This is an optimization exercise on Yosys and OpenROAD, whose aim is small area and a short achievable clock period, not a production implementation. Where RTL was checked, it was by simulation tests only, not by an equivalence proof against the original. The series may have gaps, and a smaller design here may also do less where the tests do not look. Only the layout flow was run in runs 2 to 4; the RTL was not checked for function there.

==> flow/design.v <==
module multiplier  #(parameter width = 16)
   ( input    signed  [width-1 : 0] multiplicand,
     input    signed  [width-1 : 0] multiplier,   
     output   signed  [2 * width - 1 : 0] product
   ) ;
   assign  product = multiplicand * multiplier ;
endmodule
module  adder  #(parameter width = 32)  
		( input   signed [width-1 : 0] a ,
		  input   signed [width-1 : 0] b , 
		  output  signed [width-1 : 0] sum
		) ;
    assign   sum = a + b ;
endmodule
module accumulator #(parameter width = 32) 
	(input    clk,
     	 input    ena,
         input    reset,
         input	  signed [width - 1 : 0] acc_in,
   	 output   reg signed [width - 1 : 0] acc_out
	) ;
   always @(posedge clk) begin
      if (reset)  acc_out <= 0 ;
      else if (ena) acc_out <= acc_in ;
   end
endmodule
module mac_demo(input    clk, 
           input    reset, 
           input    ena,
   	   input    signed [16-1 : 0] k,
           input    signed [16-1 : 0] x,   
           output   signed [2 * 16 - 1 : 0] acc_out
          ) ;
           wire     signed [2 * 16 - 1 : 0] p ;
           wire     signed [2 * 16 - 1 : 0] acc_in ;
   multiplier  #(.width(16)) mult_0(.multiplicand(k),
                                          .multiplier(x),
                       			  .product(p)
                			  ) ;
   adder     #(.width(2*16)) add_0(.a(p),
                			 .b(acc_out),
                			 .sum(acc_in)
               				) ;
   accumulator  #(.width(2*16))  acc_0(.clk(clk),
                   			     .reset(reset),
                   			     .ena(ena),
                   			     .acc_in(acc_in),
                   			     .acc_out(acc_out)
                   			) ;
endmodule
==> flow/run.sh <==
#!/bin/bash
# synth_recipe.tcl (not shown) runs the flow's synth.tcl, then flattens the netlist and writes it again
# the make line also repeats each setting of config.mk as NAME=value (left out here)
make -C /OpenROAD-flow-scripts/flow DESIGN_CONFIG=/design/flow/config.mk WORK_HOME=/design/flow/orfs CLKGATE_MAP_FILE= SYNTH_SCRIPT=/design/flow/synth_recipe.tcl finish
==> flow/config.mk <==
export PLATFORM = sky130hd
export DESIGN_NAME = mac_demo
export DESIGN_NICKNAME = mac_demo
export VERILOG_FILES = /design/flow/design.v
export SDC_FILE = /design/flow/constraint.sdc
export NUM_CORES = 4
export LEC_CHECK = 0
export CAP_MARGIN = 20
export CORE_MARGIN = 2
export CORE_UTILIZATION = 40
export SLEW_MARGIN = 20
==> flow/constraint.sdc <==
create_clock -name core_clock -period 7.0 [get_ports {clk}]
set_input_delay 1.4000 -clock core_clock [delete_from_list [all_inputs] [get_ports {clk}]]
set_output_delay 1.4000 -clock core_clock [all_outputs]
set_load 0.01 [all_outputs]
==> run_1/met1.png <==
Scale bar: 50 um. Cells faint in the background.
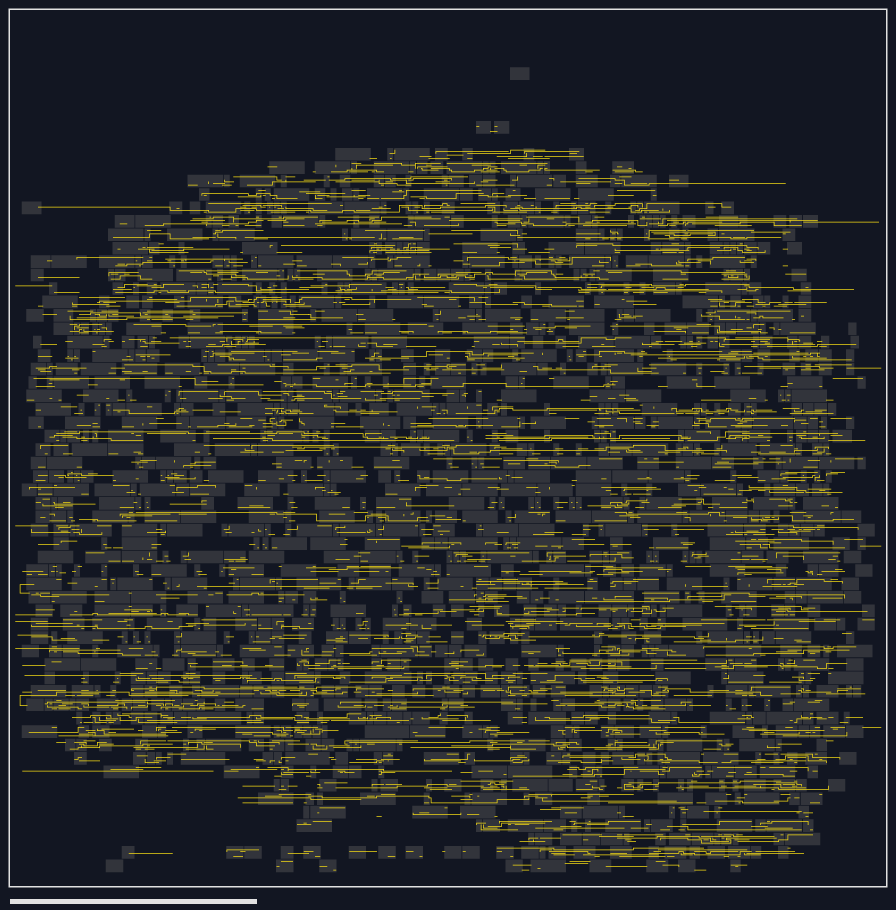
share of all routed wire: 41%
nets with wire on the layer: 1744

==> run_1/wire_density.png <==
Scale bar: 50 um. The die is cut into 35 by 35 equal tiles; dark purple is low, yellow is high, scaled to the fullest tile. Values are wire area over tile area, all layers added.
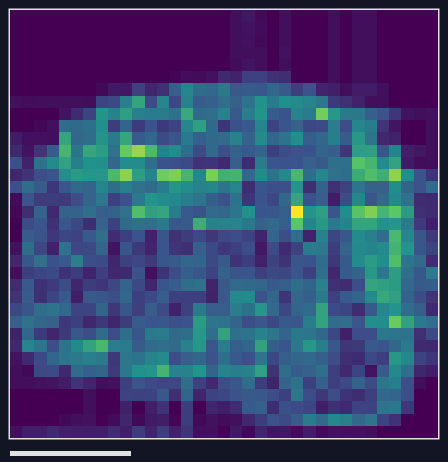
mean over tiles: 0.15
fullest tile: 0.65
densest ninth of the die: right middle

==> run_1/zoom.png <==
Region (24, 24) to (64, 64) um. Cells in gray, sequential cells in the stronger gray; small squares are vias.
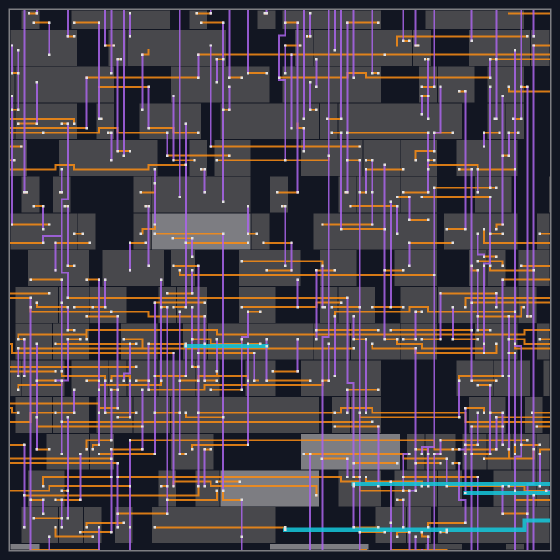
legend:
  cyan:
    layer: met3
  purple:
    layer: met2
  orange:
    layer: met1
most frequent: inv_1 (23), buf_4 (21), fa_1 (13)
cells with their middle in the window: 125
sequential cells in the window: 3
netlist names of flops here include: acc_0.acc_out (3)

==> run 1: Yosys cell counts (5+ instances only) <==
library cell	number	area, um2
sky130_fd_sc_hd__a211oi_1	8	60.06
sky130_fd_sc_hd__a21o_1	8	60.06
sky130_fd_sc_hd__a21oi_1	27	135.1
sky130_fd_sc_hd__and2_1	122	763.2
sky130_fd_sc_hd__clkbuf_1	39	146.4
sky130_fd_sc_hd__dfxtp_1	32	640.6
sky130_fd_sc_hd__fa_1	292	5846
sky130_fd_sc_hd__ha_1	98	1226
sky130_fd_sc_hd__inv_1	341	1280
sky130_fd_sc_hd__mux2i_1	8	80.08
sky130_fd_sc_hd__nand2_1	145	544.3
sky130_fd_sc_hd__nand2b_1	5	31.28
sky130_fd_sc_hd__nand3_1	8	40.04
sky130_fd_sc_hd__nor2_1	46	172.7
sky130_fd_sc_hd__nor3_1	5	25.02
sky130_fd_sc_hd__o21a_1	5	37.54
sky130_fd_sc_hd__o21ai_0	15	75.07
sky130_fd_sc_hd__o21bai_1	7	52.55
sky130_fd_sc_hd__xnor2_1	20	175.2
sky130_fd_sc_hd__xor2_1	12	105.1
==> run 1: repair_timing <==
item / in CTS / in global routing
gates cloned: 0 / 1
gates resized for setup: 106 / 74
hold buffers: 0 / 0
setup endpoints to repair: 13 / 12
pin swaps: 34 / 55
setup buffers: 21 / 7
==> run 1: final cells by class <==
type                            count  area, um2  share of cell area
Antenna cell                        2      5.005           0.0003383
Inverter                          341       1280             0.08651
Timing Repair Buffer              240       1981              0.1339
Multi-Input combinational cell    890      10240              0.6919
Clock inverter                      2      35.03            0.002368
Tap cell                          390      488.0             0.03298
Sequential cell                    32      640.6             0.04330
Clock buffer                        6      128.9            0.008710
==> run 1: per-stage QoR <==
stage	setup WS, ns	util	instance area (um2)	hold slack [ns]
2_1_floorplan	0.01645	-	12040	0.4934
3_3_place_gp	-0.6653	0.4797	14220	0.4852
3_5_place_dp	-0.7362	0.4797	14220	0.5012
4_1_cts	-0.06530	0.4934	14620	0.5142
5_1_grt	0.006624	0.4992	14800	0.5429
6_report	0.1556	0.4992	14800	0.5106
==> run 1: routing by layer <==
layer  global-route usage  wire [um]  part of all wire  vias to the layer above
met2               0.3693      15850              0.53                      167
met5                    0         18           0.00060                        -
met4              0.03723        529             0.018                        4
met3              0.02164       1136             0.038                       38
met1               0.2647      12420              0.41                     4647
li1                     -          -                 -                     4270
==> run 1: kinds of logic after synthesis <==
| group | Yosys count | share of synthesized area |
|---|---|---|
| adders and majority gates | 390 | 0.5876 |
| xor gates and xnor gates | 32 | 0.02329 |
| and+or+nand+nor | 352 | 0.1445 |
| AOI/OAI and AO/OA | 107 | 0.06426 |
| buffers and inverters | 383 | 0.1195 |
| DFF | 32 | 0.05323 |
| muxes | 9 | 0.007590 |
==> run 1: critical path, stage by stage <==
cell and delay [ns]:
sky130_fd_sc_hd__buf_2 0.12, sky130_fd_sc_hd__buf_12 0.13, sky130_fd_sc_hd__buf_4 0.16, sky130_fd_sc_hd__and2_4 0.16, sky130_fd_sc_hd__fa_1 0.54, sky130_fd_sc_hd__fa_1 0.45
sky130_fd_sc_hd__fa_1 0.51, sky130_fd_sc_hd__fa_1 0.54, sky130_fd_sc_hd__fa_1 0.57, sky130_fd_sc_hd__inv_2 0.04, sky130_fd_sc_hd__fa_1 0.52, sky130_fd_sc_hd__inv_2 0.05
sky130_fd_sc_hd__ha_4 0.21, sky130_fd_sc_hd__o21a_4 0.21, sky130_fd_sc_hd__a2111oi_4 0.45, sky130_fd_sc_hd__o31ai_4 0.11, sky130_fd_sc_hd__a311oi_4 0.28, sky130_fd_sc_hd__o21ai_4 0.12
sky130_fd_sc_hd__o31ai_4 0.20, sky130_fd_sc_hd__xor2_1 0.16, sky130_fd_sc_hd__o21ai_1 0.07
==> results.rst, run 1 <==
.. list-table::
   :header-rows: 1

   * - Metric
     - Value
   * - Launch point of the worst hold path
     - acc_0.acc_out[27]
   * - Seq cells post-synth
     - 32
   * - Yosys synthesis warning count
     - 1
   * - Worst Setup End Kind
     - flip-flop
   * - Most common cell after layout, fill and taps aside
     - sky130_fd_sc_hd__inv_1
   * - Number of standard cells in the layout, taps in and fillers out
     - 1903
   * - Number of buffers inserted by port buffering
     - 66
   * - Hold path depth
     - 2
   * - Largest net degree at the start of global routing
     - 35
   * - Primary flip-flop cell chosen by synthesis mapping
     - sky130_fd_sc_hd__dfxtp_1
   * - Max Cap Violations
     - 0
   * - Final Max Tran Viols
     - 0
   * - Post-DR wirelength/cell
     - 15.74 um
   * - Fraction of final layout cells with drive strength greater than 1
     - 0.1807
   * - Fmax
     - 146.1 MHz
   * - Skew-Pair Late Insertion Delay
     - 0.28 ns
   * - Number of filler instances in the final layout
     - 2812
   * - Register-to-register setup slack
     - between 1.5 and 2 ns
   * - Status
     - complete, no violations
   * - Post-Syn Area per Cell
     - 9.221 um2
   * - Total wirelength of the detailed-routed design
     - 29950 um
   * - Overall via count from detail_route
     - 9126
   * - Total Neg Setup Slack
     - 0 ns
   * - Period utilisation layout
     - 0.9778
   * - Pin slew with the least headroom to its limit
     - 0.7306 ns
   * - Horiz. Die Dim
     - 177.5 um
   * - Max reg flops
     - 32
   * - CTS Buf Count
     - 5
   * - Capturing point of the worst reg2reg path
     - acc_0.acc_out[28]
   * - Required time of the worst setup path
     - around 7.2 ns
   * - Hold WC Path Type
     - flip-flop to flip-flop
   * - Clock skew
     - between 0.006 and 0.007 ns
   * - Reg with most FFs
     - acc_0.acc_out
   * - Violation count after the first detailed-routing iteration
     - between 400 and 500
   * - Capturing instance or port of the critical path
     - acc_0.acc_out[28]
   * - Gpl congestion
     - 0.8381
   * - Startpoint-to-endpoint class of the critical path
     - input port to flip-flop
   * - Critical path launch point
     - k[3]
   * - Slew margin rel.
     - 0.5124
   * - HPWL Detailed
     - approximately 26000 um
   * - Source of the worst register-to-register timing path
     - acc_0.acc_out[15]
   * - Depth of the worst register-to-register path
     - 18
   * - RSZ-0062 raised after global routing
     - no
   * - Total global-route track usage
     - 0.2038
   * - DR DRC count
     - 0
   * - Highest-count cells in the layout ignoring fill and taps
     - sky130_fd_sc_hd__inv_1, sky130_fd_sc_hd__fa_1, sky130_fd_sc_hd__buf_4
   * - Boundary pin count
     - 67
   * - TritonCTS clock tree
     - yes
   * - Clock buffer depth
     - 2
   * - Net count of the finished layout
     - 1935
   * - Post-synthesis cell type count
     - about 60
   * - Area of the placeable core
     - between 0.02 and 0.03 mm2
## Run 2: files that changed since run 1, shown whole
==> flow/design.v <==
module multiplier  #(parameter width = 16)
   ( input    signed  [width-1 : 0] multiplicand,
     input    signed  [width-1 : 0] multiplier,   
     output   signed  [2 * width - 1 : 0] product
   ) ;
   assign  product = multiplicand * multiplier ;
endmodule
module  adder  #(parameter width = 32)  
		( input   signed [width-1 : 0] a ,
		  input   signed [width-1 : 0] b , 
		  output  signed [width-1 : 0] sum
		) ;
    assign   sum = a + b ;
endmodule
module accumulator #(parameter width = 32) 
	(input    clk,
     	 input    ena,
         input    reset,
         input	  signed [width - 1 : 0] acc_in,
   	 output   reg signed [width - 1 : 0] acc_out
	) ;
   always @(posedge clk) begin
      if (reset)  acc_out <= 0 ;
      else if (ena) acc_out <= acc_in ;
   end
endmodule
module mac_demo(input clk, input reset, input ena,
                input signed [15:0] k, input signed [15:0] x,
                output signed [31:0] acc_out);
  reg [31:0] rs, rc;
  wire en = ena & ~reset;
  wire [15:0] kg = k & {16{en}};
  wire [16:0] ke = {kg[15], kg};
  wire [17:0] ke2 = {ke, 1'b0};
  wire [16:0] xe = {x, 1'b0};
  wire [31:0] fs = rs & {32{~reset}};
  wire [31:0] fc = rc & {32{~reset}};
  wire [7:0] ng;
  wire b0_one = xe[1] ^ xe[0];
  wire b0_two = (xe[2] & ~xe[1] & ~xe[0]) | (~xe[2] & xe[1] & xe[0]);
  assign ng[0] = xe[2];
  wire [16:0] pp0 = (({17{b0_one}} & ke) | ({17{b0_two}} & ke2[16:0])) ^ {17{ng[0]}};
  wire b1_one = xe[3] ^ xe[2];
  wire b1_two = (xe[4] & ~xe[3] & ~xe[2]) | (~xe[4] & xe[3] & xe[2]);
  assign ng[1] = xe[4];
  wire [16:0] pp1 = (({17{b1_one}} & ke) | ({17{b1_two}} & ke2[16:0])) ^ {17{ng[1]}};
  wire b2_one = xe[5] ^ xe[4];
  wire b2_two = (xe[6] & ~xe[5] & ~xe[4]) | (~xe[6] & xe[5] & xe[4]);
  assign ng[2] = xe[6];
  wire [16:0] pp2 = (({17{b2_one}} & ke) | ({17{b2_two}} & ke2[16:0])) ^ {17{ng[2]}};
  wire b3_one = xe[7] ^ xe[6];
  wire b3_two = (xe[8] & ~xe[7] & ~xe[6]) | (~xe[8] & xe[7] & xe[6]);
  assign ng[3] = xe[8];
  wire [16:0] pp3 = (({17{b3_one}} & ke) | ({17{b3_two}} & ke2[16:0])) ^ {17{ng[3]}};
  wire b4_one = xe[9] ^ xe[8];
  wire b4_two = (xe[10] & ~xe[9] & ~xe[8]) | (~xe[10] & xe[9] & xe[8]);
  assign ng[4] = xe[10];
  wire [16:0] pp4 = (({17{b4_one}} & ke) | ({17{b4_two}} & ke2[16:0])) ^ {17{ng[4]}};
  wire b5_one = xe[11] ^ xe[10];
  wire b5_two = (xe[12] & ~xe[11] & ~xe[10]) | (~xe[12] & xe[11] & xe[10]);
  assign ng[5] = xe[12];
  wire [16:0] pp5 = (({17{b5_one}} & ke) | ({17{b5_two}} & ke2[16:0])) ^ {17{ng[5]}};
  wire b6_one = xe[13] ^ xe[12];
  wire b6_two = (xe[14] & ~xe[13] & ~xe[12]) | (~xe[14] & xe[13] & xe[12]);
  assign ng[6] = xe[14];
  wire [16:0] pp6 = (({17{b6_one}} & ke) | ({17{b6_two}} & ke2[16:0])) ^ {17{ng[6]}};
  wire b7_one = xe[15] ^ xe[14];
  wire b7_two = (xe[16] & ~xe[15] & ~xe[14]) | (~xe[16] & xe[15] & xe[14]);
  assign ng[7] = xe[16];
  wire [16:0] pp7 = (({17{b7_one}} & ke) | ({17{b7_two}} & ke2[16:0])) ^ {17{ng[7]}};
  wire s0, c0;
  assign s0 = fs[0] ^ fc[0] ^ pp0[0];
  assign c0 = (fs[0] & fc[0]) | (fs[0] & pp0[0]) | (fc[0] & pp0[0]);
  wire s1, c1;
  assign s1 = fs[1] ^ fc[1] ^ pp0[1];
  assign c1 = (fs[1] & fc[1]) | (fs[1] & pp0[1]) | (fc[1] & pp0[1]);
  wire s2, c2;
  assign s2 = fs[2] ^ fc[2] ^ pp0[2];
  assign c2 = (fs[2] & fc[2]) | (fs[2] & pp0[2]) | (fc[2] & pp0[2]);
  wire s3, c3;
  assign s3 = pp1[0] ^ ng[1] ^ c1;
  assign c3 = (pp1[0] & ng[1]) | (pp1[0] & c1) | (ng[1] & c1);
  wire s4, c4;
  assign s4 = fs[3] ^ fc[3] ^ pp0[3];
  assign c4 = (fs[3] & fc[3]) | (fs[3] & pp0[3]) | (fc[3] & pp0[3]);
  wire s5, c5;
  assign s5 = pp1[1] ^ c2 ^ s4;
  assign c5 = (pp1[1] & c2) | (pp1[1] & s4) | (c2 & s4);
  wire s6, c6;
  assign s6 = fs[4] ^ fc[4] ^ pp0[4];
  assign c6 = (fs[4] & fc[4]) | (fs[4] & pp0[4]) | (fc[4] & pp0[4]);
  wire s7, c7;
  assign s7 = pp1[2] ^ pp2[0] ^ ng[2];
  assign c7 = (pp1[2] & pp2[0]) | (pp1[2] & ng[2]) | (pp2[0] & ng[2]);
  wire s8, c8;
  assign s8 = c4 ^ s6 ^ s7;
  assign c8 = (c4 & s6) | (c4 & s7) | (s6 & s7);
  wire s9, c9;
  assign s9 = fs[5] ^ fc[5] ^ pp0[5];
  assign c9 = (fs[5] & fc[5]) | (fs[5] & pp0[5]) | (fc[5] & pp0[5]);
  wire s10, c10;
  assign s10 = pp1[3] ^ pp2[1] ^ c6;
  assign c10 = (pp1[3] & pp2[1]) | (pp1[3] & c6) | (pp2[1] & c6);
  wire s11, c11;
  assign s11 = c7 ^ s9 ^ c8;
  assign c11 = (c7 & s9) | (c7 & c8) | (s9 & c8);
  wire s12, c12;
  assign s12 = fs[6] ^ fc[6] ^ pp0[6];
  assign c12 = (fs[6] & fc[6]) | (fs[6] & pp0[6]) | (fc[6] & pp0[6]);
  wire s13, c13;
  assign s13 = pp1[4] ^ pp2[2] ^ pp3[0];
  assign c13 = (pp1[4] & pp2[2]) | (pp1[4] & pp3[0]) | (pp2[2] & pp3[0]);
  wire s14, c14;
  assign s14 = ng[3] ^ c9 ^ s12;
  assign c14 = (ng[3] & c9) | (ng[3] & s12) | (c9 & s12);
  wire s15, c15;
  assign s15 = s13 ^ c10 ^ s14;
  assign c15 = (s13 & c10) | (s13 & s14) | (c10 & s14);
  wire s16, c16;
  assign s16 = fs[7] ^ fc[7] ^ pp0[7];
  assign c16 = (fs[7] & fc[7]) | (fs[7] & pp0[7]) | (fc[7] & pp0[7]);
  wire s17, c17;
  assign s17 = pp1[5] ^ pp2[3] ^ pp3[1];
  assign c17 = (pp1[5] & pp2[3]) | (pp1[5] & pp3[1]) | (pp2[3] & pp3[1]);
  wire s18, c18;
  assign s18 = c12 ^ c13 ^ s16;
  assign c18 = (c12 & c13) | (c12 & s16) | (c13 & s16);
  wire s19, c19;
  assign s19 = s17 ^ c14 ^ s18;
  assign c19 = (s17 & c14) | (s17 & s18) | (c14 & s18);
  wire s20, c20;
  assign s20 = fs[8] ^ fc[8] ^ pp0[8];
  assign c20 = (fs[8] & fc[8]) | (fs[8] & pp0[8]) | (fc[8] & pp0[8]);
  wire s21, c21;
  assign s21 = pp1[6] ^ pp2[4] ^ pp3[2];
  assign c21 = (pp1[6] & pp2[4]) | (pp1[6] & pp3[2]) | (pp2[4] & pp3[2]);
  wire s22, c22;
  assign s22 = pp4[0] ^ ng[4] ^ c16;
  assign c22 = (pp4[0] & ng[4]) | (pp4[0] & c16) | (ng[4] & c16);
  wire s23, c23;
  assign s23 = c17 ^ s20 ^ s21;
  assign c23 = (c17 & s20) | (c17 & s21) | (s20 & s21);
  wire s24, c24;
  assign s24 = c18 ^ s22 ^ s23;
  assign c24 = (c18 & s22) | (c18 & s23) | (s22 & s23);
  wire s25, c25;
  assign s25 = fs[9] ^ fc[9] ^ pp0[9];
  assign c25 = (fs[9] & fc[9]) | (fs[9] & pp0[9]) | (fc[9] & pp0[9]);
  wire s26, c26;
  assign s26 = pp1[7] ^ pp2[5] ^ pp3[3];
  assign c26 = (pp1[7] & pp2[5]) | (pp1[7] & pp3[3]) | (pp2[5] & pp3[3]);
  wire s27, c27;
  assign s27 = pp4[1] ^ c20 ^ c21;
  assign c27 = (pp4[1] & c20) | (pp4[1] & c21) | (c20 & c21);
  wire s28, c28;
  assign s28 = s25 ^ s26 ^ c22;
  assign c28 = (s25 & s26) | (s25 & c22) | (s26 & c22);
  wire s29, c29;
  assign s29 = c23 ^ s27 ^ s28;
  assign c29 = (c23 & s27) | (c23 & s28) | (s27 & s28);
  wire s30, c30;
  assign s30 = fs[10] ^ fc[10] ^ pp0[10];
  assign c30 = (fs[10] & fc[10]) | (fs[10] & pp0[10]) | (fc[10] & pp0[10]);
  wire s31, c31;
  assign s31 = pp1[8] ^ pp2[6] ^ pp3[4];
  assign c31 = (pp1[8] & pp2[6]) | (pp1[8] & pp3[4]) | (pp2[6] & pp3[4]);
  wire s32, c32;
  assign s32 = pp4[2] ^ pp5[0] ^ ng[5];
  assign c32 = (pp4[2] & pp5[0]) | (pp4[2] & ng[5]) | (pp5[0] & ng[5]);
  wire s33, c33;
  assign s33 = c25 ^ c26 ^ s30;
  assign c33 = (c25 & c26) | (c25 & s30) | (c26 & s30);
  wire s34, c34;
  assign s34 = s31 ^ s32 ^ c27;
  assign c34 = (s31 & s32) | (s31 & c27) | (s32 & c27);
  wire s35, c35;
  assign s35 = s33 ^ c28 ^ s34;
  assign c35 = (s33 & c28) | (s33 & s34) | (c28 & s34);
  wire s36, c36;
  assign s36 = fs[11] ^ fc[11] ^ pp0[11];
  assign c36 = (fs[11] & fc[11]) | (fs[11] & pp0[11]) | (fc[11] & pp0[11]);
  wire s37, c37;
  assign s37 = pp1[9] ^ pp2[7] ^ pp3[5];
  assign c37 = (pp1[9] & pp2[7]) | (pp1[9] & pp3[5]) | (pp2[7] & pp3[5]);
  wire s38, c38;
  assign s38 = pp4[3] ^ pp5[1] ^ c30;
  assign c38 = (pp4[3] & pp5[1]) | (pp4[3] & c30) | (pp5[1] & c30);
  wire s39, c39;
  assign s39 = c31 ^ c32 ^ s36;
  assign c39 = (c31 & c32) | (c31 & s36) | (c32 & s36);
  wire s40, c40;
  assign s40 = s37 ^ c33 ^ s38;
  assign c40 = (s37 & c33) | (s37 & s38) | (c33 & s38);
  wire s41, c41;
  assign s41 = s39 ^ c34 ^ s40;
  assign c41 = (s39 & c34) | (s39 & s40) | (c34 & s40);
  wire s42, c42;
  assign s42 = fs[12] ^ fc[12] ^ pp0[12];
  assign c42 = (fs[12] & fc[12]) | (fs[12] & pp0[12]) | (fc[12] & pp0[12]);
  wire s43, c43;
  assign s43 = pp1[10] ^ pp2[8] ^ pp3[6];
  assign c43 = (pp1[10] & pp2[8]) | (pp1[10] & pp3[6]) | (pp2[8] & pp3[6]);
  wire s44, c44;
  assign s44 = pp4[4] ^ pp5[2] ^ pp6[0];
  assign c44 = (pp4[4] & pp5[2]) | (pp4[4] & pp6[0]) | (pp5[2] & pp6[0]);
  wire s45, c45;
  assign s45 = ng[6] ^ c36 ^ c37;
  assign c45 = (ng[6] & c36) | (ng[6] & c37) | (c36 & c37);
  wire s46, c46;
  assign s46 = s42 ^ s43 ^ s44;
  assign c46 = (s42 & s43) | (s42 & s44) | (s43 & s44);
  wire s47, c47;
  assign s47 = c38 ^ c39 ^ s45;
  assign c47 = (c38 & c39) | (c38 & s45) | (c39 & s45);
  wire s48, c48;
  assign s48 = s46 ^ c40 ^ s47;
  assign c48 = (s46 & c40) | (s46 & s47) | (c40 & s47);
  wire s49, c49;
  assign s49 = fs[13] ^ fc[13] ^ pp0[13];
  assign c49 = (fs[13] & fc[13]) | (fs[13] & pp0[13]) | (fc[13] & pp0[13]);
  wire s50, c50;
  assign s50 = pp1[11] ^ pp2[9] ^ pp3[7];
  assign c50 = (pp1[11] & pp2[9]) | (pp1[11] & pp3[7]) | (pp2[9] & pp3[7]);
  wire s51, c51;
  assign s51 = pp4[5] ^ pp5[3] ^ pp6[1];
  assign c51 = (pp4[5] & pp5[3]) | (pp4[5] & pp6[1]) | (pp5[3] & pp6[1]);
  wire s52, c52;
  assign s52 = c42 ^ c43 ^ c44;
  assign c52 = (c42 & c43) | (c42 & c44) | (c43 & c44);
  wire s53, c53;
  assign s53 = s49 ^ s50 ^ s51;
  assign c53 = (s49 & s50) | (s49 & s51) | (s50 & s51);
  wire s54, c54;
  assign s54 = c45 ^ c46 ^ s52;
  assign c54 = (c45 & c46) | (c45 & s52) | (c46 & s52);
  wire s55, c55;
  assign s55 = s53 ^ c47 ^ s54;
  assign c55 = (s53 & c47) | (s53 & s54) | (c47 & s54);
  wire s56, c56;
  assign s56 = fs[14] ^ fc[14] ^ pp0[14];
  assign c56 = (fs[14] & fc[14]) | (fs[14] & pp0[14]) | (fc[14] & pp0[14]);
  wire s57, c57;
  assign s57 = pp1[12] ^ pp2[10] ^ pp3[8];
  assign c57 = (pp1[12] & pp2[10]) | (pp1[12] & pp3[8]) | (pp2[10] & pp3[8]);
  wire s58, c58;
  assign s58 = pp4[6] ^ pp5[4] ^ pp6[2];
  assign c58 = (pp4[6] & pp5[4]) | (pp4[6] & pp6[2]) | (pp5[4] & pp6[2]);
  wire s59, c59;
  assign s59 = pp7[0] ^ ng[7] ^ c49;
  assign c59 = (pp7[0] & ng[7]) | (pp7[0] & c49) | (ng[7] & c49);
  wire s60, c60;
  assign s60 = c50 ^ c51 ^ s56;
  assign c60 = (c50 & c51) | (c50 & s56) | (c51 & s56);
  wire s61, c61;
  assign s61 = s57 ^ s58 ^ c52;
  assign c61 = (s57 & s58) | (s57 & c52) | (s58 & c52);
  wire s62, c62;
  assign s62 = c53 ^ s59 ^ s60;
  assign c62 = (c53 & s59) | (c53 & s60) | (s59 & s60);
  wire s63, c63;
  assign s63 = c54 ^ s61 ^ s62;
  assign c63 = (c54 & s61) | (c54 & s62) | (s61 & s62);
  wire s64, c64;
  assign s64 = fs[15] ^ fc[15] ^ pp0[15];
  assign c64 = (fs[15] & fc[15]) | (fs[15] & pp0[15]) | (fc[15] & pp0[15]);
  wire s65, c65;
  assign s65 = pp1[13] ^ pp2[11] ^ pp3[9];
  assign c65 = (pp1[13] & pp2[11]) | (pp1[13] & pp3[9]) | (pp2[11] & pp3[9]);
  wire s66, c66;
  assign s66 = pp4[7] ^ pp5[5] ^ pp6[3];
  assign c66 = (pp4[7] & pp5[5]) | (pp4[7] & pp6[3]) | (pp5[5] & pp6[3]);
  wire s67, c67;
  assign s67 = pp7[1] ^ c56 ^ c57;
  assign c67 = (pp7[1] & c56) | (pp7[1] & c57) | (c56 & c57);
  wire s68, c68;
  assign s68 = c58 ^ s64 ^ s65;
  assign c68 = (c58 & s64) | (c58 & s65) | (s64 & s65);
  wire s69, c69;
  assign s69 = s66 ^ c59 ^ c60;
  assign c69 = (s66 & c59) | (s66 & c60) | (c59 & c60);
  wire s70, c70;
  assign s70 = s67 ^ s68 ^ c61;
  assign c70 = (s67 & s68) | (s67 & c61) | (s68 & c61);
  wire s71, c71;
  assign s71 = c62 ^ s69 ^ s70;
  assign c71 = (c62 & s69) | (c62 & s70) | (s69 & s70);
  wire s72, c72;
  assign s72 = 1'b1 ^ fs[16] ^ fc[16];
  assign c72 = (1'b1 & fs[16]) | (1'b1 & fc[16]) | (fs[16] & fc[16]);
  wire s73, c73;
  assign s73 = s72 ^ ~pp0[16] ^ pp1[14];
  assign c73 = (s72 & ~pp0[16]) | (s72 & pp1[14]) | (~pp0[16] & pp1[14]);
  wire s74, c74;
  assign s74 = pp2[12] ^ pp3[10] ^ pp4[8];
  assign c74 = (pp2[12] & pp3[10]) | (pp2[12] & pp4[8]) | (pp3[10] & pp4[8]);
  wire s75, c75;
  assign s75 = pp5[6] ^ pp6[4] ^ pp7[2];
  assign c75 = (pp5[6] & pp6[4]) | (pp5[6] & pp7[2]) | (pp6[4] & pp7[2]);
  wire s76, c76;
  assign s76 = c64 ^ c65 ^ c66;
  assign c76 = (c64 & c65) | (c64 & c66) | (c65 & c66);
  wire s77, c77;
  assign s77 = s73 ^ s74 ^ s75;
  assign c77 = (s73 & s74) | (s73 & s75) | (s74 & s75);
  wire s78, c78;
  assign s78 = c67 ^ c68 ^ s76;
  assign c78 = (c67 & c68) | (c67 & s76) | (c68 & s76);
  wire s79, c79;
  assign s79 = s77 ^ c69 ^ s78;
  assign c79 = (s77 & c69) | (s77 & s78) | (c69 & s78);
  wire s80, c80;
  assign s80 = c70 ^ s79 ^ c71;
  assign c80 = (c70 & s79) | (c70 & c71) | (s79 & c71);
  wire s81, c81;
  assign s81 = 1'b1 ^ fs[17] ^ fc[17];
  assign c81 = (1'b1 & fs[17]) | (1'b1 & fc[17]) | (fs[17] & fc[17]);
  wire s82, c82;
  assign s82 = c72 ^ s81 ^ pp1[15];
  assign c82 = (c72 & s81) | (c72 & pp1[15]) | (s81 & pp1[15]);
  wire s83, c83;
  assign s83 = pp2[13] ^ pp3[11] ^ pp4[9];
  assign c83 = (pp2[13] & pp3[11]) | (pp2[13] & pp4[9]) | (pp3[11] & pp4[9]);
  wire s84, c84;
  assign s84 = pp5[7] ^ pp6[5] ^ pp7[3];
  assign c84 = (pp5[7] & pp6[5]) | (pp5[7] & pp7[3]) | (pp6[5] & pp7[3]);
  wire s85, c85;
  assign s85 = c73 ^ c74 ^ c75;
  assign c85 = (c73 & c74) | (c73 & c75) | (c74 & c75);
  wire s86, c86;
  assign s86 = s82 ^ s83 ^ s84;
  assign c86 = (s82 & s83) | (s82 & s84) | (s83 & s84);
  wire s87, c87;
  assign s87 = c76 ^ c77 ^ s85;
  assign c87 = (c76 & c77) | (c76 & s85) | (c77 & s85);
  wire s88, c88;
  assign s88 = s86 ^ c78 ^ s87;
  assign c88 = (s86 & c78) | (s86 & s87) | (c78 & s87);
  wire s89, c89;
  assign s89 = c79 ^ s88 ^ c80;
  assign c89 = (c79 & s88) | (c79 & c80) | (s88 & c80);
  wire s90, c90;
  assign s90 = fs[18] ^ fc[18] ^ c81;
  assign c90 = (fs[18] & fc[18]) | (fs[18] & c81) | (fc[18] & c81);
  wire s91, c91;
  assign s91 = s90 ^ ~pp1[16] ^ pp2[14];
  assign c91 = (s90 & ~pp1[16]) | (s90 & pp2[14]) | (~pp1[16] & pp2[14]);
  wire s92, c92;
  assign s92 = pp3[12] ^ pp4[10] ^ pp5[8];
  assign c92 = (pp3[12] & pp4[10]) | (pp3[12] & pp5[8]) | (pp4[10] & pp5[8]);
  wire s93, c93;
  assign s93 = pp6[6] ^ pp7[4] ^ c82;
  assign c93 = (pp6[6] & pp7[4]) | (pp6[6] & c82) | (pp7[4] & c82);
  wire s94, c94;
  assign s94 = c83 ^ c84 ^ s91;
  assign c94 = (c83 & c84) | (c83 & s91) | (c84 & s91);
  wire s95, c95;
  assign s95 = s92 ^ c85 ^ c86;
  assign c95 = (s92 & c85) | (s92 & c86) | (c85 & c86);
  wire s96, c96;
  assign s96 = s93 ^ s94 ^ c87;
  assign c96 = (s93 & s94) | (s93 & c87) | (s94 & c87);
  wire s97, c97;
  assign s97 = s95 ^ c88 ^ s96;
  assign c97 = (s95 & c88) | (s95 & s96) | (c88 & s96);
  wire s98, c98;
  assign s98 = 1'b1 ^ fs[19] ^ fc[19];
  assign c98 = (1'b1 & fs[19]) | (1'b1 & fc[19]) | (fs[19] & fc[19]);
  wire s99, c99;
  assign s99 = s98 ^ c90 ^ pp2[15];
  assign c99 = (s98 & c90) | (s98 & pp2[15]) | (c90 & pp2[15]);
  wire s100, c100;
  assign s100 = pp3[13] ^ pp4[11] ^ pp5[9];
  assign c100 = (pp3[13] & pp4[11]) | (pp3[13] & pp5[9]) | (pp4[11] & pp5[9]);
  wire s101, c101;
  assign s101 = pp6[7] ^ pp7[5] ^ c91;
  assign c101 = (pp6[7] & pp7[5]) | (pp6[7] & c91) | (pp7[5] & c91);
  wire s102, c102;
  assign s102 = c92 ^ s99 ^ s100;
  assign c102 = (c92 & s99) | (c92 & s100) | (s99 & s100);
  wire s103, c103;
  assign s103 = c93 ^ c94 ^ s101;
  assign c103 = (c93 & c94) | (c93 & s101) | (c94 & s101);
  wire s104, c104;
  assign s104 = s102 ^ c95 ^ s103;
  assign c104 = (s102 & c95) | (s102 & s103) | (c95 & s103);
  wire s105, c105;
  assign s105 = c96 ^ s104 ^ c97;
  assign c105 = (c96 & s104) | (c96 & c97) | (s104 & c97);
  wire s106, c106;
  assign s106 = fs[20] ^ fc[20] ^ c98;
  assign c106 = (fs[20] & fc[20]) | (fs[20] & c98) | (fc[20] & c98);
  wire s107, c107;
  assign s107 = s106 ^ ~pp2[16] ^ pp3[14];
  assign c107 = (s106 & ~pp2[16]) | (s106 & pp3[14]) | (~pp2[16] & pp3[14]);
  wire s108, c108;
  assign s108 = pp4[12] ^ pp5[10] ^ pp6[8];
  assign c108 = (pp4[12] & pp5[10]) | (pp4[12] & pp6[8]) | (pp5[10] & pp6[8]);
  wire s109, c109;
  assign s109 = pp7[6] ^ c99 ^ c100;
  assign c109 = (pp7[6] & c99) | (pp7[6] & c100) | (c99 & c100);
  wire s110, c110;
  assign s110 = s107 ^ s108 ^ c101;
  assign c110 = (s107 & s108) | (s107 & c101) | (s108 & c101);
  wire s111, c111;
  assign s111 = c102 ^ s109 ^ c103;
  assign c111 = (c102 & s109) | (c102 & c103) | (s109 & c103);
  wire s112, c112;
  assign s112 = s110 ^ c104 ^ s111;
  assign c112 = (s110 & c104) | (s110 & s111) | (c104 & s111);
  wire s113, c113;
  assign s113 = 1'b1 ^ fs[21] ^ fc[21];
  assign c113 = (1'b1 & fs[21]) | (1'b1 & fc[21]) | (fs[21] & fc[21]);
  wire s114, c114;
  assign s114 = s113 ^ c106 ^ pp3[15];
  assign c114 = (s113 & c106) | (s113 & pp3[15]) | (c106 & pp3[15]);
  wire s115, c115;
  assign s115 = pp4[13] ^ pp5[11] ^ pp6[9];
  assign c115 = (pp4[13] & pp5[11]) | (pp4[13] & pp6[9]) | (pp5[11] & pp6[9]);
  wire s116, c116;
  assign s116 = pp7[7] ^ c107 ^ c108;
  assign c116 = (pp7[7] & c107) | (pp7[7] & c108) | (c107 & c108);
  wire s117, c117;
  assign s117 = s114 ^ s115 ^ c109;
  assign c117 = (s114 & s115) | (s114 & c109) | (s115 & c109);
  wire s118, c118;
  assign s118 = s116 ^ c110 ^ s117;
  assign c118 = (s116 & c110) | (s116 & s117) | (c110 & s117);
  wire s119, c119;
  assign s119 = c111 ^ s118 ^ c112;
  assign c119 = (c111 & s118) | (c111 & c112) | (s118 & c112);
  wire s120, c120;
  assign s120 = fs[22] ^ fc[22] ^ c113;
  assign c120 = (fs[22] & fc[22]) | (fs[22] & c113) | (fc[22] & c113);
  wire s121, c121;
  assign s121 = s120 ^ ~pp3[16] ^ pp4[14];
  assign c121 = (s120 & ~pp3[16]) | (s120 & pp4[14]) | (~pp3[16] & pp4[14]);
  wire s122, c122;
  assign s122 = pp5[12] ^ pp6[10] ^ pp7[8];
  assign c122 = (pp5[12] & pp6[10]) | (pp5[12] & pp7[8]) | (pp6[10] & pp7[8]);
  wire s123, c123;
  assign s123 = c114 ^ c115 ^ s121;
  assign c123 = (c114 & c115) | (c114 & s121) | (c115 & s121);
  wire s124, c124;
  assign s124 = s122 ^ c116 ^ s123;
  assign c124 = (s122 & c116) | (s122 & s123) | (c116 & s123);
  wire s125, c125;
  assign s125 = c117 ^ s124 ^ c118;
  assign c125 = (c117 & s124) | (c117 & c118) | (s124 & c118);
  wire s126, c126;
  assign s126 = 1'b1 ^ fs[23] ^ fc[23];
  assign c126 = (1'b1 & fs[23]) | (1'b1 & fc[23]) | (fs[23] & fc[23]);
  wire s127, c127;
  assign s127 = s126 ^ c120 ^ pp4[15];
  assign c127 = (s126 & c120) | (s126 & pp4[15]) | (c120 & pp4[15]);
  wire s128, c128;
  assign s128 = pp5[13] ^ pp6[11] ^ pp7[9];
  assign c128 = (pp5[13] & pp6[11]) | (pp5[13] & pp7[9]) | (pp6[11] & pp7[9]);
  wire s129, c129;
  assign s129 = c121 ^ c122 ^ s127;
  assign c129 = (c121 & c122) | (c121 & s127) | (c122 & s127);
  wire s130, c130;
  assign s130 = s128 ^ c123 ^ s129;
  assign c130 = (s128 & c123) | (s128 & s129) | (c123 & s129);
  wire s131, c131;
  assign s131 = c124 ^ s130 ^ c125;
  assign c131 = (c124 & s130) | (c124 & c125) | (s130 & c125);
  wire s132, c132;
  assign s132 = fs[24] ^ fc[24] ^ c126;
  assign c132 = (fs[24] & fc[24]) | (fs[24] & c126) | (fc[24] & c126);
  wire s133, c133;
  assign s133 = s132 ^ ~pp4[16] ^ pp5[14];
  assign c133 = (s132 & ~pp4[16]) | (s132 & pp5[14]) | (~pp4[16] & pp5[14]);
  wire s134, c134;
  assign s134 = pp6[12] ^ pp7[10] ^ c127;
  assign c134 = (pp6[12] & pp7[10]) | (pp6[12] & c127) | (pp7[10] & c127);
  wire s135, c135;
  assign s135 = c128 ^ s133 ^ c129;
  assign c135 = (c128 & s133) | (c128 & c129) | (s133 & c129);
  wire s136, c136;
  assign s136 = s134 ^ c130 ^ s135;
  assign c136 = (s134 & c130) | (s134 & s135) | (c130 & s135);
  wire s137, c137;
  assign s137 = 1'b1 ^ fs[25] ^ fc[25];
  assign c137 = (1'b1 & fs[25]) | (1'b1 & fc[25]) | (fs[25] & fc[25]);
  wire s138, c138;
  assign s138 = s137 ^ c132 ^ pp5[15];
  assign c138 = (s137 & c132) | (s137 & pp5[15]) | (c132 & pp5[15]);
  wire s139, c139;
  assign s139 = pp6[13] ^ pp7[11] ^ c133;
  assign c139 = (pp6[13] & pp7[11]) | (pp6[13] & c133) | (pp7[11] & c133);
  wire s140, c140;
  assign s140 = s138 ^ c134 ^ s139;
  assign c140 = (s138 & c134) | (s138 & s139) | (c134 & s139);
  wire s141, c141;
  assign s141 = c135 ^ s140 ^ c136;
  assign c141 = (c135 & s140) | (c135 & c136) | (s140 & c136);
  wire s142, c142;
  assign s142 = fs[26] ^ fc[26] ^ c137;
  assign c142 = (fs[26] & fc[26]) | (fs[26] & c137) | (fc[26] & c137);
  wire s143, c143;
  assign s143 = s142 ^ ~pp5[16] ^ pp6[14];
  assign c143 = (s142 & ~pp5[16]) | (s142 & pp6[14]) | (~pp5[16] & pp6[14]);
  wire s144, c144;
  assign s144 = pp7[12] ^ c138 ^ s143;
  assign c144 = (pp7[12] & c138) | (pp7[12] & s143) | (c138 & s143);
  wire s145, c145;
  assign s145 = c139 ^ s144 ^ c140;
  assign c145 = (c139 & s144) | (c139 & c140) | (s144 & c140);
  wire s146, c146;
  assign s146 = 1'b1 ^ fs[27] ^ fc[27];
  assign c146 = (1'b1 & fs[27]) | (1'b1 & fc[27]) | (fs[27] & fc[27]);
  wire s147, c147;
  assign s147 = s146 ^ c142 ^ pp6[15];
  assign c147 = (s146 & c142) | (s146 & pp6[15]) | (c142 & pp6[15]);
  wire s148, c148;
  assign s148 = pp7[13] ^ c143 ^ s147;
  assign c148 = (pp7[13] & c143) | (pp7[13] & s147) | (c143 & s147);
  wire s149, c149;
  assign s149 = c144 ^ s148 ^ c145;
  assign c149 = (c144 & s148) | (c144 & c145) | (s148 & c145);
  wire s150, c150;
  assign s150 = fs[28] ^ fc[28] ^ c146;
  assign c150 = (fs[28] & fc[28]) | (fs[28] & c146) | (fc[28] & c146);
  wire s151, c151;
  assign s151 = s150 ^ ~pp6[16] ^ pp7[14];
  assign c151 = (s150 & ~pp6[16]) | (s150 & pp7[14]) | (~pp6[16] & pp7[14]);
  wire s152, c152;
  assign s152 = c147 ^ s151 ^ c148;
  assign c152 = (c147 & s151) | (c147 & c148) | (s151 & c148);
  wire s153, c153;
  assign s153 = 1'b1 ^ fs[29] ^ fc[29];
  assign c153 = (1'b1 & fs[29]) | (1'b1 & fc[29]) | (fs[29] & fc[29]);
  wire s154, c154;
  assign s154 = s153 ^ c150 ^ pp7[15];
  assign c154 = (s153 & c150) | (s153 & pp7[15]) | (c150 & pp7[15]);
  wire s155, c155;
  assign s155 = c151 ^ s154 ^ c152;
  assign c155 = (c151 & s154) | (c151 & c152) | (s154 & c152);
  wire s156, c156;
  assign s156 = fs[30] ^ fc[30] ^ c153;
  assign c156 = (fs[30] & fc[30]) | (fs[30] & c153) | (fc[30] & c153);
  wire s157, c157;
  assign s157 = s156 ^ ~pp7[16] ^ c154;
  assign c157 = (s156 & ~pp7[16]) | (s156 & c154) | (~pp7[16] & c154);
  wire s158, c158;
  assign s158 = 1'b1 ^ fs[31] ^ fc[31];
  assign c158 = (1'b1 & fs[31]) | (1'b1 & fc[31]) | (fs[31] & fc[31]);
  wire s159, c159;
  assign s159 = s158 ^ c156 ^ c157;
  assign c159 = (s158 & c156) | (s158 & c157) | (c156 & c157);
  wire [31:0] ns = {s159, s157, s155, s152, s149, s145, s141, s136, s131, s125, s119, s112, s105, s97, s89, s80, c63, c55, c48, c41, c35, c29, c24, c19, c15, c11, s10, c5, c3, s2, c0, ng[0]};
  wire [31:0] nc = {1'b0, c155, 1'b0, c149, 1'b0, c141, 1'b0, c131, 1'b0, c119, 1'b0, c105, 1'b0, c89, 1'b0, 1'b0, s71, s63, s55, s48, s41, s35, s29, s24, s19, s15, s11, s8, s5, s3, s1, s0};
  always @(posedge clk) begin
    rs <= ns;
    rc <= nc;
  end
  assign acc_out = rs + rc;
endmodule
==> run_2/cts_layout.png <==
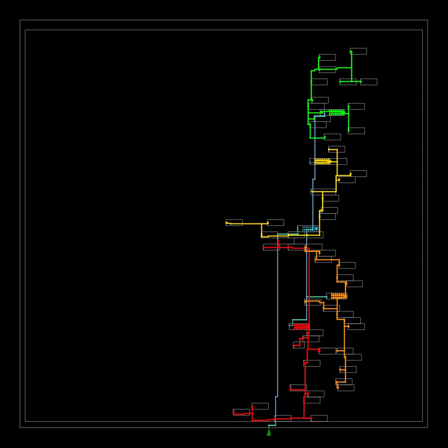
number of levels in the clock H-tree: 2
clk sinks: 55
total number of sequential cells: 55

==> run_2/zoom.png <==
Region (25, 25) to (65, 65) um. Cells in gray, sequential cells in the stronger gray; small squares are vias.
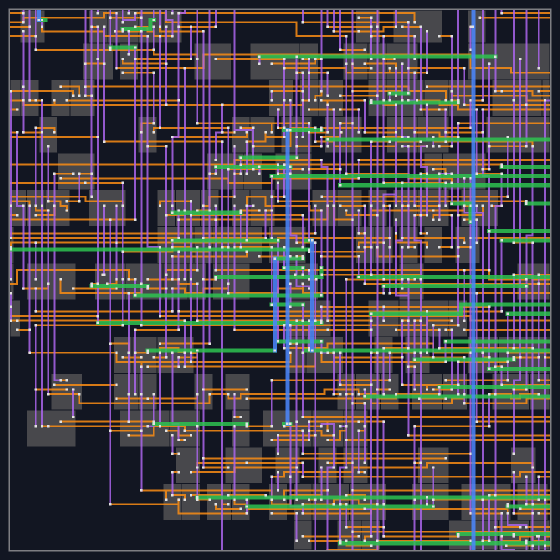
legend:
  purple:
    layer: met2
  blue:
    layer: met4
  green:
    layer: met3
  orange:
    layer: met1
cells with their middle in the window: 133
most frequent: nand2_1 (30), a21oi_1 (20), nor2_1 (15)
sequential cells in the window: 0

==> results.rst, run 2 <==
.. list-table::
   :header-rows: 1

   * - Metric
     - Value
   * - Final Max Tran Viols
     - 0
   * - Number of synthesized flops with an enable pin
     - 0
   * - TritonRoute pass-1 iters
     - 6
   * - Via count of the first global-routing pass
     - 10550
   * - Total Neg Setup Slack
     - 0 ns
   * - Detail Route met3 WL
     - 2593 um
   * - Total global-route track usage
     - 0.2298
   * - Proportion of register bits with asynchronous set or reset after synthesis
     - 0
   * - Top cells by area, synth
     - sky130_fd_sc_hd__fa_1, sky130_fd_sc_hd__dfxtp_1, sky130_fd_sc_hd__a21oi_1, sky130_fd_sc_hd__maj3_1, sky130_fd_sc_hd__nand2_1
   * - Worst Setup End Kind
     - flip-flop
   * - Most numerous cell types in the synthesized netlist
     - sky130_fd_sc_hd__nand2_1, sky130_fd_sc_hd__a21oi_1, sky130_fd_sc_hd__nor2_1
   * - Sum of routed wire segments on met1
     - 18910 um
   * - Required time of the worst setup path
     - 7.17 ns
   * - Number of filler instances in the final layout
     - 3136
   * - Highest-count cells in the layout ignoring fill and taps
     - sky130_fd_sc_hd__nand2_1, sky130_fd_sc_hd__a21oi_1, sky130_fd_sc_hd__nor2_1
   * - Post-synthesis cell type count
     - 65
   * - Hold WC Path Type
     - flip-flop to flip-flop
   * - Yosys synthesis warning count
     - 1
   * - Seq cells post-synth
     - between 50 and 60
   * - Register-to-register setup slack
     - a little under 3 ns
   * - Routed met2 length
     - 15830 um
   * - Largest net degree at the start of global routing
     - 97
   * - Net count of the finished layout
     - 1901
   * - Gpl congestion
     - 0.9230
   * - Highest signal layer in the routed design
     - met4
   * - TritonCTS clock tree
     - yes
   * - Most common cell after layout, fill and taps aside
     - sky130_fd_sc_hd__nand2_1
   * - Overall via count from detail_route
     - 11980
   * - Total wirelength of the detailed-routed design
     - 38010 um
   * - Primary flip-flop cell chosen by synthesis mapping
     - sky130_fd_sc_hd__dfxtp_1
   * - Slew margin rel.
     - 0.3156
   * - Clock slew at the register clock pins of the worst setup and hold paths
     - 0.07 ns
   * - Post-DR wirelength/cell
     - about 18 um
   * - Remaining global-route overflow
     - 0
   * - Post-Syn Area per Cell
     - 7.165 um2
   * - Boundary pin count
     - 67
   * - Setup-violating endpoint count in the final report
     - 0
   * - Period utilisation layout
     - 0.8895
   * - Wire length of the first global-routing pass
     - 60590 um
   * - Reg with most FFs
     - rs
   * - Max Cap Violations
     - 0
   * - Status
     - complete, no violations
   * - Clock buffer depth
     - 2
   * - Shortest period the worst path allows
     - 6.226 ns
   * - Quantity of hold-fixing buffers added after cts
     - 0
   * - Diodes inserted
     - 0
   * - Fmax
     - 160.6 MHz
   * - Library cell with the largest summed area after synthesis
     - sky130_fd_sc_hd__fa_1
   * - RSZ-0062 raised after global routing
     - no
   * - Largest fanout on the critical path
     - 33
   * - Pre-CTS setup slack
     - 0.4816 ns
   * - CTS Buf Count
     - 5
   * - Setup ws final
     - 0.7736 ns
   * - Pin slew with the least headroom to its limit
     - 1.023 ns
   * - Count of cells resized by post-cts repair
     - 0
   * - DR DRC count
     - 0
   * - Number of buffers inserted by port buffering
     - 66
   * - Post-DP Area
     - 0.01334 mm2
   * - Horiz. Die Dim
     - 181.2 um
   * - Most repeated cell in the gate-level netlist after synthesis
     - sky130_fd_sc_hd__nand2_1
   * - Fraction of final layout cells with drive strength greater than 1
     - 0.05713
   * - Violation count after the first detailed-routing iteration
     - 1331
   * - HPWL Detailed
     - 30010 um
   * - Relative area change from synthesis to final layout
     - 7.631%
   * - Area of the placeable core
     - 0.03075 mm2
   * - Post-CTS setup buffer count
     - 0
   * - Max reg flops
     - 32
   * - Number of standard cells in the layout, taps in and fillers out
     - 2094
   * - Startpoint-to-endpoint class of the critical path
     - input port to flip-flop
   * - Final design instance area without fill
     - 0.01352 mm2
   * - Standard-cell rows
     - 64
   * - Clock skew
     - between 0.004 and 0.005 ns
   * - Skew-Pair Late Insertion Delay
     - 0.30 ns
   * - Area share of the largest cell type after synthesis
     - 0.2327
## run 2: metal layers
metal / track usage / vias to the layer above
met2: 0.3358 / 465
met3: 0.01653 / 40
li1: - / 5784
met4: 0.05041 / 0
met1: 0.3652 / 5689
met5: 0 / -
## run 2: final cells by class
cell class	instances	area [um2]	area share
multi-input combinational	1361	10100	0.7472
sequential	55	1101	0.08145
timing repair buffer	126	1091	0.08071
inverter	148	555.5	0.04110
tap	396	495.5	0.03665
clock buffer	6	138.9	0.01027
clock inverter	2	35.03	0.002592
## run 2: worst paths after layout
path / start / endpoint / cells after the start
worst max-delay path: ena / rs[17] / 17
worst min-delay path: rs[31] / rs[31] / 2
worst max register to register: rs[17] / rs[21] / 9
worst min register to register: rs[31] / rs[31] / 2
## run 2: worst max-delay path, cell delays in order
cell and delay (ns):
sky130_fd_sc_hd__clkdlybuf4s50_1 0.45, sky130_fd_sc_hd__nor2b_2 0.12, sky130_fd_sc_hd__buf_4 0.32, sky130_fd_sc_hd__and2_1 0.43
sky130_fd_sc_hd__maj3_1 0.27, sky130_fd_sc_hd__o22ai_1 0.08, sky130_fd_sc_hd__a21o_1 0.18, sky130_fd_sc_hd__fa_1 0.42
sky130_fd_sc_hd__fa_1 0.42, sky130_fd_sc_hd__inv_1 0.09, sky130_fd_sc_hd__fa_1 0.17, sky130_fd_sc_hd__inv_1 0.05
sky130_fd_sc_hd__fa_1 0.53, sky130_fd_sc_hd__inv_1 0.05, sky130_fd_sc_hd__fa_1 0.44, sky130_fd_sc_hd__fa_1 0.46
sky130_fd_sc_hd__fa_1 0.50
## run 2: cells by family after synthesis
logic type | share of synthesized area
AOI/OAI and AO/OA | 0.2603
xor gates and xnor gates | 0.02999
adders and majority gates | 0.3251
buffers and inverters | 0.1081
DFF | 0.08767
muxes | 0.005180
and+or+nand+nor | 0.1837
## run 2: through the flow
step                hold WS [ns]  utilization
floorplan                 0.5602            -
global placement          0.5855       0.4340
detailed placement        0.5878       0.4340
CTS                       0.6068       0.4396
global route              0.6392       0.4396
finish                    0.6033       0.4396
--- run 3 (diff from run 2) ---
--- a/flow/config.mk
+++ b/flow/config.mk
@@ -7,2 +7,3 @@
 export LEC_CHECK = 0
+export ABC_AREA = 1
 export CAP_MARGIN = 20
==> results.rst, run 3 <==
.. list-table::
   :header-rows: 1

   * - Metric
     - Value
   * - Number of synthesized flops with an enable pin
     - 0
   * - Most numerous cell types in the synthesized netlist
     - sky130_fd_sc_hd__nand2_1, sky130_fd_sc_hd__inv_1, sky130_fd_sc_hd__fa_1
   * - Diodes inserted
     - 0
   * - Count of cells resized by post-cts repair
     - 0
   * - Number of buffers inserted by port buffering
     - 66
   * - Post-synthesis mux area share
     - 0.001052
   * - Leading registers by flop count
     - rs (32), rc (23)
   * - Reg with most FFs
     - rs
   * - Area fraction in and, or, nand and nor cells after synthesis
     - 0.1733
   * - Wire length of the first global-routing pass
     - 45670 um
   * - Period utilisation layout
     - 0.8740
   * - Post-placement cell count
     - between 1500 and 2000
   * - Startpoint types
     - input port
   * - Slew margin rel.
     - 0.5153
   * - Number of standard cells after synthesis
     - roughly 1300
   * - TritonRoute pass-1 iters
     - 5
   * - Required time of the worst setup path
     - 7.17 ns
   * - Largest net degree at the start of global routing
     - 35
   * - Part of the Yosys area used for sequential elements
     - 0.1157
   * - Library cell with the largest summed area after synthesis
     - sky130_fd_sc_hd__fa_1
   * - Relative area change from synthesis to final layout
     - 12.27%
   * - Total global-route track usage
     - 0.2388
   * - Boundary pin count
     - 67
   * - Max reg flops
     - 32
   * - Number of levels in the clock H-tree
     - 2
   * - Overall via count from detail_route
     - ~8300
   * - Net count of the finished layout
     - 1525
   * - TritonCTS clock tree
     - yes
   * - Top cells by area, synth
     - sky130_fd_sc_hd__fa_1, sky130_fd_sc_hd__xor2_1, sky130_fd_sc_hd__dfxtp_1, sky130_fd_sc_hd__nand2_1, sky130_fd_sc_hd__inv_1
   * - Skew-Pair Late Insertion Delay
     - 0.30 ns
   * - Pin slew with the least headroom to its limit
     - approximately 0.72 ns
   * - Yosys synthesis warning count
     - 1
   * - Horiz. Die Dim
     - 158.2 um
   * - Total Neg Setup Slack
     - 0 ns
   * - Fraction of the mapped netlist area in compound gates
     - 0.1069
   * - Fmax
     - roughly 160 MHz
   * - Worst Setup End Kind
     - flip-flop
   * - Fraction of final layout cells with drive strength greater than 1
     - 0.04387
   * - Standard-cell rows
     - 56
   * - Proportion of register bits with asynchronous set or reset after synthesis
     - 0
   * - Shortest period the worst path allows
     - roughly 6 ns
   * - Post-CTS setup buffer count
     - 0
   * - Tightest hold margin
     - 0.5282 ns
   * - Setup-violating endpoint count in the final report
     - 0
   * - Final Max Tran Viols
     - 0
   * - Initial antenna violation count
     - 0
   * - Die area
     - 0.02504 mm2
   * - Effective utilization at floorplan
     - 0.4067
   * - Most repeated cell in the gate-level netlist after synthesis
     - sky130_fd_sc_hd__nand2_1
   * - Hold WC Path Type
     - flip-flop to flip-flop
   * - Number of nets still failing antenna checks after routing
     - 0
   * - Total wirelength of the detailed-routed design
     - roughly 28000 um
   * - Largest family of logic cells by synthesized area
     - adder cells
   * - Clk sinks
     - between 50 and 60
   * - Post-Syn Area per Cell
     - 7.488 um2
   * - Gpl congestion
     - about 0.95
   * - Area share of the largest cell type after synthesis
     - 0.3071
   * - Seq cells post-synth
     - 55
   * - Clock slew at the register clock pins of the worst setup and hold paths
     - 0.06 ns
   * - Cell area after technology mapping
     - 0.009517 mm2
   * - Via count of the first global-routing pass
     - between 8000 and 9000
   * - Clock skew
     - 0.007294 ns
   * - Primary flip-flop cell chosen by synthesis mapping
     - sky130_fd_sc_hd__dfxtp_1
   * - Post-synthesis cell type count
     - 32
   * - Number of hold violations in the final report
     - 0
   * - Largest fanout on the critical path
     - 15
   * - Violation count after the first detailed-routing iteration
     - 629
   * - Die height
     - around 160 um
   * - Remaining global-route overflow
     - 0
   * - Startpoint-to-endpoint class of the critical path
     - input port to flip-flop
   * - Status
     - complete, no violations
   * - Post-synthesis share of cell area spent on full adders, half adders and majority gates
     - 0.3374
   * - Worst EP arrival
     - 6.29 ns
   * - Highest-count cells in the layout ignoring fill and taps
     - sky130_fd_sc_hd__nand2_1, sky130_fd_sc_hd__inv_1, sky130_fd_sc_hd__fa_1
   * - Max Cap Violations
     - 0
   * - Area of the placeable core
     - ~0.023 mm2
   * - HPWL Detailed
     - 23880 um
   * - Number of standard cells in the layout, taps in and fillers out
     - ~1600
   * - Core utilization of the finished layout
     - 0.4565
   * - Clock buffer depth
     - 2
   * - Quantity of hold-fixing buffers added after cts
     - 0
   * - RSZ-0062 raised after global routing
     - no
   * - Most common cell after layout, fill and taps aside
     - sky130_fd_sc_hd__nand2_1
   * - DR DRC count
     - 0
   * - Detailed-route vias per instance
     - 5.030
   * - Post-DR wirelength/cell
     - 17.30 um
   * - Parity-gate share of the synthesized area counting xor and xnor cells
     - 0.1298
run 3: cell count changes in the layout (fill, tap and decap cells not counted), moves of 21 or more:
cell,change
sky130_fd_sc_hd__a21oi_1,-157
sky130_fd_sc_hd__buf_4,-27
sky130_fd_sc_hd__o21ai_0,-108
sky130_fd_sc_hd__nand2_1,+57
sky130_fd_sc_hd__maj3_1,-86
sky130_fd_sc_hd__inv_1,+117
sky130_fd_sc_hd__a21o_1,-44
sky130_fd_sc_hd__and2_1,-21
sky130_fd_sc_hd__nand3_1,+28
sky130_fd_sc_hd__nand2b_1,-42
sky130_fd_sc_hd__nor2_1,-77
sky130_fd_sc_hd__xor2_1,+117
sky130_fd_sc_hd__o22ai_1,+26
run 3: metrics by stage:
step                      area (um2)  setup slack [ns]
final                          10680            0.8818
after CTS                      10680            0.8740
after detailed placement       10530            0.5641
after global routing           10680            0.6126
after global placement         10530            0.6066
after floorplan                 9517             1.424
run 3: area by class of cell:
| type | count | area [um2] |
|---|---|---|
| Tap cell | 319 | 399.1 |
| Timing Repair Buffer | 97 | 893.4 |
| Multi-Input combinational cell | 891 | 7122 |
| Clock buffer | 7 | 142.6 |
| Inverter | 271 | 1017 |
| Sequential cell | 55 | 1101 |
| Fill cell | 2403 | 12720 |
| Clock inverter | 1 | 8.758 |
run 3: path summary, 6_finish.rpt:
| kind | from | end | slack (ns) | depth (start not counted) |
|---|---|---|---|---|
| setup / recovery | reset | rs[17] | 0.88 | 18 |
| hold / removal | rs[31] | rs[31] | 0.53 | 3 |
| setup reg to reg | rs[17] | rs[21] | 2.81 | 11 |
| hold reg to reg | rs[31] | rs[31] | 0.53 | 3 |
run 3: cells by family (layout without fill, tap and decap cells):
group | count (synthesis) | after routing
flip-flops | 55 | 55
buffers and inverters | 325 | 376
AND/OR/NAND/NOR | 412 | 412
AO/OA/AOI/OAI | 168 | 168
multiplexers | 1 | 1
XOR/XNOR | 141 | 141
adder cells (fa/ha/maj) | 169 | 169
run 3: layer usage:
| layer | part of all wire | GRT usage | vias up | wire, um |
|---|---|---|---|---|
| li1 | - | - | 3976 | - |
| met1 | 0.48 | 0.3432 | 3951 | 13710 |
| met2 | 0.43 | 0.3741 | 290 | 12260 |
| met3 | 0.061 | 0.03805 | 37 | 1740 |
| met4 | 0.024 | 0.06478 | 0 | 670 |
| met5 | 0 | 0 | - | 0 |
run 3: critical path, stage by stage:
cell	delay (ns)
sky130_fd_sc_hd__clkdlybuf4s50_1	0.43
sky130_fd_sc_hd__inv_2	0.11
sky130_fd_sc_hd__nand2_1	0.14
sky130_fd_sc_hd__inv_2	0.28
sky130_fd_sc_hd__nand2_1	0.26
sky130_fd_sc_hd__buf_4	0.25
sky130_fd_sc_hd__o22ai_1	0.15
sky130_fd_sc_hd__xor2_1	0.11
sky130_fd_sc_hd__fa_1	0.43
sky130_fd_sc_hd__fa_1	0.44
sky130_fd_sc_hd__inv_1	0.10
sky130_fd_sc_hd__fa_1	0.16
sky130_fd_sc_hd__inv_1	0.05
sky130_fd_sc_hd__fa_1	0.52
sky130_fd_sc_hd__inv_1	0.06
sky130_fd_sc_hd__fa_1	0.44
sky130_fd_sc_hd__fa_1	0.46
sky130_fd_sc_hd__fa_1	0.48
==> run_3/cts_layout.png <==
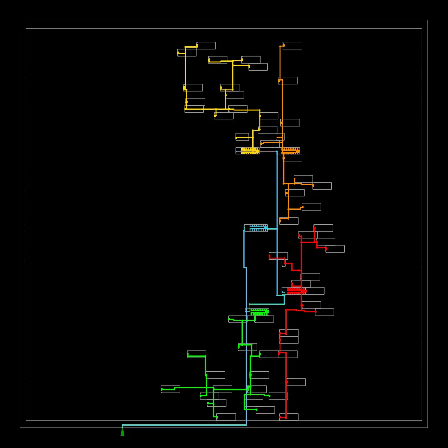
CTS Buf Count: 5
Clk Tree Root Cell: sky130_fd_sc_hd__clkbuf_16

==> run_3/gate_families.png <==
Scale bar: 50 um.
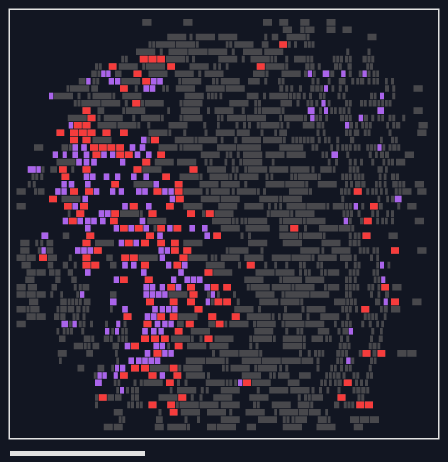
legend:
  red:
    family: XOR/XNOR gates
    cells: 141
    most_used: xor2_1
  purple:
    family: inverting AOI/OAI gates
    cells: 167
    most_used: o22ai_1

==> run_3/wire_density.png <==
Scale bar: 50 um. The die is cut into 32 by 32 equal tiles; dark purple is low, yellow is high, scaled to the fullest tile. Values are wire area over tile area, all layers added.
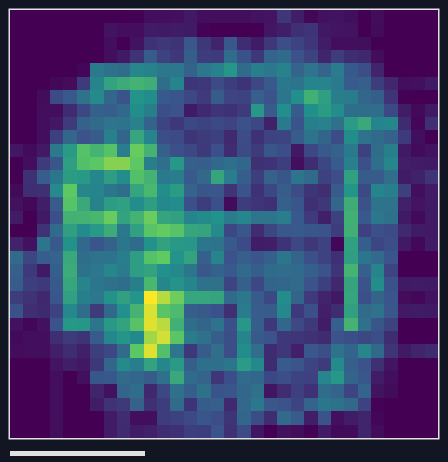

--- run 4 (diff from run 3) ---
--- a/flow/config.mk
+++ b/flow/config.mk
@@ -11,2 +11,3 @@
 export CORE_UTILIZATION = 40
+export SETUP_SLACK_MARGIN = 1.0
 export SLEW_MARGIN = 20
==> run_4/wire_density.png <==
Scale bar: 50 um. The die is cut into 32 by 32 equal tiles; dark purple is low, yellow is high, scaled to the fullest tile. Values are wire area over tile area, all layers added.
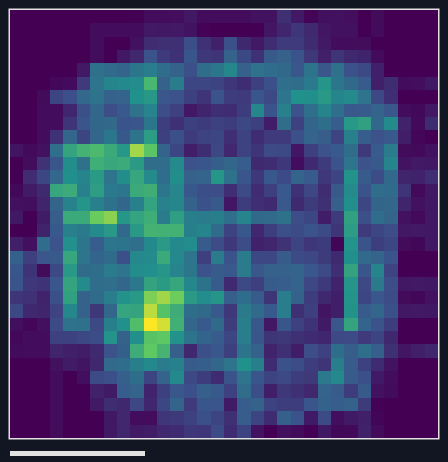
fullest tile: 0.82
nearly empty tiles: 15%
mean over tiles: 0.18

==> run_4/cts_layout.png <==
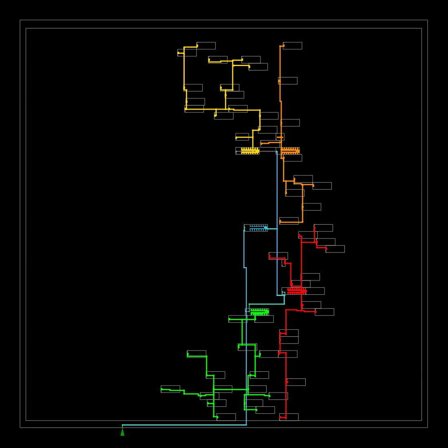

==> results.rst, run 4 <==
.. list-table::
   :header-rows: 1

   * - Metric
     - Value
   * - Seq cells post-synth
     - 55
   * - Number of levels in the clock H-tree
     - 2
   * - Status
     - complete, no violations
   * - Source of the worst register-to-register timing path
     - rs[17]
   * - Depth of the worst register-to-register path
     - 11
   * - Most repeated cell in the gate-level netlist after synthesis
     - sky130_fd_sc_hd__nand2_1
   * - Number of nets still failing antenna checks after routing
     - 0
   * - Horiz. Die Dim
     - 158.2 um
   * - Die area
     - 0.02504 mm2
   * - Max Cap Violations
     - 0
   * - Post-placement cell count
     - 1633
   * - Hold path depth
     - 3
   * - Number of filler instances in the final layout
     - around 2400
   * - Total wirelength of the detailed-routed design
     - 28480 um
   * - Post-Syn Area per Cell
     - 7.488 um2
   * - Final Max Tran Viols
     - 0
   * - Area of the placeable core
     - 0.02340 mm2
   * - Clk Tree Root Cell
     - sky130_fd_sc_hd__clkbuf_16
   * - Shortest period the worst path allows
     - 5.811 ns
   * - Number of hold violations in the final report
     - 0
   * - Library cell with the largest summed area after synthesis
     - sky130_fd_sc_hd__fa_1
   * - Fraction of final layout cells with drive strength greater than 1
     - 0.05732
   * - Required time of the worst setup path
     - 7.17 ns
   * - Worst Setup End Kind
     - flip-flop
   * - Relative area change from synthesis to final layout
     - 13.66%
   * - Post-DR wirelength/cell
     - ~17 um
   * - Endpoint of the worst hold-timing path
     - rs[31]
   * - Gpl congestion
     - 0.9450
   * - Number of standard cells in the layout, taps in and fillers out
     - ~1600
   * - CTS Buf Count
     - 5
   * - Multi-input gate area
     - 0.007202 mm2
   * - Hold WC Path Type
     - flip-flop to flip-flop
   * - Pre-CTS setup slack
     - 0.5641 ns
   * - Area share of the largest cell type after synthesis
     - 0.3071
   * - Pin slew with the least headroom to its limit
     - 0.7020 ns
   * - Violation count after the first detailed-routing iteration
     - 650
   * - HPWL Detailed
     - 23880 um
   * - Slew margin rel.
     - 0.5271
   * - Clk sinks
     - 55
   * - TritonRoute pass-1 iters
     - 5
   * - Overall via count from detail_route
     - 8299
   * - Primary flip-flop cell chosen by synthesis mapping
     - sky130_fd_sc_hd__dfxtp_1
   * - TritonCTS clock tree
     - yes
   * - Setup-violating endpoint count in the final report
     - 0
   * - Total global-route track usage
     - 0.2394
   * - Post-DP Area
     - 0.01053 mm2
   * - Top cells by area, synth
     - sky130_fd_sc_hd__fa_1, sky130_fd_sc_hd__xor2_1, sky130_fd_sc_hd__dfxtp_1, sky130_fd_sc_hd__nand2_1, sky130_fd_sc_hd__inv_1
   * - Capturing point of the worst reg2reg path
     - rs[21]
   * - Most numerous cell types in the synthesized netlist
     - sky130_fd_sc_hd__nand2_1, sky130_fd_sc_hd__inv_1, sky130_fd_sc_hd__fa_1
   * - Standard-cell rows
     - 56
## run 4: worst max path at each step
stage,to,slack [ns],cells past startpoint
floorplan,rs[17],1.42,16
global placement,rs[17],0.61,18
detailed placement,rs[17],0.56,18
CTS,rs[17],1.01,16
global route,rs[17],0.98,17
finish,rs[17],1.19,17
## run 4: cell type report
type | count | share of cell area
Clock inverter | 1 | 0.0008097
Timing Repair Buffer | 100 | 0.08606
Clock buffer | 7 | 0.01319
Inverter | 271 | 0.09474
Multi-Input combinational cell | 891 | 0.6658
Tap cell | 319 | 0.03690
Timing Repair inverter | 1 | 0.0006940
Sequential cell | 55 | 0.1018
## run 4: critical path, cell delays in order
cell                              delay [ns]
sky130_fd_sc_hd__clkdlybuf4s50_1        0.49
sky130_fd_sc_hd__inv_2                  0.08
sky130_fd_sc_hd__nand2_4                0.13
sky130_fd_sc_hd__clkinvlp_4             0.11
sky130_fd_sc_hd__buf_4                  0.17
sky130_fd_sc_hd__nand2_4                0.19
sky130_fd_sc_hd__o22ai_1                0.14
sky130_fd_sc_hd__xor2_1                 0.17
sky130_fd_sc_hd__fa_1                   0.51
sky130_fd_sc_hd__inv_1                  0.06
sky130_fd_sc_hd__fa_1                   0.53
sky130_fd_sc_hd__inv_1                  0.05
sky130_fd_sc_hd__fa_1                   0.49
sky130_fd_sc_hd__inv_1                  0.06
sky130_fd_sc_hd__fa_1                   0.44
sky130_fd_sc_hd__fa_1                   0.46
sky130_fd_sc_hd__fa_1                   0.48
## run 4: cell families after synthesis
family                     count (synthesis)  share of synthesized area
AOI/OAI and AO/OA                        168                     0.1069
xor gates and xnor gates                 141                     0.1298
buffers and inverters                    325                     0.1359
muxes                                      1                   0.001052
adders and majority gates                169                     0.3374
and+or+nand+nor                          412                     0.1733
DFF                                       55                     0.1157
## run 4: repair_timing
| action | in CTS | in global routing |
|---|---|---|
| setup buffers | 2 | 1 |
| endpoints found under the setup margin | 2 | 4 |
| hold buffers | 0 | 0 |
| pin swaps | 0 | 1 |
| gates resized for setup | 9 | 27 |
| gates cloned | 1 | 0 |
## run 4: through the flow
stage,utilization,hold WS (ns)
finish,0.4622,0.5290
global placement,0.4501,0.5062
global route,0.4622,0.5872
detailed placement,0.4501,0.5146
floorplan,-,0.4912
CTS,0.4588,0.5313
## run 4: layer usage
layer / global-route usage / vias up / wire, um
li1: - / 3989 / -
met3: 0.03778 / 46 / 1818
met2: 0.3756 / 314 / 12280
met4: 0.06435 / 0 / 716
met5: 0 / - / 0
met1: 0.3440 / 3950 / 13670
==> run 5: too many edits to list; what changed since run 4 <==
flow/design.v: 558 -> 508 lines; modules unchanged: 3
  mac_demo: edited, 532 -> 478 lines
  fa: new, 4 lines
==> module fa as of run 5 <==
module fa(input a, input b, input c, output s, output co);
  assign s = a ^ b ^ c;
  assign co = (a & b) | (a & c) | (b & c);
endmodule
--- a/flow/config.mk
+++ b/flow/config.mk
@@ -12,2 +12,4 @@
 export SETUP_SLACK_MARGIN = 1.0
 export SLEW_MARGIN = 20
+export SYNTH_HIERARCHICAL = 1
+export SYNTH_MINIMUM_KEEP_SIZE = 0
==> run_5/gate_families.png <==
Scale bar: 50 um.
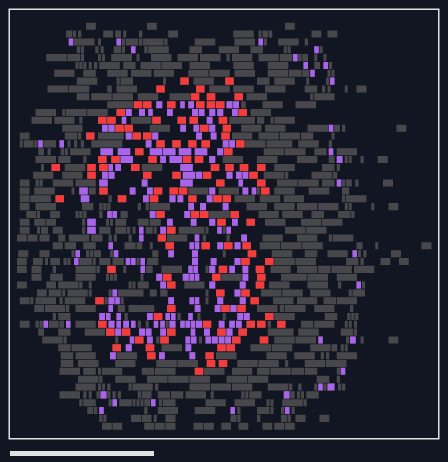
legend:
  purple:
    family: inverting AOI/OAI gates
    cells: 202
    most_used: o22ai_1
  red:
    family: XOR/XNOR gates
    cells: 122
    most_used: xor2_1

==> run_5/met1.png <==
Scale bar: 50 um. Cells faint in the background.
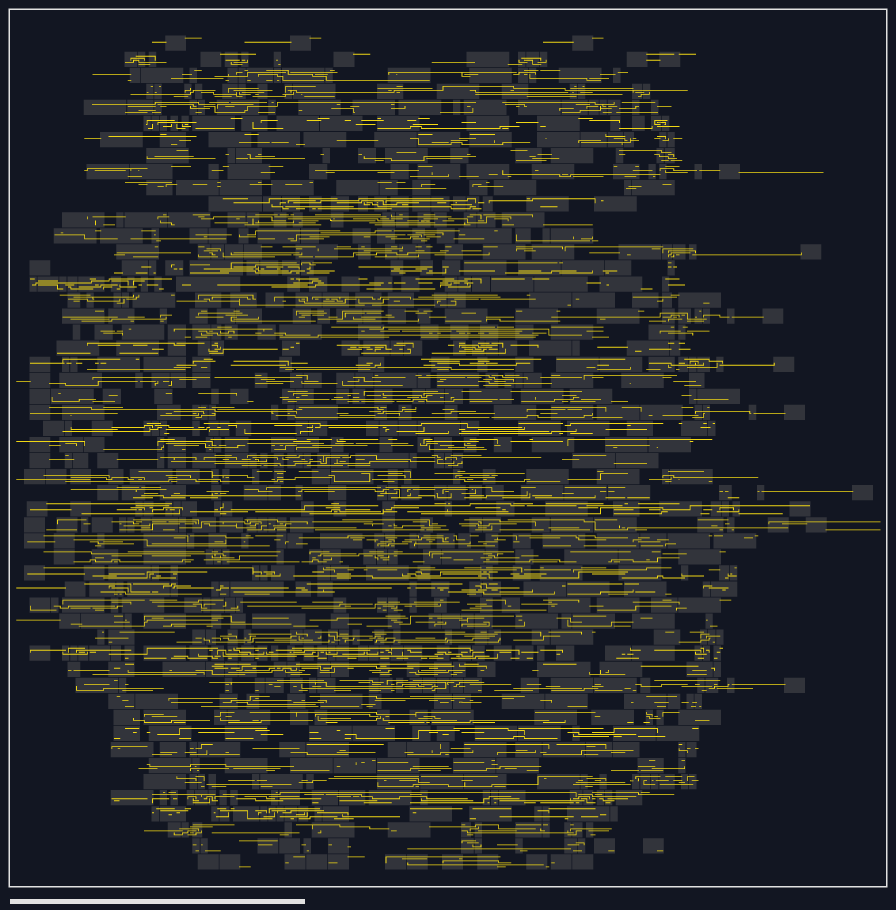
main direction: horizontal
share of all routed wire: 48%
nets with wire on the layer: 1028
longest straight run: 50.1 um
wire length on this layer: 9840 um

==> results.rst, run 5 <==
.. list-table::
   :header-rows: 1

   * - Metric
     - Value
   * - Number of nets still failing antenna checks after routing
     - 0
   * - Cell area after technology mapping
     - 0.008344 mm2
   * - Worst EP arrival
     - 5.60 ns
   * - Fraction of final layout cells with drive strength greater than 1
     - 0.07767
   * - Largest fanout on the critical path
     - 17
   * - CP top delay family
     - adder cells
   * - Clock skew
     - 0.01104 ns
   * - Post-Syn Area per Cell
     - 9.515 um2
   * - Die area
     - 0.02203 mm2
   * - Number of hold violations in the final report
     - 0
   * - HPWL Detailed
     - 15920 um
   * - Critical path launch point
     - reset
   * - Slowest cell on the critical path
     - sky130_fd_sc_hd__clkdlybuf4s50_1
   * - Post-placement cell count
     - 1181
   * - Required time of the worst setup path
     - 7.21 ns
   * - Total wirelength of the detailed-routed design
     - 20630 um
   * - Pin slew with the least headroom to its limit
     - 0.9411 ns
   * - Launch point of the worst hold path
     - rs[31]
   * - Effective utilization at floorplan
     - 0.4097
   * - Gpl congestion
     - 0.8457
   * - Worst-path cell chain
     - clkdlybuf4s50_1 > inv_2 > nand2_4 > inv_4 > nand2_1 > inv_1 > o21ai_0 > fa_1 > fa_1 > fa_1 > fa_1 > fa_1
   * - Via count of the first global-routing pass
     - 6325
   * - Startpoint-to-endpoint class of the critical path
     - input port to flip-flop
   * - Skew-Pair Late Insertion Delay
     - 0.34 ns
   * - Final Max Tran Viols
     - 0
   * - Library cell with the largest summed area after synthesis
     - sky130_fd_sc_hd__fa_1
   * - Pre-CTS setup slack
     - 1.258 ns
   * - TritonRoute pass-1 iters
     - 5
   * - Boundary pin count
     - 67
   * - Number of buffers inserted by port buffering
     - 66
   * - Post-synthesis cell type count
     - 33
   * - Number of standard cells in the layout, taps in and fillers out
     - 1197
   * - Number of standard cells after synthesis
     - 877
   * - Initial antenna violation count
     - 0
   * - RSZ-0062 raised after global routing
     - no
   * - Highest signal layer in the routed design
     - met4
   * - TritonCTS clock tree
     - yes
   * - Standard-cell rows
     - 52
   * - Routed met2 length
     - between 9000 and 10000 um
   * - Sum of buffers and inverters on the critical path
     - 4
   * - Die height
     - 148.4 um
   * - Remaining global-route overflow
     - 0
   * - Slew margin rel.
     - 0.3684
   * - Total Neg Setup Slack
     - 0 ns
   * - Diodes inserted
     - 0
   * - Dominant cell type by count on the critical path
     - sky130_fd_sc_hd__fa_1
   * - Part of the Yosys area used for sequential elements
     - 0.1535
   * - Detailed-route vias per instance
     - about 5.3
   * - Status
     - complete, no violations
   * - Area share of the largest cell type after synthesis
     - 0.3263
   * - Source of the worst register-to-register timing path
     - rs[0]
   * - Count of cells resized by post-cts repair
     - 0
   * - Startpoint types
     - input port
   * - Period utilisation layout
     - 0.7698
   * - Violation count after the first detailed-routing iteration
     - about 500
   * - Area of the placeable core
     - 0.02036 mm2
   * - Detail Route met3 WL
     - 1500 um
   * - Relative area change from synthesis to final layout
     - 13.53%
   * - Post-DR wirelength/cell
     - 17.24 um
   * - Setup-violating endpoint count in the final report
     - 0
[run 5: routing by layer]
| layer | GRT usage | up-vias |
|---|---|---|
| met1 | 0.2894 | 3072 |
| li1 | - | 2989 |
| met3 | 0.03712 | 21 |
| met4 | 0.04238 | 0 |
| met2 | 0.2926 | 251 |
| met5 | 0 | - |
[run 5: per-module statistics from Yosys (local to each module, per instance)]
module    times used  area [um2]  cells  flip-flops and latches
fa               120       20.02      1                       0
mac_demo           1        5942    757                      64
[run 5: cell type report]
cell class | instances | area (um2)
fillers | 1970 | 10890
multi-input cells | 676 | 6474
flip-flops and latches | 64 | 1281
repair buffers | 75 | 728.2
inverters | 96 | 362.8
well taps | 270 | 337.8
clock buffers | 10 | 229.0
clock inverters | 6 | 60.06
[run 5: path summary, 6_finish.rpt]
| path | depth (start not counted) | slack [ns] | end |
|---|---|---|---|
| min reg2reg | 3 | 0.66 | rs[31] |
| max reg2reg | 19 | 1.81 | rc[18] |
| max | 12 | 1.61 | rc[18] |
| min | 3 | 0.66 | rs[31] |
[run 5: kinds of logic (layout without fill, tap and decap cells)]
family / count (synthesis) / in the layout / synth area share
compound gates: 205 / 205 / 0.1529
fa+ha+maj: 188 / 188 / 0.4043
simple gates: 153 / 153 / 0.08667
buf+inv: 144 / 187 / 0.07407
xor+xnor: 122 / 122 / 0.1281
flops: 64 / 64 / 0.1535
other cells: 1 / 8 / 0.0004494
[run 5: worst reg2reg max path, delay by kind of cell (launching register included)]
kind | cells | cell delay, ns
AND/OR/NAND/NOR | 5 | 0.73
flip-flops | 1 | 0.31
adder cells (fa/ha/maj) | 8 | 3.14
buffers and inverters | 3 | 0.26
AO/OA/AOI/OAI | 3 | 0.62
[run 5: metrics by stage]
step	utilization	hold slack [ns]	instance area, um2
global route	0.4652	0.6637	9473
detailed placement	0.4510	0.6337	9184
floorplan	-	0.6345	8371
global placement	0.4510	0.6132	9184
CTS	0.4652	0.6535	9473
finish	0.4652	0.6560	9473
==> run_5/cts_layout.png <==
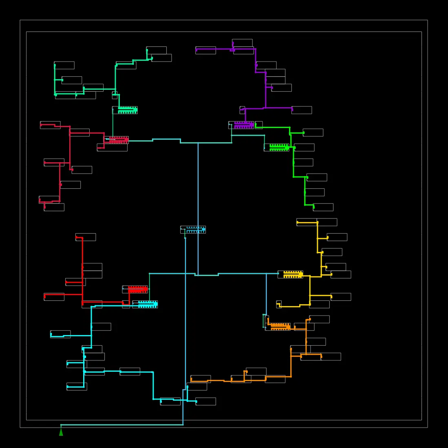

--- run 6 (diff from run 5) ---
--- a/flow/config.mk
+++ b/flow/config.mk
@@ -11,3 +11,3 @@
 export CORE_UTILIZATION = 40
-export SETUP_SLACK_MARGIN = 1.0
+export SETUP_SLACK_MARGIN = 2.5
 export SLEW_MARGIN = 20
==> run_6/cts_layout.png <==
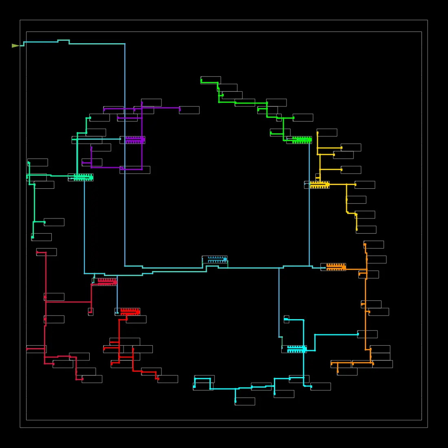
clk sinks: 64
number of levels in the clock H-tree: 3
total number of sequential cells: 64
CTS Buf Count: 9

==> run_6/gate_families.png <==
Scale bar: 50 um.
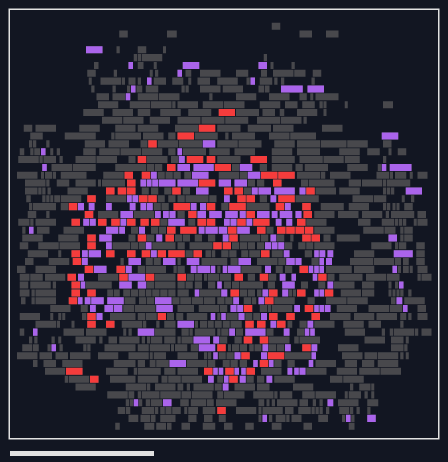
legend:
  purple:
    family: inverting AOI/OAI gates
    cells: 204
    most_used: o22ai_1
  red:
    family: XOR/XNOR gates
    cells: 122
    most_used: xor2_1

==> results.rst, run 6 <==
.. list-table::
   :header-rows: 1

   * - Metric
     - Value
   * - Status
     - complete, no violations
   * - Max Cap Violations
     - 0
   * - Number of nets still failing antenna checks after routing
     - 0
   * - Largest fanout on the critical path
     - 16
   * - Setup-violating endpoint count in the final report
     - 0
   * - Most repeated cell in the gate-level netlist after synthesis
     - sky130_fd_sc_hd__fa_1
   * - Net count of the finished layout
     - between 1000 and 1500
   * - Startpoint types
     - input port
   * - Gpl congestion
     - 0.8404
   * - Detailed-route vias per instance
     - ~5.5
   * - Number of standard cells after synthesis
     - 877
   * - Worst EP arrival
     - 4.87 ns
   * - Pin slew with the least headroom to its limit
     - approximately 0.55 ns
   * - Period utilisation layout
     - 0.6628
   * - Most numerous cell types in the synthesized netlist
     - sky130_fd_sc_hd__fa_1, sky130_fd_sc_hd__xor2_1, sky130_fd_sc_hd__o22ai_1
   * - Total wirelength of the detailed-routed design
     - 26170 um
   * - Most common cell after layout, fill and taps aside
     - sky130_fd_sc_hd__buf_4
   * - Yosys synthesis warning count
     - 7
   * - Slowest cell on the critical path
     - sky130_fd_sc_hd__fa_1
   * - Primary flip-flop cell chosen by synthesis mapping
     - sky130_fd_sc_hd__dfxtp_1
   * - Total Neg Setup Slack
     - 0 ns
   * - Relative area change from synthesis to final layout
     - 39.20%
   * - Via count of the first global-routing pass
     - approximately 7600
   * - Worst Setup End Kind
     - flip-flop
   * - Number of hold violations in the final report
     - 0
   * - Quantity of hold-fixing buffers added after cts
     - 0
   * - Clock buffer depth
     - 2
   * - CP top delay family
     - adder cells
   * - Register-to-register setup slack
     - around 2.5 ns
   * - Number of synthesized flops with an enable pin
     - 0
   * - Seq cells post-synth
     - 64
   * - Shortest period the worst path allows
     - 4.640 ns
   * - Post-Syn Area per Cell
     - 9.515 um2
   * - Violation count after the first detailed-routing iteration
     - 689
   * - Clock slew at the register clock pins of the worst setup and hold paths
     - 0.06 ns
   * - Effective utilization at floorplan
     - 0.4097
   * - Die area
     - 0.02203 mm2
   * - Hold WC Path Type
     - flip-flop to flip-flop
   * - Part of the Yosys area used for sequential elements
     - 0.1535
   * - Worst-path cell chain
     - clkdlybuf4s15_1 > inv_2 > a21oi_1 > o21ai_1 > buf_6 > o22ai_2 > xor2_2 > fa_1 > fa_1 > fa_2 > fa_1 > fa_1
   * - TritonRoute pass-1 iters
     - 5
   * - TritonCTS clock tree
     - yes
   * - Largest net degree at the start of global routing
     - 32
   * - Library cell with the largest summed area after synthesis
     - sky130_fd_sc_hd__fa_1
   * - Post-DR wirelength/cell
     - 19.57 um
   * - Startpoint-to-endpoint class of the critical path
     - input port to flip-flop
   * - Boundary pin count
     - 67
   * - Required time of the worst setup path
     - 7.23 ns
   * - Leading registers by flop count
     - rc (32), rs (32)
   * - RSZ-0062 raised after global routing
     - yes
   * - HPWL Detailed
     - around 16000 um
   * - Horiz. Die Dim
     - 148.4 um
   * - Standard-cell rows
     - 52
   * - Fmax
     - 215.5 MHz
   * - Clock skew
     - 0.008112 ns
   * - Area share of the largest cell type after synthesis
     - 0.3263
   * - Overall via count from detail_route
     - 7366
   * - Setup ws final
     - 2.360 ns
   * - Cell area after technology mapping
     - 0.008344 mm2
   * - Pre-CTS setup slack
     - roughly 1.5 ns
   * - Proportion of register bits with asynchronous set or reset after synthesis
     - 0
   * - Clk Tree Root Cell
     - sky130_fd_sc_hd__clkbuf_16
   * - Dominant cell type by count on the critical path
     - sky130_fd_sc_hd__fa_1
   * - Fraction of final layout cells with drive strength greater than 1
     - 0.3602
   * - Sum of buffers and inverters on the critical path
     - 3
   * - Slew margin rel.
     - 0.6311
run 6: cell counts after synthesis:
Identical to the previous run, type by type.
run 6: final cells by class:
cell class	instances	area (um2)
Inverter	96	471.7
Fill cell	1682	8750
Sequential cell	64	1284
Multi-Input combinational cell	679	7372
Clock inverter	7	110.1
Clock buffer	9	225.2
Antenna cell	1	2.502
Timing Repair Buffer	206	1779
Timing Repair inverter	5	32.53
Tap cell	270	337.8
run 6: Yosys stat by module (local to each module, per instance):
module	copies in the design	flip-flops and latches
fa	120	0
mac_demo	1	64
run 6: cells by family (layout without fill, tap and decap cells):
logic type                 count (synthesis)  after routing  share of synthesized area
adders and majority gates                188            188                     0.4043
AOI/OAI and AO/OA                        205            207                     0.1529
buffers and inverters                    144            323                    0.07407
and+or+nand+nor                          153            154                    0.08667
xor gates and xnor gates                 122            122                     0.1281
DFF                                       64             64                     0.1535
other                                      1              9                  0.0004494
run 6: worst paths after layout:
check / endpoint / from / cells after the start
setup / recovery: rc[16] / x[11] / 12
hold / removal: rs[31] / rs[31] / 3
setup reg to reg: rc[16] / rs[0] / 18
hold reg to reg: rs[31] / rs[31] / 3
run 6: repair_timing:
action / CTS / global route
buffers inserted: 112 / 23
pin swaps: 54 / 36
endpoints found under the setup margin: 62 / 39
cloned: 6 / 2
gates resized for setup: 174 / 86
run 6: worst reg2reg max path, cell delays in order (launching register included):
cell	delay, ns
sky130_fd_sc_hd__dfxtp_2	0.34
sky130_fd_sc_hd__ha_4	0.13
sky130_fd_sc_hd__inv_2	0.03
sky130_fd_sc_hd__fa_2	0.36
sky130_fd_sc_hd__inv_2	0.07
sky130_fd_sc_hd__nand3_4	0.06
sky130_fd_sc_hd__nand2_4	0.11
sky130_fd_sc_hd__nand2_4	0.06
sky130_fd_sc_hd__nand2_4	0.09
sky130_fd_sc_hd__inv_4	0.04
sky130_fd_sc_hd__o21bai_4	0.14
sky130_fd_sc_hd__a31oi_4	0.11
sky130_fd_sc_hd__fa_2	0.58
sky130_fd_sc_hd__nor2_4	0.05
sky130_fd_sc_hd__fa_2	0.41
sky130_fd_sc_hd__fa_1	0.49
sky130_fd_sc_hd__fa_2	0.38
sky130_fd_sc_hd__fa_1	0.54
sky130_fd_sc_hd__fa_1	0.41
run 6: routing by layer:
layer,vias up,wire (um),global-route usage
met3,131,1984,0.04325
met2,398,12400,0.3903
li1,3273,-,-
met1,3564,10280,0.3010
met5,-,0,0
met4,0,1512,0.1305
run 6: stage by stage:
stage	std cells	util	instance area (um2)
global route	1337	0.5703	11610
CTS	1311	0.5475	11150
floorplan	884	-	8681
global placement	1177	0.4606	9380
finish	1337	0.5703	11610
detailed placement	1177	0.4606	9380
--- run 7 (diff from run 6) ---
--- a/flow/config.mk
+++ b/flow/config.mk
@@ -11,3 +11,3 @@
 export CORE_UTILIZATION = 40
-export SETUP_SLACK_MARGIN = 2.5
+export SETUP_SLACK_MARGIN = 3.5
 export SLEW_MARGIN = 20
==> run_7/met1.png <==
Scale bar: 50 um. Cells faint in the background.
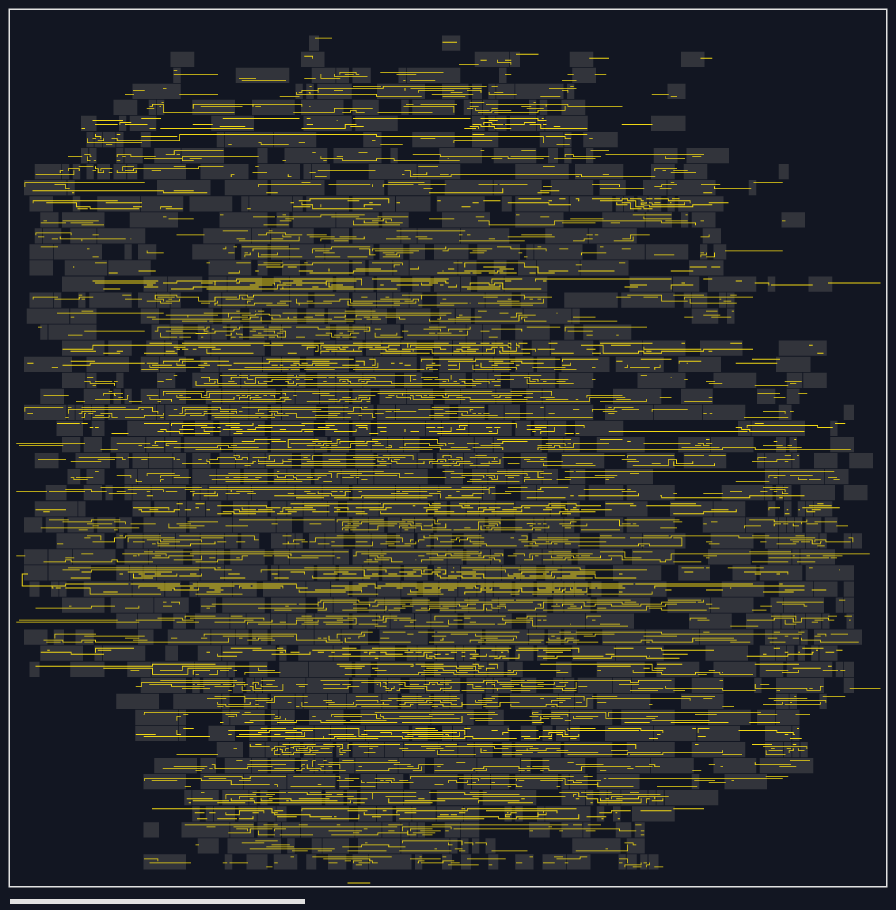
nets with wire on the layer: 1196
main direction: horizontal
share of all routed wire: 40%
longest straight run: 51.5 um

==> results.rst, run 7 <==
.. list-table::
   :header-rows: 1

   * - Metric
     - Value
   * - Total Neg Setup Slack
     - 0 ns
   * - Wire length of the first global-routing pass
     - 42990 um
   * - Post-DP Area
     - ~0.0097 mm2
   * - Library cell with the largest summed area after synthesis
     - sky130_fd_sc_hd__fa_1
   * - Clk sinks
     - 64
   * - Register-to-register setup slack
     - 2.57 ns
   * - Top cells by area, synth
     - sky130_fd_sc_hd__fa_1, sky130_fd_sc_hd__dfxtp_1, sky130_fd_sc_hd__xor2_1, sky130_fd_sc_hd__ha_1, sky130_fd_sc_hd__o22ai_1
   * - Startpoint-to-endpoint class of the critical path
     - input port to flip-flop
   * - Number of standard cells after synthesis
     - 877
   * - Fraction of final layout cells with drive strength greater than 1
     - 0.5355
   * - Status
     - complete, no violations
   * - DR DRC count
     - 0
   * - Startpoint types
     - input port
   * - Worst EP arrival
     - approximately 4.8 ns
   * - Seq cells post-synth
     - 64
   * - Largest net degree at the start of global routing
     - 32
   * - Yosys synthesis warning count
     - 7
   * - Area of the placeable core
     - 0.02036 mm2
   * - Detailed-route vias per instance
     - 5.651
   * - RSZ-0062 raised after global routing
     - yes
   * - CTS Buf Count
     - 9
   * - Final Max Tran Viols
     - 0
   * - Overall via count from detail_route
     - 7730
   * - Most repeated cell in the gate-level netlist after synthesis
     - sky130_fd_sc_hd__fa_1
   * - Largest fanout on the critical path
     - 7
   * - Leading registers by flop count
     - rc (32), rs (32)
   * - Post-placement cell count
     - 1178
   * - Shortest period the worst path allows
     - 4.614 ns
   * - Remaining global-route overflow
     - 0
   * - Slew margin rel.
     - 0.5804
   * - Required time of the worst setup path
     - 7.23 ns
   * - Relative area change from synthesis to final layout
     - 53.52%
   * - Fmax
     - 216.7 MHz
   * - Standard-cell rows
     - 52
   * - Final design instance area without fill
     - 0.01281 mm2
   * - Number of levels in the clock H-tree
     - 3
   * - Diodes inserted
     - 0
   * - Max Cap Violations
     - 0
==> run_7/gate_families.png <==
Scale bar: 50 um.
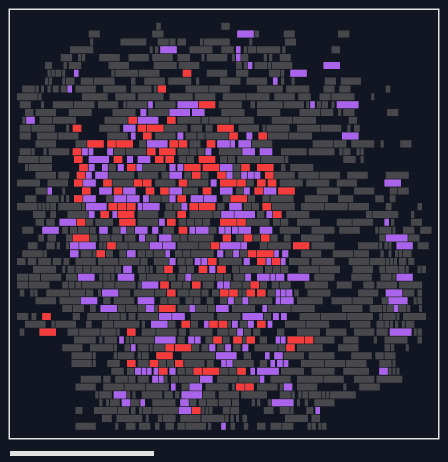
legend:
  purple:
    family: inverting AOI/OAI gates
    cells: 202
    most_used: o22ai_1
  red:
    family: XOR/XNOR gates
    cells: 122
    most_used: xor2_1

run 7: metal layers:
metal | track usage | share of wire | vias to the layer above
met5 | 0 | 0 | -
li1 | - | - | 3320
met3 | 0.04509 | 0.085 | 153
met2 | 0.4065 | 0.46 | 508
met1 | 0.3339 | 0.40 | 3749
met4 | 0.1286 | 0.058 | 0
run 7: kinds of logic (layout without fill, tap and decap cells):
group                    after synthesis  after routing  share of synthesized area
AO/OA/AOI/OAI                        205            205                     0.1529
XOR/XNOR                             122            122                     0.1281
adder cells (fa/ha/maj)              188            188                     0.4043
buffers and inverters                144            357                    0.07407
flip-flops                            64             64                     0.1535
other                                  1              8                  0.0004494
AND/OR/NAND/NOR                      153            154                    0.08667
run 7: Yosys stat by module, one instance, submodules excluded:
module | cells inside | times used
mac_demo | 757 | 1
fa | 1 | 120
run 7: through the flow:
stage               worst slack (ns)    util
global placement               1.474  0.4779
CTS                            2.471  0.5968
floorplan                      2.453       -
global route                   2.307  0.6290
finish                         2.386  0.6290
detailed placement             1.441  0.4779
run 7: timing repair:
| action | 4_1_cts | 5_1_grt |
|---|---|---|
| cloned | 4 | 0 |
| pin swaps | 93 | 58 |
| gates resized for setup | 404 | 117 |
| setup buffers | 153 | 17 |
| setup endpoints to repair | 85 | 81 |
run 7: layout make-up:
class                      instances  area (um2)  share of cell area
clock buffer                      10       239.0             0.01866
clock inverter                     6       35.03            0.002735
inverter                          96       469.2             0.03663
multi-input combinational        677        8147              0.6360
sequential                        64        1282              0.1001
tap                              270       337.8             0.02637
timing repair buffer             243        2281              0.1781
timing repair inverter             2       18.77            0.001465
run 7: worst paths after layout:
| check | start | cells after the start | end |
|---|---|---|---|
| max | k[11] | 9 | rc[20] |
| min | rc[31] | 3 | rs[31] |
| max reg2reg | rs[0] | 19 | rc[14] |
| min reg2reg | rc[31] | 3 | rs[31] |
run 7: critical path, cell delays in order:
cell	delay, ns
sky130_fd_sc_hd__clkdlybuf4s15_2	0.26
sky130_fd_sc_hd__clkinvlp_4	0.25
sky130_fd_sc_hd__buf_4	0.24
sky130_fd_sc_hd__o22ai_1	0.26
sky130_fd_sc_hd__xor2_1	0.45
sky130_fd_sc_hd__fa_2	0.56
sky130_fd_sc_hd__fa_1	0.41
sky130_fd_sc_hd__fa_1	0.58
sky130_fd_sc_hd__fa_2	0.43
--- run 8 (diff from run 7) ---
--- a/flow/config.mk
+++ b/flow/config.mk
@@ -11,3 +11,3 @@
 export CORE_UTILIZATION = 40
-export SETUP_SLACK_MARGIN = 3.5
+export SETUP_SLACK_MARGIN = 1.5
 export SLEW_MARGIN = 20
==> run_8/cts_layout.png <==
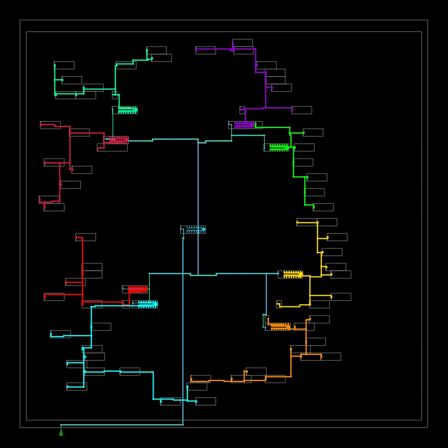

==> results.rst, run 8 <==
.. list-table::
   :header-rows: 1

   * - Metric
     - Value
   * - Die area
     - 0.02203 mm2
   * - RSZ-0062 raised after global routing
     - no
   * - Area of the placeable core
     - around 0.020 mm2
   * - HPWL Detailed
     - about 16000 um
   * - Final design instance area without fill
     - 0.009478 mm2
   * - CP top delay family
     - adder cells
   * - Most common cell after layout, fill and taps aside
     - sky130_fd_sc_hd__fa_1
   * - Largest net degree at the start of global routing
     - 32
   * - Slowest cell on the critical path
     - sky130_fd_sc_hd__fa_1
   * - Remaining global-route overflow
     - 0
   * - Yosys synthesis warning count
     - 7
   * - Shortest period the worst path allows
     - 5.333 ns
   * - Boundary pin count
     - 67
   * - Library cell with the largest summed area after synthesis
     - sky130_fd_sc_hd__fa_1
   * - Number of levels in the clock H-tree
     - 3
   * - Period utilisation layout
     - 0.7619
   * - Most numerous cell types in the synthesized netlist
     - sky130_fd_sc_hd__fa_1, sky130_fd_sc_hd__xor2_1, sky130_fd_sc_hd__o22ai_1
   * - Fraction of final layout cells with drive strength greater than 1
     - 0.07983
   * - Via count of the first global-routing pass
     - 6325
   * - Clock skew
     - 0.01107 ns
   * - Sum of buffers and inverters on the critical path
     - 3
   * - Highest-count cells in the layout ignoring fill and taps
     - sky130_fd_sc_hd__fa_1, sky130_fd_sc_hd__xor2_1, sky130_fd_sc_hd__o22ai_1
   * - CTS Buf Count
     - 9
   * - Number of filler instances in the final layout
     - 1972
   * - Worst-path cell chain
     - clkdlybuf4s50_1 > inv_2 > nand2_4 > a21oi_1 > o21ai_1 > buf_4 > o22ai_1 > xor2_1 > fa_1 > fa_1 > fa_1 > fa_1 > ha_1
   * - Multi-input gate area
     - 0.006479 mm2
   * - Status
     - complete, no violations
   * - Diodes inserted
     - 0
   * - Post-DR wirelength/cell
     - 17.15 um
   * - Primary flip-flop cell chosen by synthesis mapping
     - sky130_fd_sc_hd__dfxtp_1
   * - Final Max Tran Viols
     - 0
   * - Wire length of the first global-routing pass
     - between 30000 and 40000 um
   * - Effective utilization at floorplan
     - 0.4097
   * - Violation count after the first detailed-routing iteration
     - 491
   * - Pin slew with the least headroom to its limit
     - 0.9590 ns
   * - Post-Syn Area per Cell
     - roughly 9.5 um2
   * - Fmax
     - 187.5 MHz
   * - Leading registers by flop count
     - rc (32), rs (32)
   * - Skew-Pair Late Insertion Delay
     - 0.34 ns
   * - Area share of the largest cell type after synthesis
     - 0.3263
==> run_8/zoom.png <==
Region (17, 17) to (57, 57) um. Cells in gray, sequential cells in the stronger gray; small squares are vias.
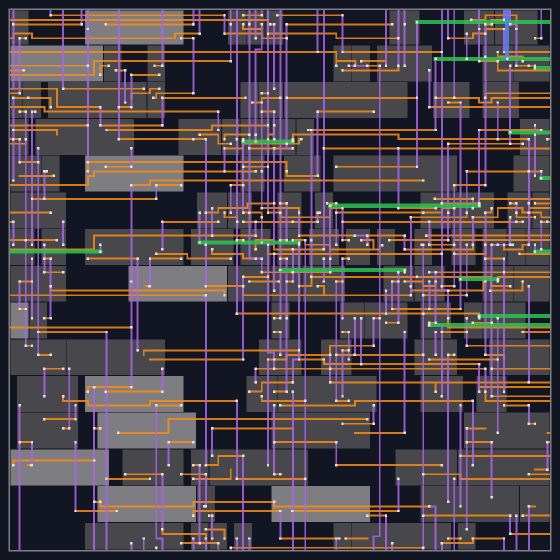
legend:
  orange:
    layer: met1
  green:
    layer: met3
  blue:
    layer: met4
  purple:
    layer: met2
sequential cells in the window: 9
most frequent: inv_1 (14), xor2_1 (14)
cells with their middle in the window: 109
netlist names of flops here include: rs (5), rc (4)

-- run 8: cell counts after synthesis --
Identical to the previous run, type by type.
-- run 8: cells by family (layout without fill, tap and decap cells) --
group,after synthesis,in the layout,synth area share
flops,64,64,0.1535
buf+inv,144,187,0.07407
simple gates,153,153,0.08667
compound gates,205,205,0.1529
xor+xnor,122,122,0.1281
other cells,1,8,0.0004494
fa+ha+maj,188,188,0.4043
-- run 8: final cells by class --
| type | count | area share |
|---|---|---|
| repair buffers | 75 | 0.07683 |
| clock buffers | 10 | 0.02416 |
| well taps | 270 | 0.03564 |
| flip-flops and latches | 64 | 0.1352 |
| clock inverters | 6 | 0.006337 |
| inverters | 96 | 0.03828 |
| multi-input cells | 676 | 0.6836 |
-- run 8: worst paths after layout --
check / to / cells after the start / from
min reg2reg: rs[31] / 3 / rs[31]
max reg2reg: rc[18] / 19 / rs[0]
min: rs[31] / 3 / rs[31]
max: rc[13] / 13 / reset
-- run 8: metrics by stage --
stage,util,cells,hold WS [ns],setup WS (ns)
5_1_grt,0.4654,1197,0.6637,1.506
4_1_cts,0.4652,1197,0.6535,1.599
3_3_place_gp,0.4510,1181,0.6132,1.376
2_1_floorplan,-,884,0.6345,2.241
6_report,0.4654,1197,0.6560,1.667
3_5_place_dp,0.4510,1181,0.6337,1.258
-- run 8: timing repair --
| item | 4_1_cts | 5_1_grt |
|---|---|---|
| endpoints found under the setup margin | 0 | 5 |
| gates resized for setup | 0 | 2 |
| setup buffers | 0 | 0 |
-- run 8: worst min-delay path, delay by kind of cell (launching register included) --
family / cells / cell delay (ns)
flops: 1 / 0.33
simple gates: 1 / 0.06
xor+xnor: 2 / 0.23
-- run 8: metal layers --
layer | up-vias | part of all wire | global-route usage
li1 | 2992 | - | -
met1 | 3072 | 0.48 | 0.2894
met2 | 243 | 0.44 | 0.2926
met3 | 20 | 0.069 | 0.03712
met4 | 0 | 0.012 | 0.04238
met5 | - | 0 | 0
-- run 8: Yosys stat by module (local to each module, per instance) --
module | area (um2) | cells inside | flops+latches | times used
fa | 20.02 | 1 | 0 | 120
mac_demo | 5942 | 757 | 64 | 1
## Run 9: large edit since run 8, in outline
flow/design.v: 508 -> 496 lines; modules unchanged: 4
  mac_demo: edited, 478 -> 462 lines
  ha: new, 4 lines
==> module ha as of run 9 <==
module ha(input a, input b, output s, output co);
  assign s = a ^ b;
  assign co = a & b;
endmodule
--- a/flow/config.mk
+++ b/flow/config.mk
@@ -10,5 +10,5 @@
 export CORE_MARGIN = 2
 export CORE_UTILIZATION = 40
-export SETUP_SLACK_MARGIN = 1.5
+export SETUP_SLACK_MARGIN = 2.0
 export SLEW_MARGIN = 20
 export SYNTH_HIERARCHICAL = 1
==> run_9/gate_families.png <==
Scale bar: 50 um.
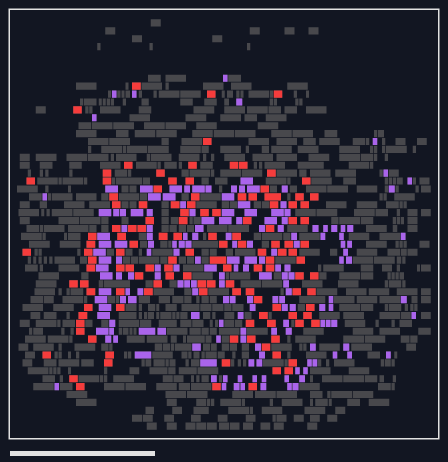
legend:
  red:
    family: XOR/XNOR gates
    cells: 129
    most_used: xor2_1
  purple:
    family: inverting AOI/OAI gates
    cells: 178
    most_used: o22ai_1

==> results.rst, run 9 <==
.. list-table::
   :header-rows: 1

   * - Metric
     - Value
   * - Final Max Tran Viols
     - 0
   * - Horiz. Die Dim
     - 147.2 um
   * - Largest family of logic cells by synthesized area
     - adder cells
   * - Number of buffers inserted by port buffering
     - 66
   * - Most common cell after layout, fill and taps aside
     - sky130_fd_sc_hd__fa_1
   * - TritonCTS clock tree
     - yes
   * - Library cell with the largest summed area after synthesis
     - sky130_fd_sc_hd__fa_1
   * - Net count of the finished layout
     - 1181
   * - Source of the worst register-to-register timing path
     - rs[4]
   * - Die height
     - between 100 and 150 um
   * - Depth of the worst register-to-register path
     - 14
   * - Critical path launch point
     - ena
   * - Detailed-route vias per instance
     - 5.317
   * - Clock skew
     - slightly above 0.009 ns
   * - Shortest period the worst path allows
     - about 4.9 ns
   * - Max Cap Violations
     - 0
   * - Core utilization of the finished layout
     - 0.5029
   * - Quantity of hold-fixing buffers added after cts
     - 0
   * - Area of the placeable core
     - a little over 0.02 mm2
   * - Yosys synthesis warning count
     - 7
   * - Total wirelength of the detailed-routed design
     - between 20000 and 25000 um
   * - Diodes inserted
     - 0
   * - Pin slew with the least headroom to its limit
     - 0.6680 ns
   * - Die area
     - 0.02168 mm2
   * - Post-DP Area
     - slightly below 0.009 mm2
   * - Largest fanout on the critical path
     - 15
   * - Clock buffer depth
     - 2
   * - Max reg flops
     - 32
   * - Primary flip-flop cell chosen by synthesis mapping
     - sky130_fd_sc_hd__dfxtp_1
   * - Fraction of the mapped netlist area in compound gates
     - 0.1470
   * - Most congested layer reported by global routing
     - met2
   * - Tightest hold margin
     - 0.6135 ns
   * - Via count of the first global-routing pass
     - 6248
   * - Largest net degree at the start of global routing
     - 28
   * - Part of the Yosys area used for sequential elements
     - 0.1366
   * - Post-Syn Area per Cell
     - 9.656 um2
   * - Seq cells post-synth
     - 56
   * - Post-synthesis share of cell area spent on full adders, half adders and majority gates
     - 0.3933
   * - Status
     - complete, no violations
   * - Setup-violating endpoint count in the final report
     - 0
   * - Violation count after the first detailed-routing iteration
     - roughly 410
   * - Total Neg Setup Slack
     - 0 ns
   * - Area fraction in and, or, nand and nor cells after synthesis
     - 0.08918
   * - Capturing point of the worst reg2reg path
     - rc[20]
   * - Reg with most FFs
     - rs
   * - Capturing instance or port of the critical path
     - rc[16]
   * - Clock slew at the register clock pins of the worst setup and hold paths
     - around 0.070 ns
==> run_9/cts_layout.png <==
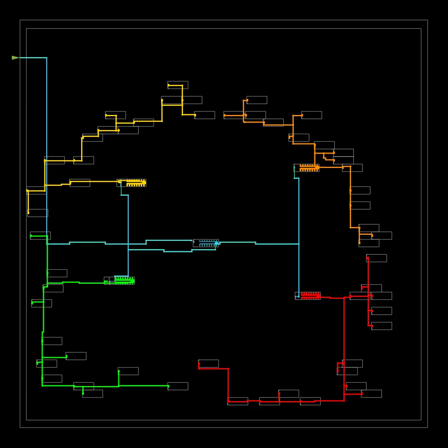
number of levels in the clock H-tree: 2
CTS Buf Count: 5
clk sinks: 56
total number of sequential cells: 56

[run 9: changes by cell type in the layout (fill, tap and decap cells not counted), moves of 7 or more]
| cell | previous run | this run |
|---|---|---|
| sky130_fd_sc_hd__nand2_1 | 78 | 66 |
| sky130_fd_sc_hd__dfxtp_1 | 64 | 56 |
| sky130_fd_sc_hd__nand3_4 | 0 | 7 |
| sky130_fd_sc_hd__a21oi_1 | 66 | 46 |
| sky130_fd_sc_hd__buf_4 | 9 | 78 |
| sky130_fd_sc_hd__buf_12 | 0 | 12 |
| sky130_fd_sc_hd__o22ai_1 | 94 | 72 |
| sky130_fd_sc_hd__conb_1 | 8 | 0 |
| sky130_fd_sc_hd__o22ai_2 | 11 | 33 |
[run 9: kinds of logic after synthesis]
kind of cell	Yosys count
xor gates and xnor gates	129
DFF	56
AOI/OAI and AO/OA	180
and+or+nand+nor	144
muxes	1
buffers and inverters	160
adders and majority gates	180
[run 9: repair_timing]
action                                 4_1_cts  5_1_grt
pin swaps                                   11       20
cloned                                       1        2
setup endpoints to repair                   23       13
buffers inserted                            30       60
gates resized for setup                     20       42
endpoints found under the hold margin        0        0
[run 9: layout make-up]
class                      instances  share of cell area
clock buffer                       6             0.01271
multi-input combinational        637              0.6484
tap                              270             0.03331
inverter                         107             0.04454
timing repair buffer             159              0.1500
sequential                        56              0.1105
clock inverter                     1           0.0004935
[run 9: critical path: stages]
cell and delay (ns):
sky130_fd_sc_hd__dlygate4sd2_1 0.39, sky130_fd_sc_hd__nand2_8 0.12, sky130_fd_sc_hd__clkbuf_4 0.20, sky130_fd_sc_hd__nor2_4 0.15, sky130_fd_sc_hd__inv_4 0.10, sky130_fd_sc_hd__a21oi_1 0.15, sky130_fd_sc_hd__a21oi_1 0.07, sky130_fd_sc_hd__a31oi_2 0.25
sky130_fd_sc_hd__fa_1 0.46, sky130_fd_sc_hd__fa_1 0.46, sky130_fd_sc_hd__fa_1 0.42, sky130_fd_sc_hd__fa_1 0.51, sky130_fd_sc_hd__fa_1 0.41
[run 9: metrics by stage]
| step | std cells | worst slack (ns) |
|---|---|---|
| after floorplan | 850 | 2.221 |
| after global placement | 1136 | 1.329 |
| after detailed placement | 1136 | 1.310 |
| after CTS | 1174 | 2.000 |
| after global routing | 1236 | 1.909 |
| final | 1236 | 2.081 |
[run 9: routing by layer]
layer,up-vias,part of all wire,wire length (um)
met1,3219,0.42,9091
met3,49,0.068,1471
met2,285,0.49,10580
met5,-,0,0
met4,0,0.028,619
li1,3019,-,-
[run 9: per-module statistics from Yosys, one instance, submodules excluded]
module	copies in the design	cells inside	flip-flops and latches	area, um2
fa	119	1	0	20.02
mac_demo	1	715	56	5625
ha	16	1	0	12.51
[run 9: worst min path at each step]
| stage | start | to | cells after the start |
|---|---|---|---|
| 5_1_grt | rs[31] | rs[31] | 3 |
| 6_report | rs[31] | rs[31] | 3 |
| 4_1_cts | rs[31] | rs[31] | 3 |
| 3_5_place_dp | rs[31] | rs[31] | 3 |
| 3_3_place_gp | rs[31] | rs[31] | 3 |
| 2_1_floorplan | rs[31] | rs[31] | 3 |
==> run_9/zoom.png <==
Region (17, 17) to (57, 57) um. Cells in gray, sequential cells in the stronger gray; small squares are vias.
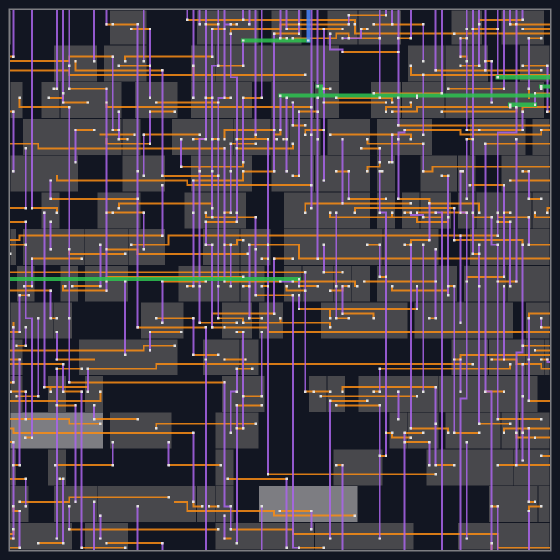

--- run 10 (diff from run 9) ---
--- a/flow/config.mk
+++ b/flow/config.mk
@@ -11,3 +11,3 @@
 export CORE_UTILIZATION = 40
-export SETUP_SLACK_MARGIN = 2.0
+export SETUP_SLACK_MARGIN = 1.5
 export SLEW_MARGIN = 20
==> run_10/zoom.png <==
Region (17, 17) to (57, 57) um. Cells in gray, sequential cells in the stronger gray; small squares are vias.
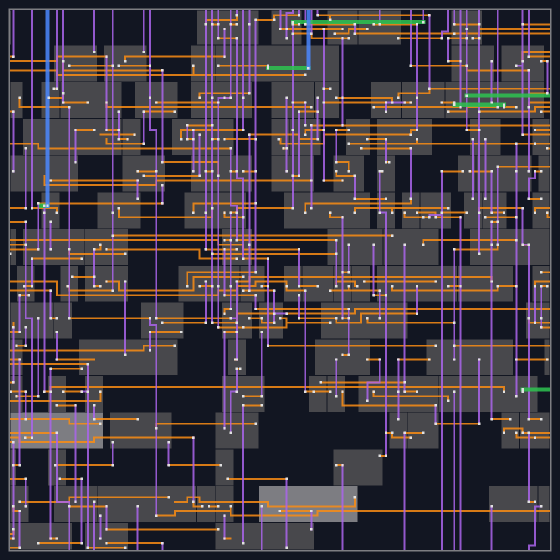
legend:
  purple:
    layer: met2
  orange:
    layer: met1
  blue:
    layer: met4
  green:
    layer: met3
sequential cells in the window: 2
netlist names of flops here include: rc (1), rs (1)
most frequent: xor2_1 (18), inv_1 (15), nand2_1 (15)
cells with their middle in the window: 106

==> results.rst, run 10 <==
.. list-table::
   :header-rows: 1

   * - Metric
     - Value
   * - Most common cell after layout, fill and taps aside
     - sky130_fd_sc_hd__fa_1
   * - Worst EP arrival
     - 5.54 ns
   * - Via count of the first global-routing pass
     - 6022
   * - Clk Tree Root Cell
     - sky130_fd_sc_hd__clkbuf_16
   * - Max Cap Violations
     - 0
   * - Fmax
     - 186.4 MHz
   * - Shortest period the worst path allows
     - 5.364 ns
   * - Skew-Pair Late Insertion Delay
     - 0.31 ns
   * - Sum of buffers and inverters on the critical path
     - 2
   * - Number of buffers inserted by port buffering
     - 66
   * - Boundary pin count
     - 67
   * - Clk sinks
     - 56
   * - Register-to-register setup slack
     - 2.58 ns
   * - Reg with most FFs
     - rs
   * - Leading registers by flop count
     - rs (32), rc (24)
   * - CTS Buf Count
     - 5
   * - Post-synthesis cell type count
     - 36
   * - Final Max Tran Viols
     - 0
   * - Most repeated cell in the gate-level netlist after synthesis
     - sky130_fd_sc_hd__fa_1
   * - Startpoint-to-endpoint class of the critical path
     - input port to flip-flop
   * - Largest fanout on the critical path
     - 17
   * - Status
     - complete, no violations
   * - Fraction of final layout cells with drive strength greater than 1
     - 0.07789
   * - Relative area change from synthesis to final layout
     - 10.09%
   * - Detailed-route vias per instance
     - about 5.3
   * - Total Neg Setup Slack
     - 0 ns
   * - CP top delay family
     - adder cells
   * - Setup-violating endpoint count in the final report
     - 0
   * - Top cells by area, synth
     - sky130_fd_sc_hd__fa_1, sky130_fd_sc_hd__dfxtp_1, sky130_fd_sc_hd__xor2_1, sky130_fd_sc_hd__ha_1, sky130_fd_sc_hd__o22ai_1
   * - Clock buffer depth
     - 2
   * - Slowest cell on the critical path
     - sky130_fd_sc_hd__fa_1
   * - Clock skew
     - 0.009562 ns
   * - Area of the placeable core
     - ~0.020 mm2
   * - Proportion of register bits with asynchronous set or reset after synthesis
     - 0
   * - Initial antenna violation count
     - 0
   * - Worst-path cell chain
     - clkdlybuf4s50_1 > clkinv_4 > nand2_8 > a21oi_1 > nand2_1 > o22ai_1 > xor2_1 > fa_1 > fa_1 > fa_1 > fa_1 > fa_1
   * - HPWL Detailed
     - 15610 um
   * - Part of the Yosys area used for sequential elements
     - 0.1366
   * - Post-Syn Area per Cell
     - roughly 9.7 um2
   * - Cell area after technology mapping
     - 0.008208 mm2
   * - Quantity of hold-fixing buffers added after cts
     - 0
   * - Wire length of the first global-routing pass
     - 32200 um
   * - Core utilization of the finished layout
     - 0.4480
   * - Seq cells post-synth
     - 56
   * - Pin slew with the least headroom to its limit
     - 0.6739 ns
   * - Overall via count from detail_route
     - roughly 6000
   * - Slew margin rel.
     - 0.5497
   * - Diodes inserted
     - 0
   * - DR DRC count
     - 0
   * - Post-DR wirelength/cell
     - about 17 um
   * - Post-placement cell count
     - approximately 1100
==> run_10/cts_layout.png <==
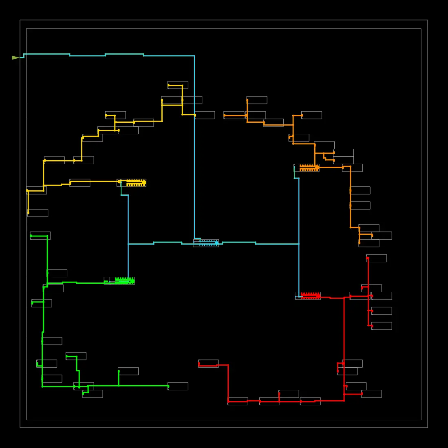

## run 10: routing by layer
layer,global-route usage,part of all wire
met5,0,0
met1,0.2600,0.45
met2,0.3175,0.48
met4,0.05000,0.020
met3,0.02609,0.051
## run 10: worst reg2reg max path, stage by stage, from the launching register on
cell,delay [ns]
sky130_fd_sc_hd__dfxtp_1,0.30
sky130_fd_sc_hd__ha_1,0.19
sky130_fd_sc_hd__ha_1,0.20
sky130_fd_sc_hd__nand3_1,0.08
sky130_fd_sc_hd__nand2_1,0.12
sky130_fd_sc_hd__nand3_1,0.11
sky130_fd_sc_hd__nand3_1,0.25
sky130_fd_sc_hd__a31oi_1,0.26
sky130_fd_sc_hd__fa_1,0.48
sky130_fd_sc_hd__nor2_1,0.20
sky130_fd_sc_hd__fa_1,0.43
sky130_fd_sc_hd__fa_1,0.39
sky130_fd_sc_hd__fa_1,0.45
sky130_fd_sc_hd__fa_1,0.38
sky130_fd_sc_hd__fa_1,0.44
## run 10: logic make-up (layout without fill, tap and decap cells)
kind of cell	Yosys count	count (layout)	share of synthesized area
AO/OA/AOI/OAI	180	180	0.1470
buffers and inverters	160	183	0.09512
flip-flops	56	56	0.1366
multiplexers	1	1	0.001220
XOR/XNOR	129	129	0.1377
adder cells (fa/ha/maj)	180	180	0.3933
AND/OR/NAND/NOR	144	144	0.08918
## run 10: worst paths after layout
kind,startpoint,end,depth (start not counted)
min,rs[31],rs[31],3
min reg2reg,rs[31],rs[31],3
max,reset,rc[18],12
max reg2reg,rs[4],rc[20],14
## run 10: per-module statistics from Yosys, one instance, submodules excluded
module,copies in the design,cells
mac_demo,1,715
ha,16,1
fa,119,1
## run 10: repair_timing
action | in CTS | in global routing
setup endpoints to repair | 0 | 5
gates resized for setup | 0 | 8
hold endpoints to repair | 0 | 0
## run 10: metrics by stage
step	hold slack [ns]	setup WS (ns)	area, um2
2_1_floorplan	0.5879	2.221	8208
3_3_place_gp	0.6043	1.329	8862
3_5_place_dp	0.6099	1.310	8862
4_1_cts	0.6277	1.627	8996
5_1_grt	0.6754	1.508	9036
6_report	0.6163	1.636	9036
## run 10: cell type report
type	instances	area, um2
Tap cell	270	337.8
Timing Repair Buffer	69	683.2
Fill cell	1976	11130
Sequential cell	56	1121
Clock inverter	1	5.005
Clock buffer	6	128.9
Inverter	107	411.6
Multi-Input combinational cell	634	6349

==> screenshots <==
Logic cells by family.
Scale bar: 50 um.
panel A
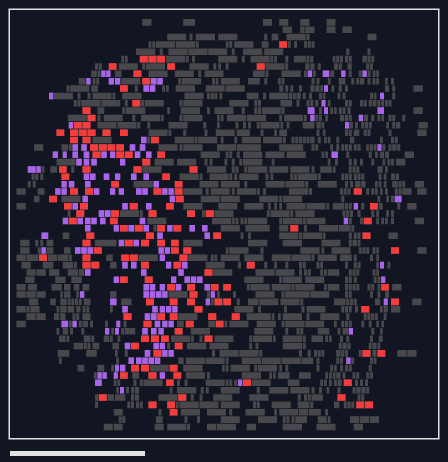
panel B
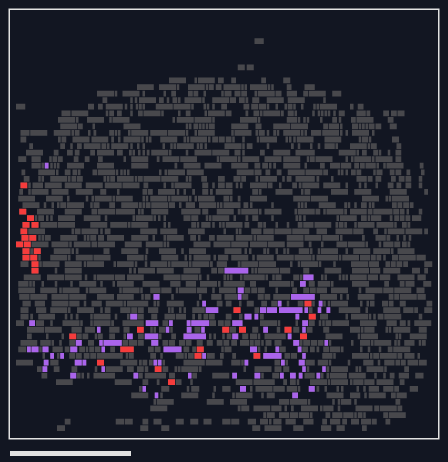
panel C
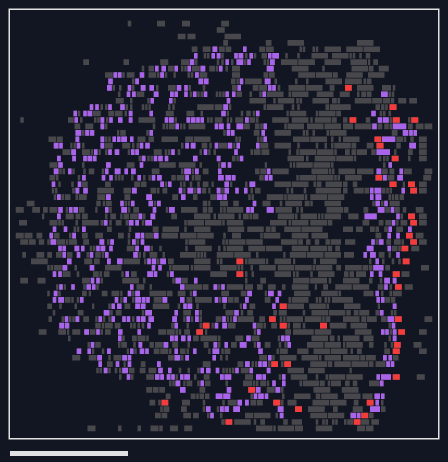
panel D
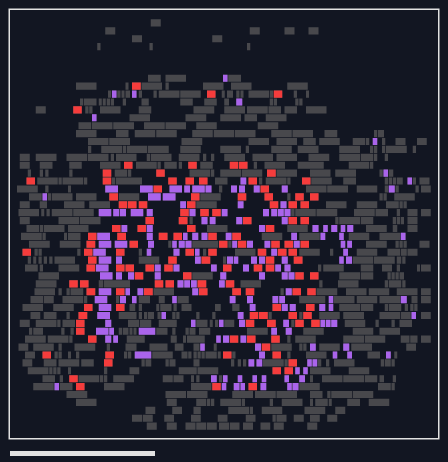
panel E
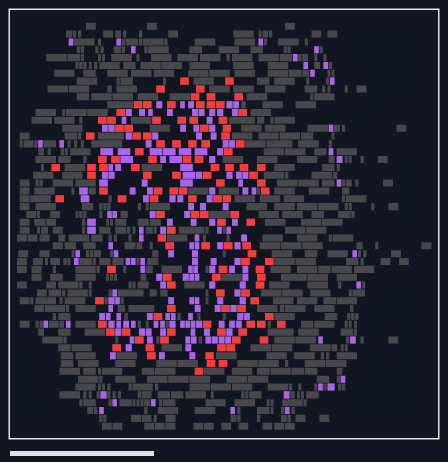
For run 4, see panel A.
For run 2, see panel C.
For run 8, see panel E.
For run 1, see panel B.
For run 10, see panel D.

==> separate check: timing with driven ports <==
How much do the figures lean on ideal ports? The routed layouts below were timed once more, with nothing changed but the port constraints.
Step 1 assumes that a clkbuf_16 drives the clock port and a buf_2 every other input.
Step 2 moves the port delays by t, midway between the first and last clock arrival at a register: inputs arrive t later, outputs are due t later. That takes back most of the time a late clock gives input paths.
Slacks: ideal / step 1 / step 2; pairs: ideal / step 1.
run | shift t [ns] | slack for setup (ns) | worst setup path at the end | pins driven straight from the clock port
run 1 | 0.311 | 0.156 / 0.162 / -0.149 | input to register | 1
run 2 | 0.333 | 0.774 / 0.791 / 0.458 | input to register | 1
run 3 | 0.335 | 0.882 / 0.903 / 0.568 | input to register | 1
run 4 | 0.335 | 1.189 / 1.208 / 0.874 | input to register | 1
run 5 | 0.379 | 1.611 / 1.629 / 1.251 | input to register | 1
run 6 | 0.397 | 2.360 / 2.385 / 1.989 | input to register | 1
run 7 | 0.403 | 2.386 / 2.398 / 1.996 | input to register | 1
run 8 | 0.379 | 1.667 / 1.685 / 1.307 | input to register | 1
run 9 | 0.350 | 2.081 / 2.095 / 1.745 | input to register | 1
run 10 | 0.348 | 1.636 / 1.656 / 1.308 | input to register | 1
With both steps, setup timing fails in run 1, where it was met with ideal ports. For run 7, which loses most, drivers alone change the setup slack by +0.012 ns; drivers and shift together by -0.390 ns.
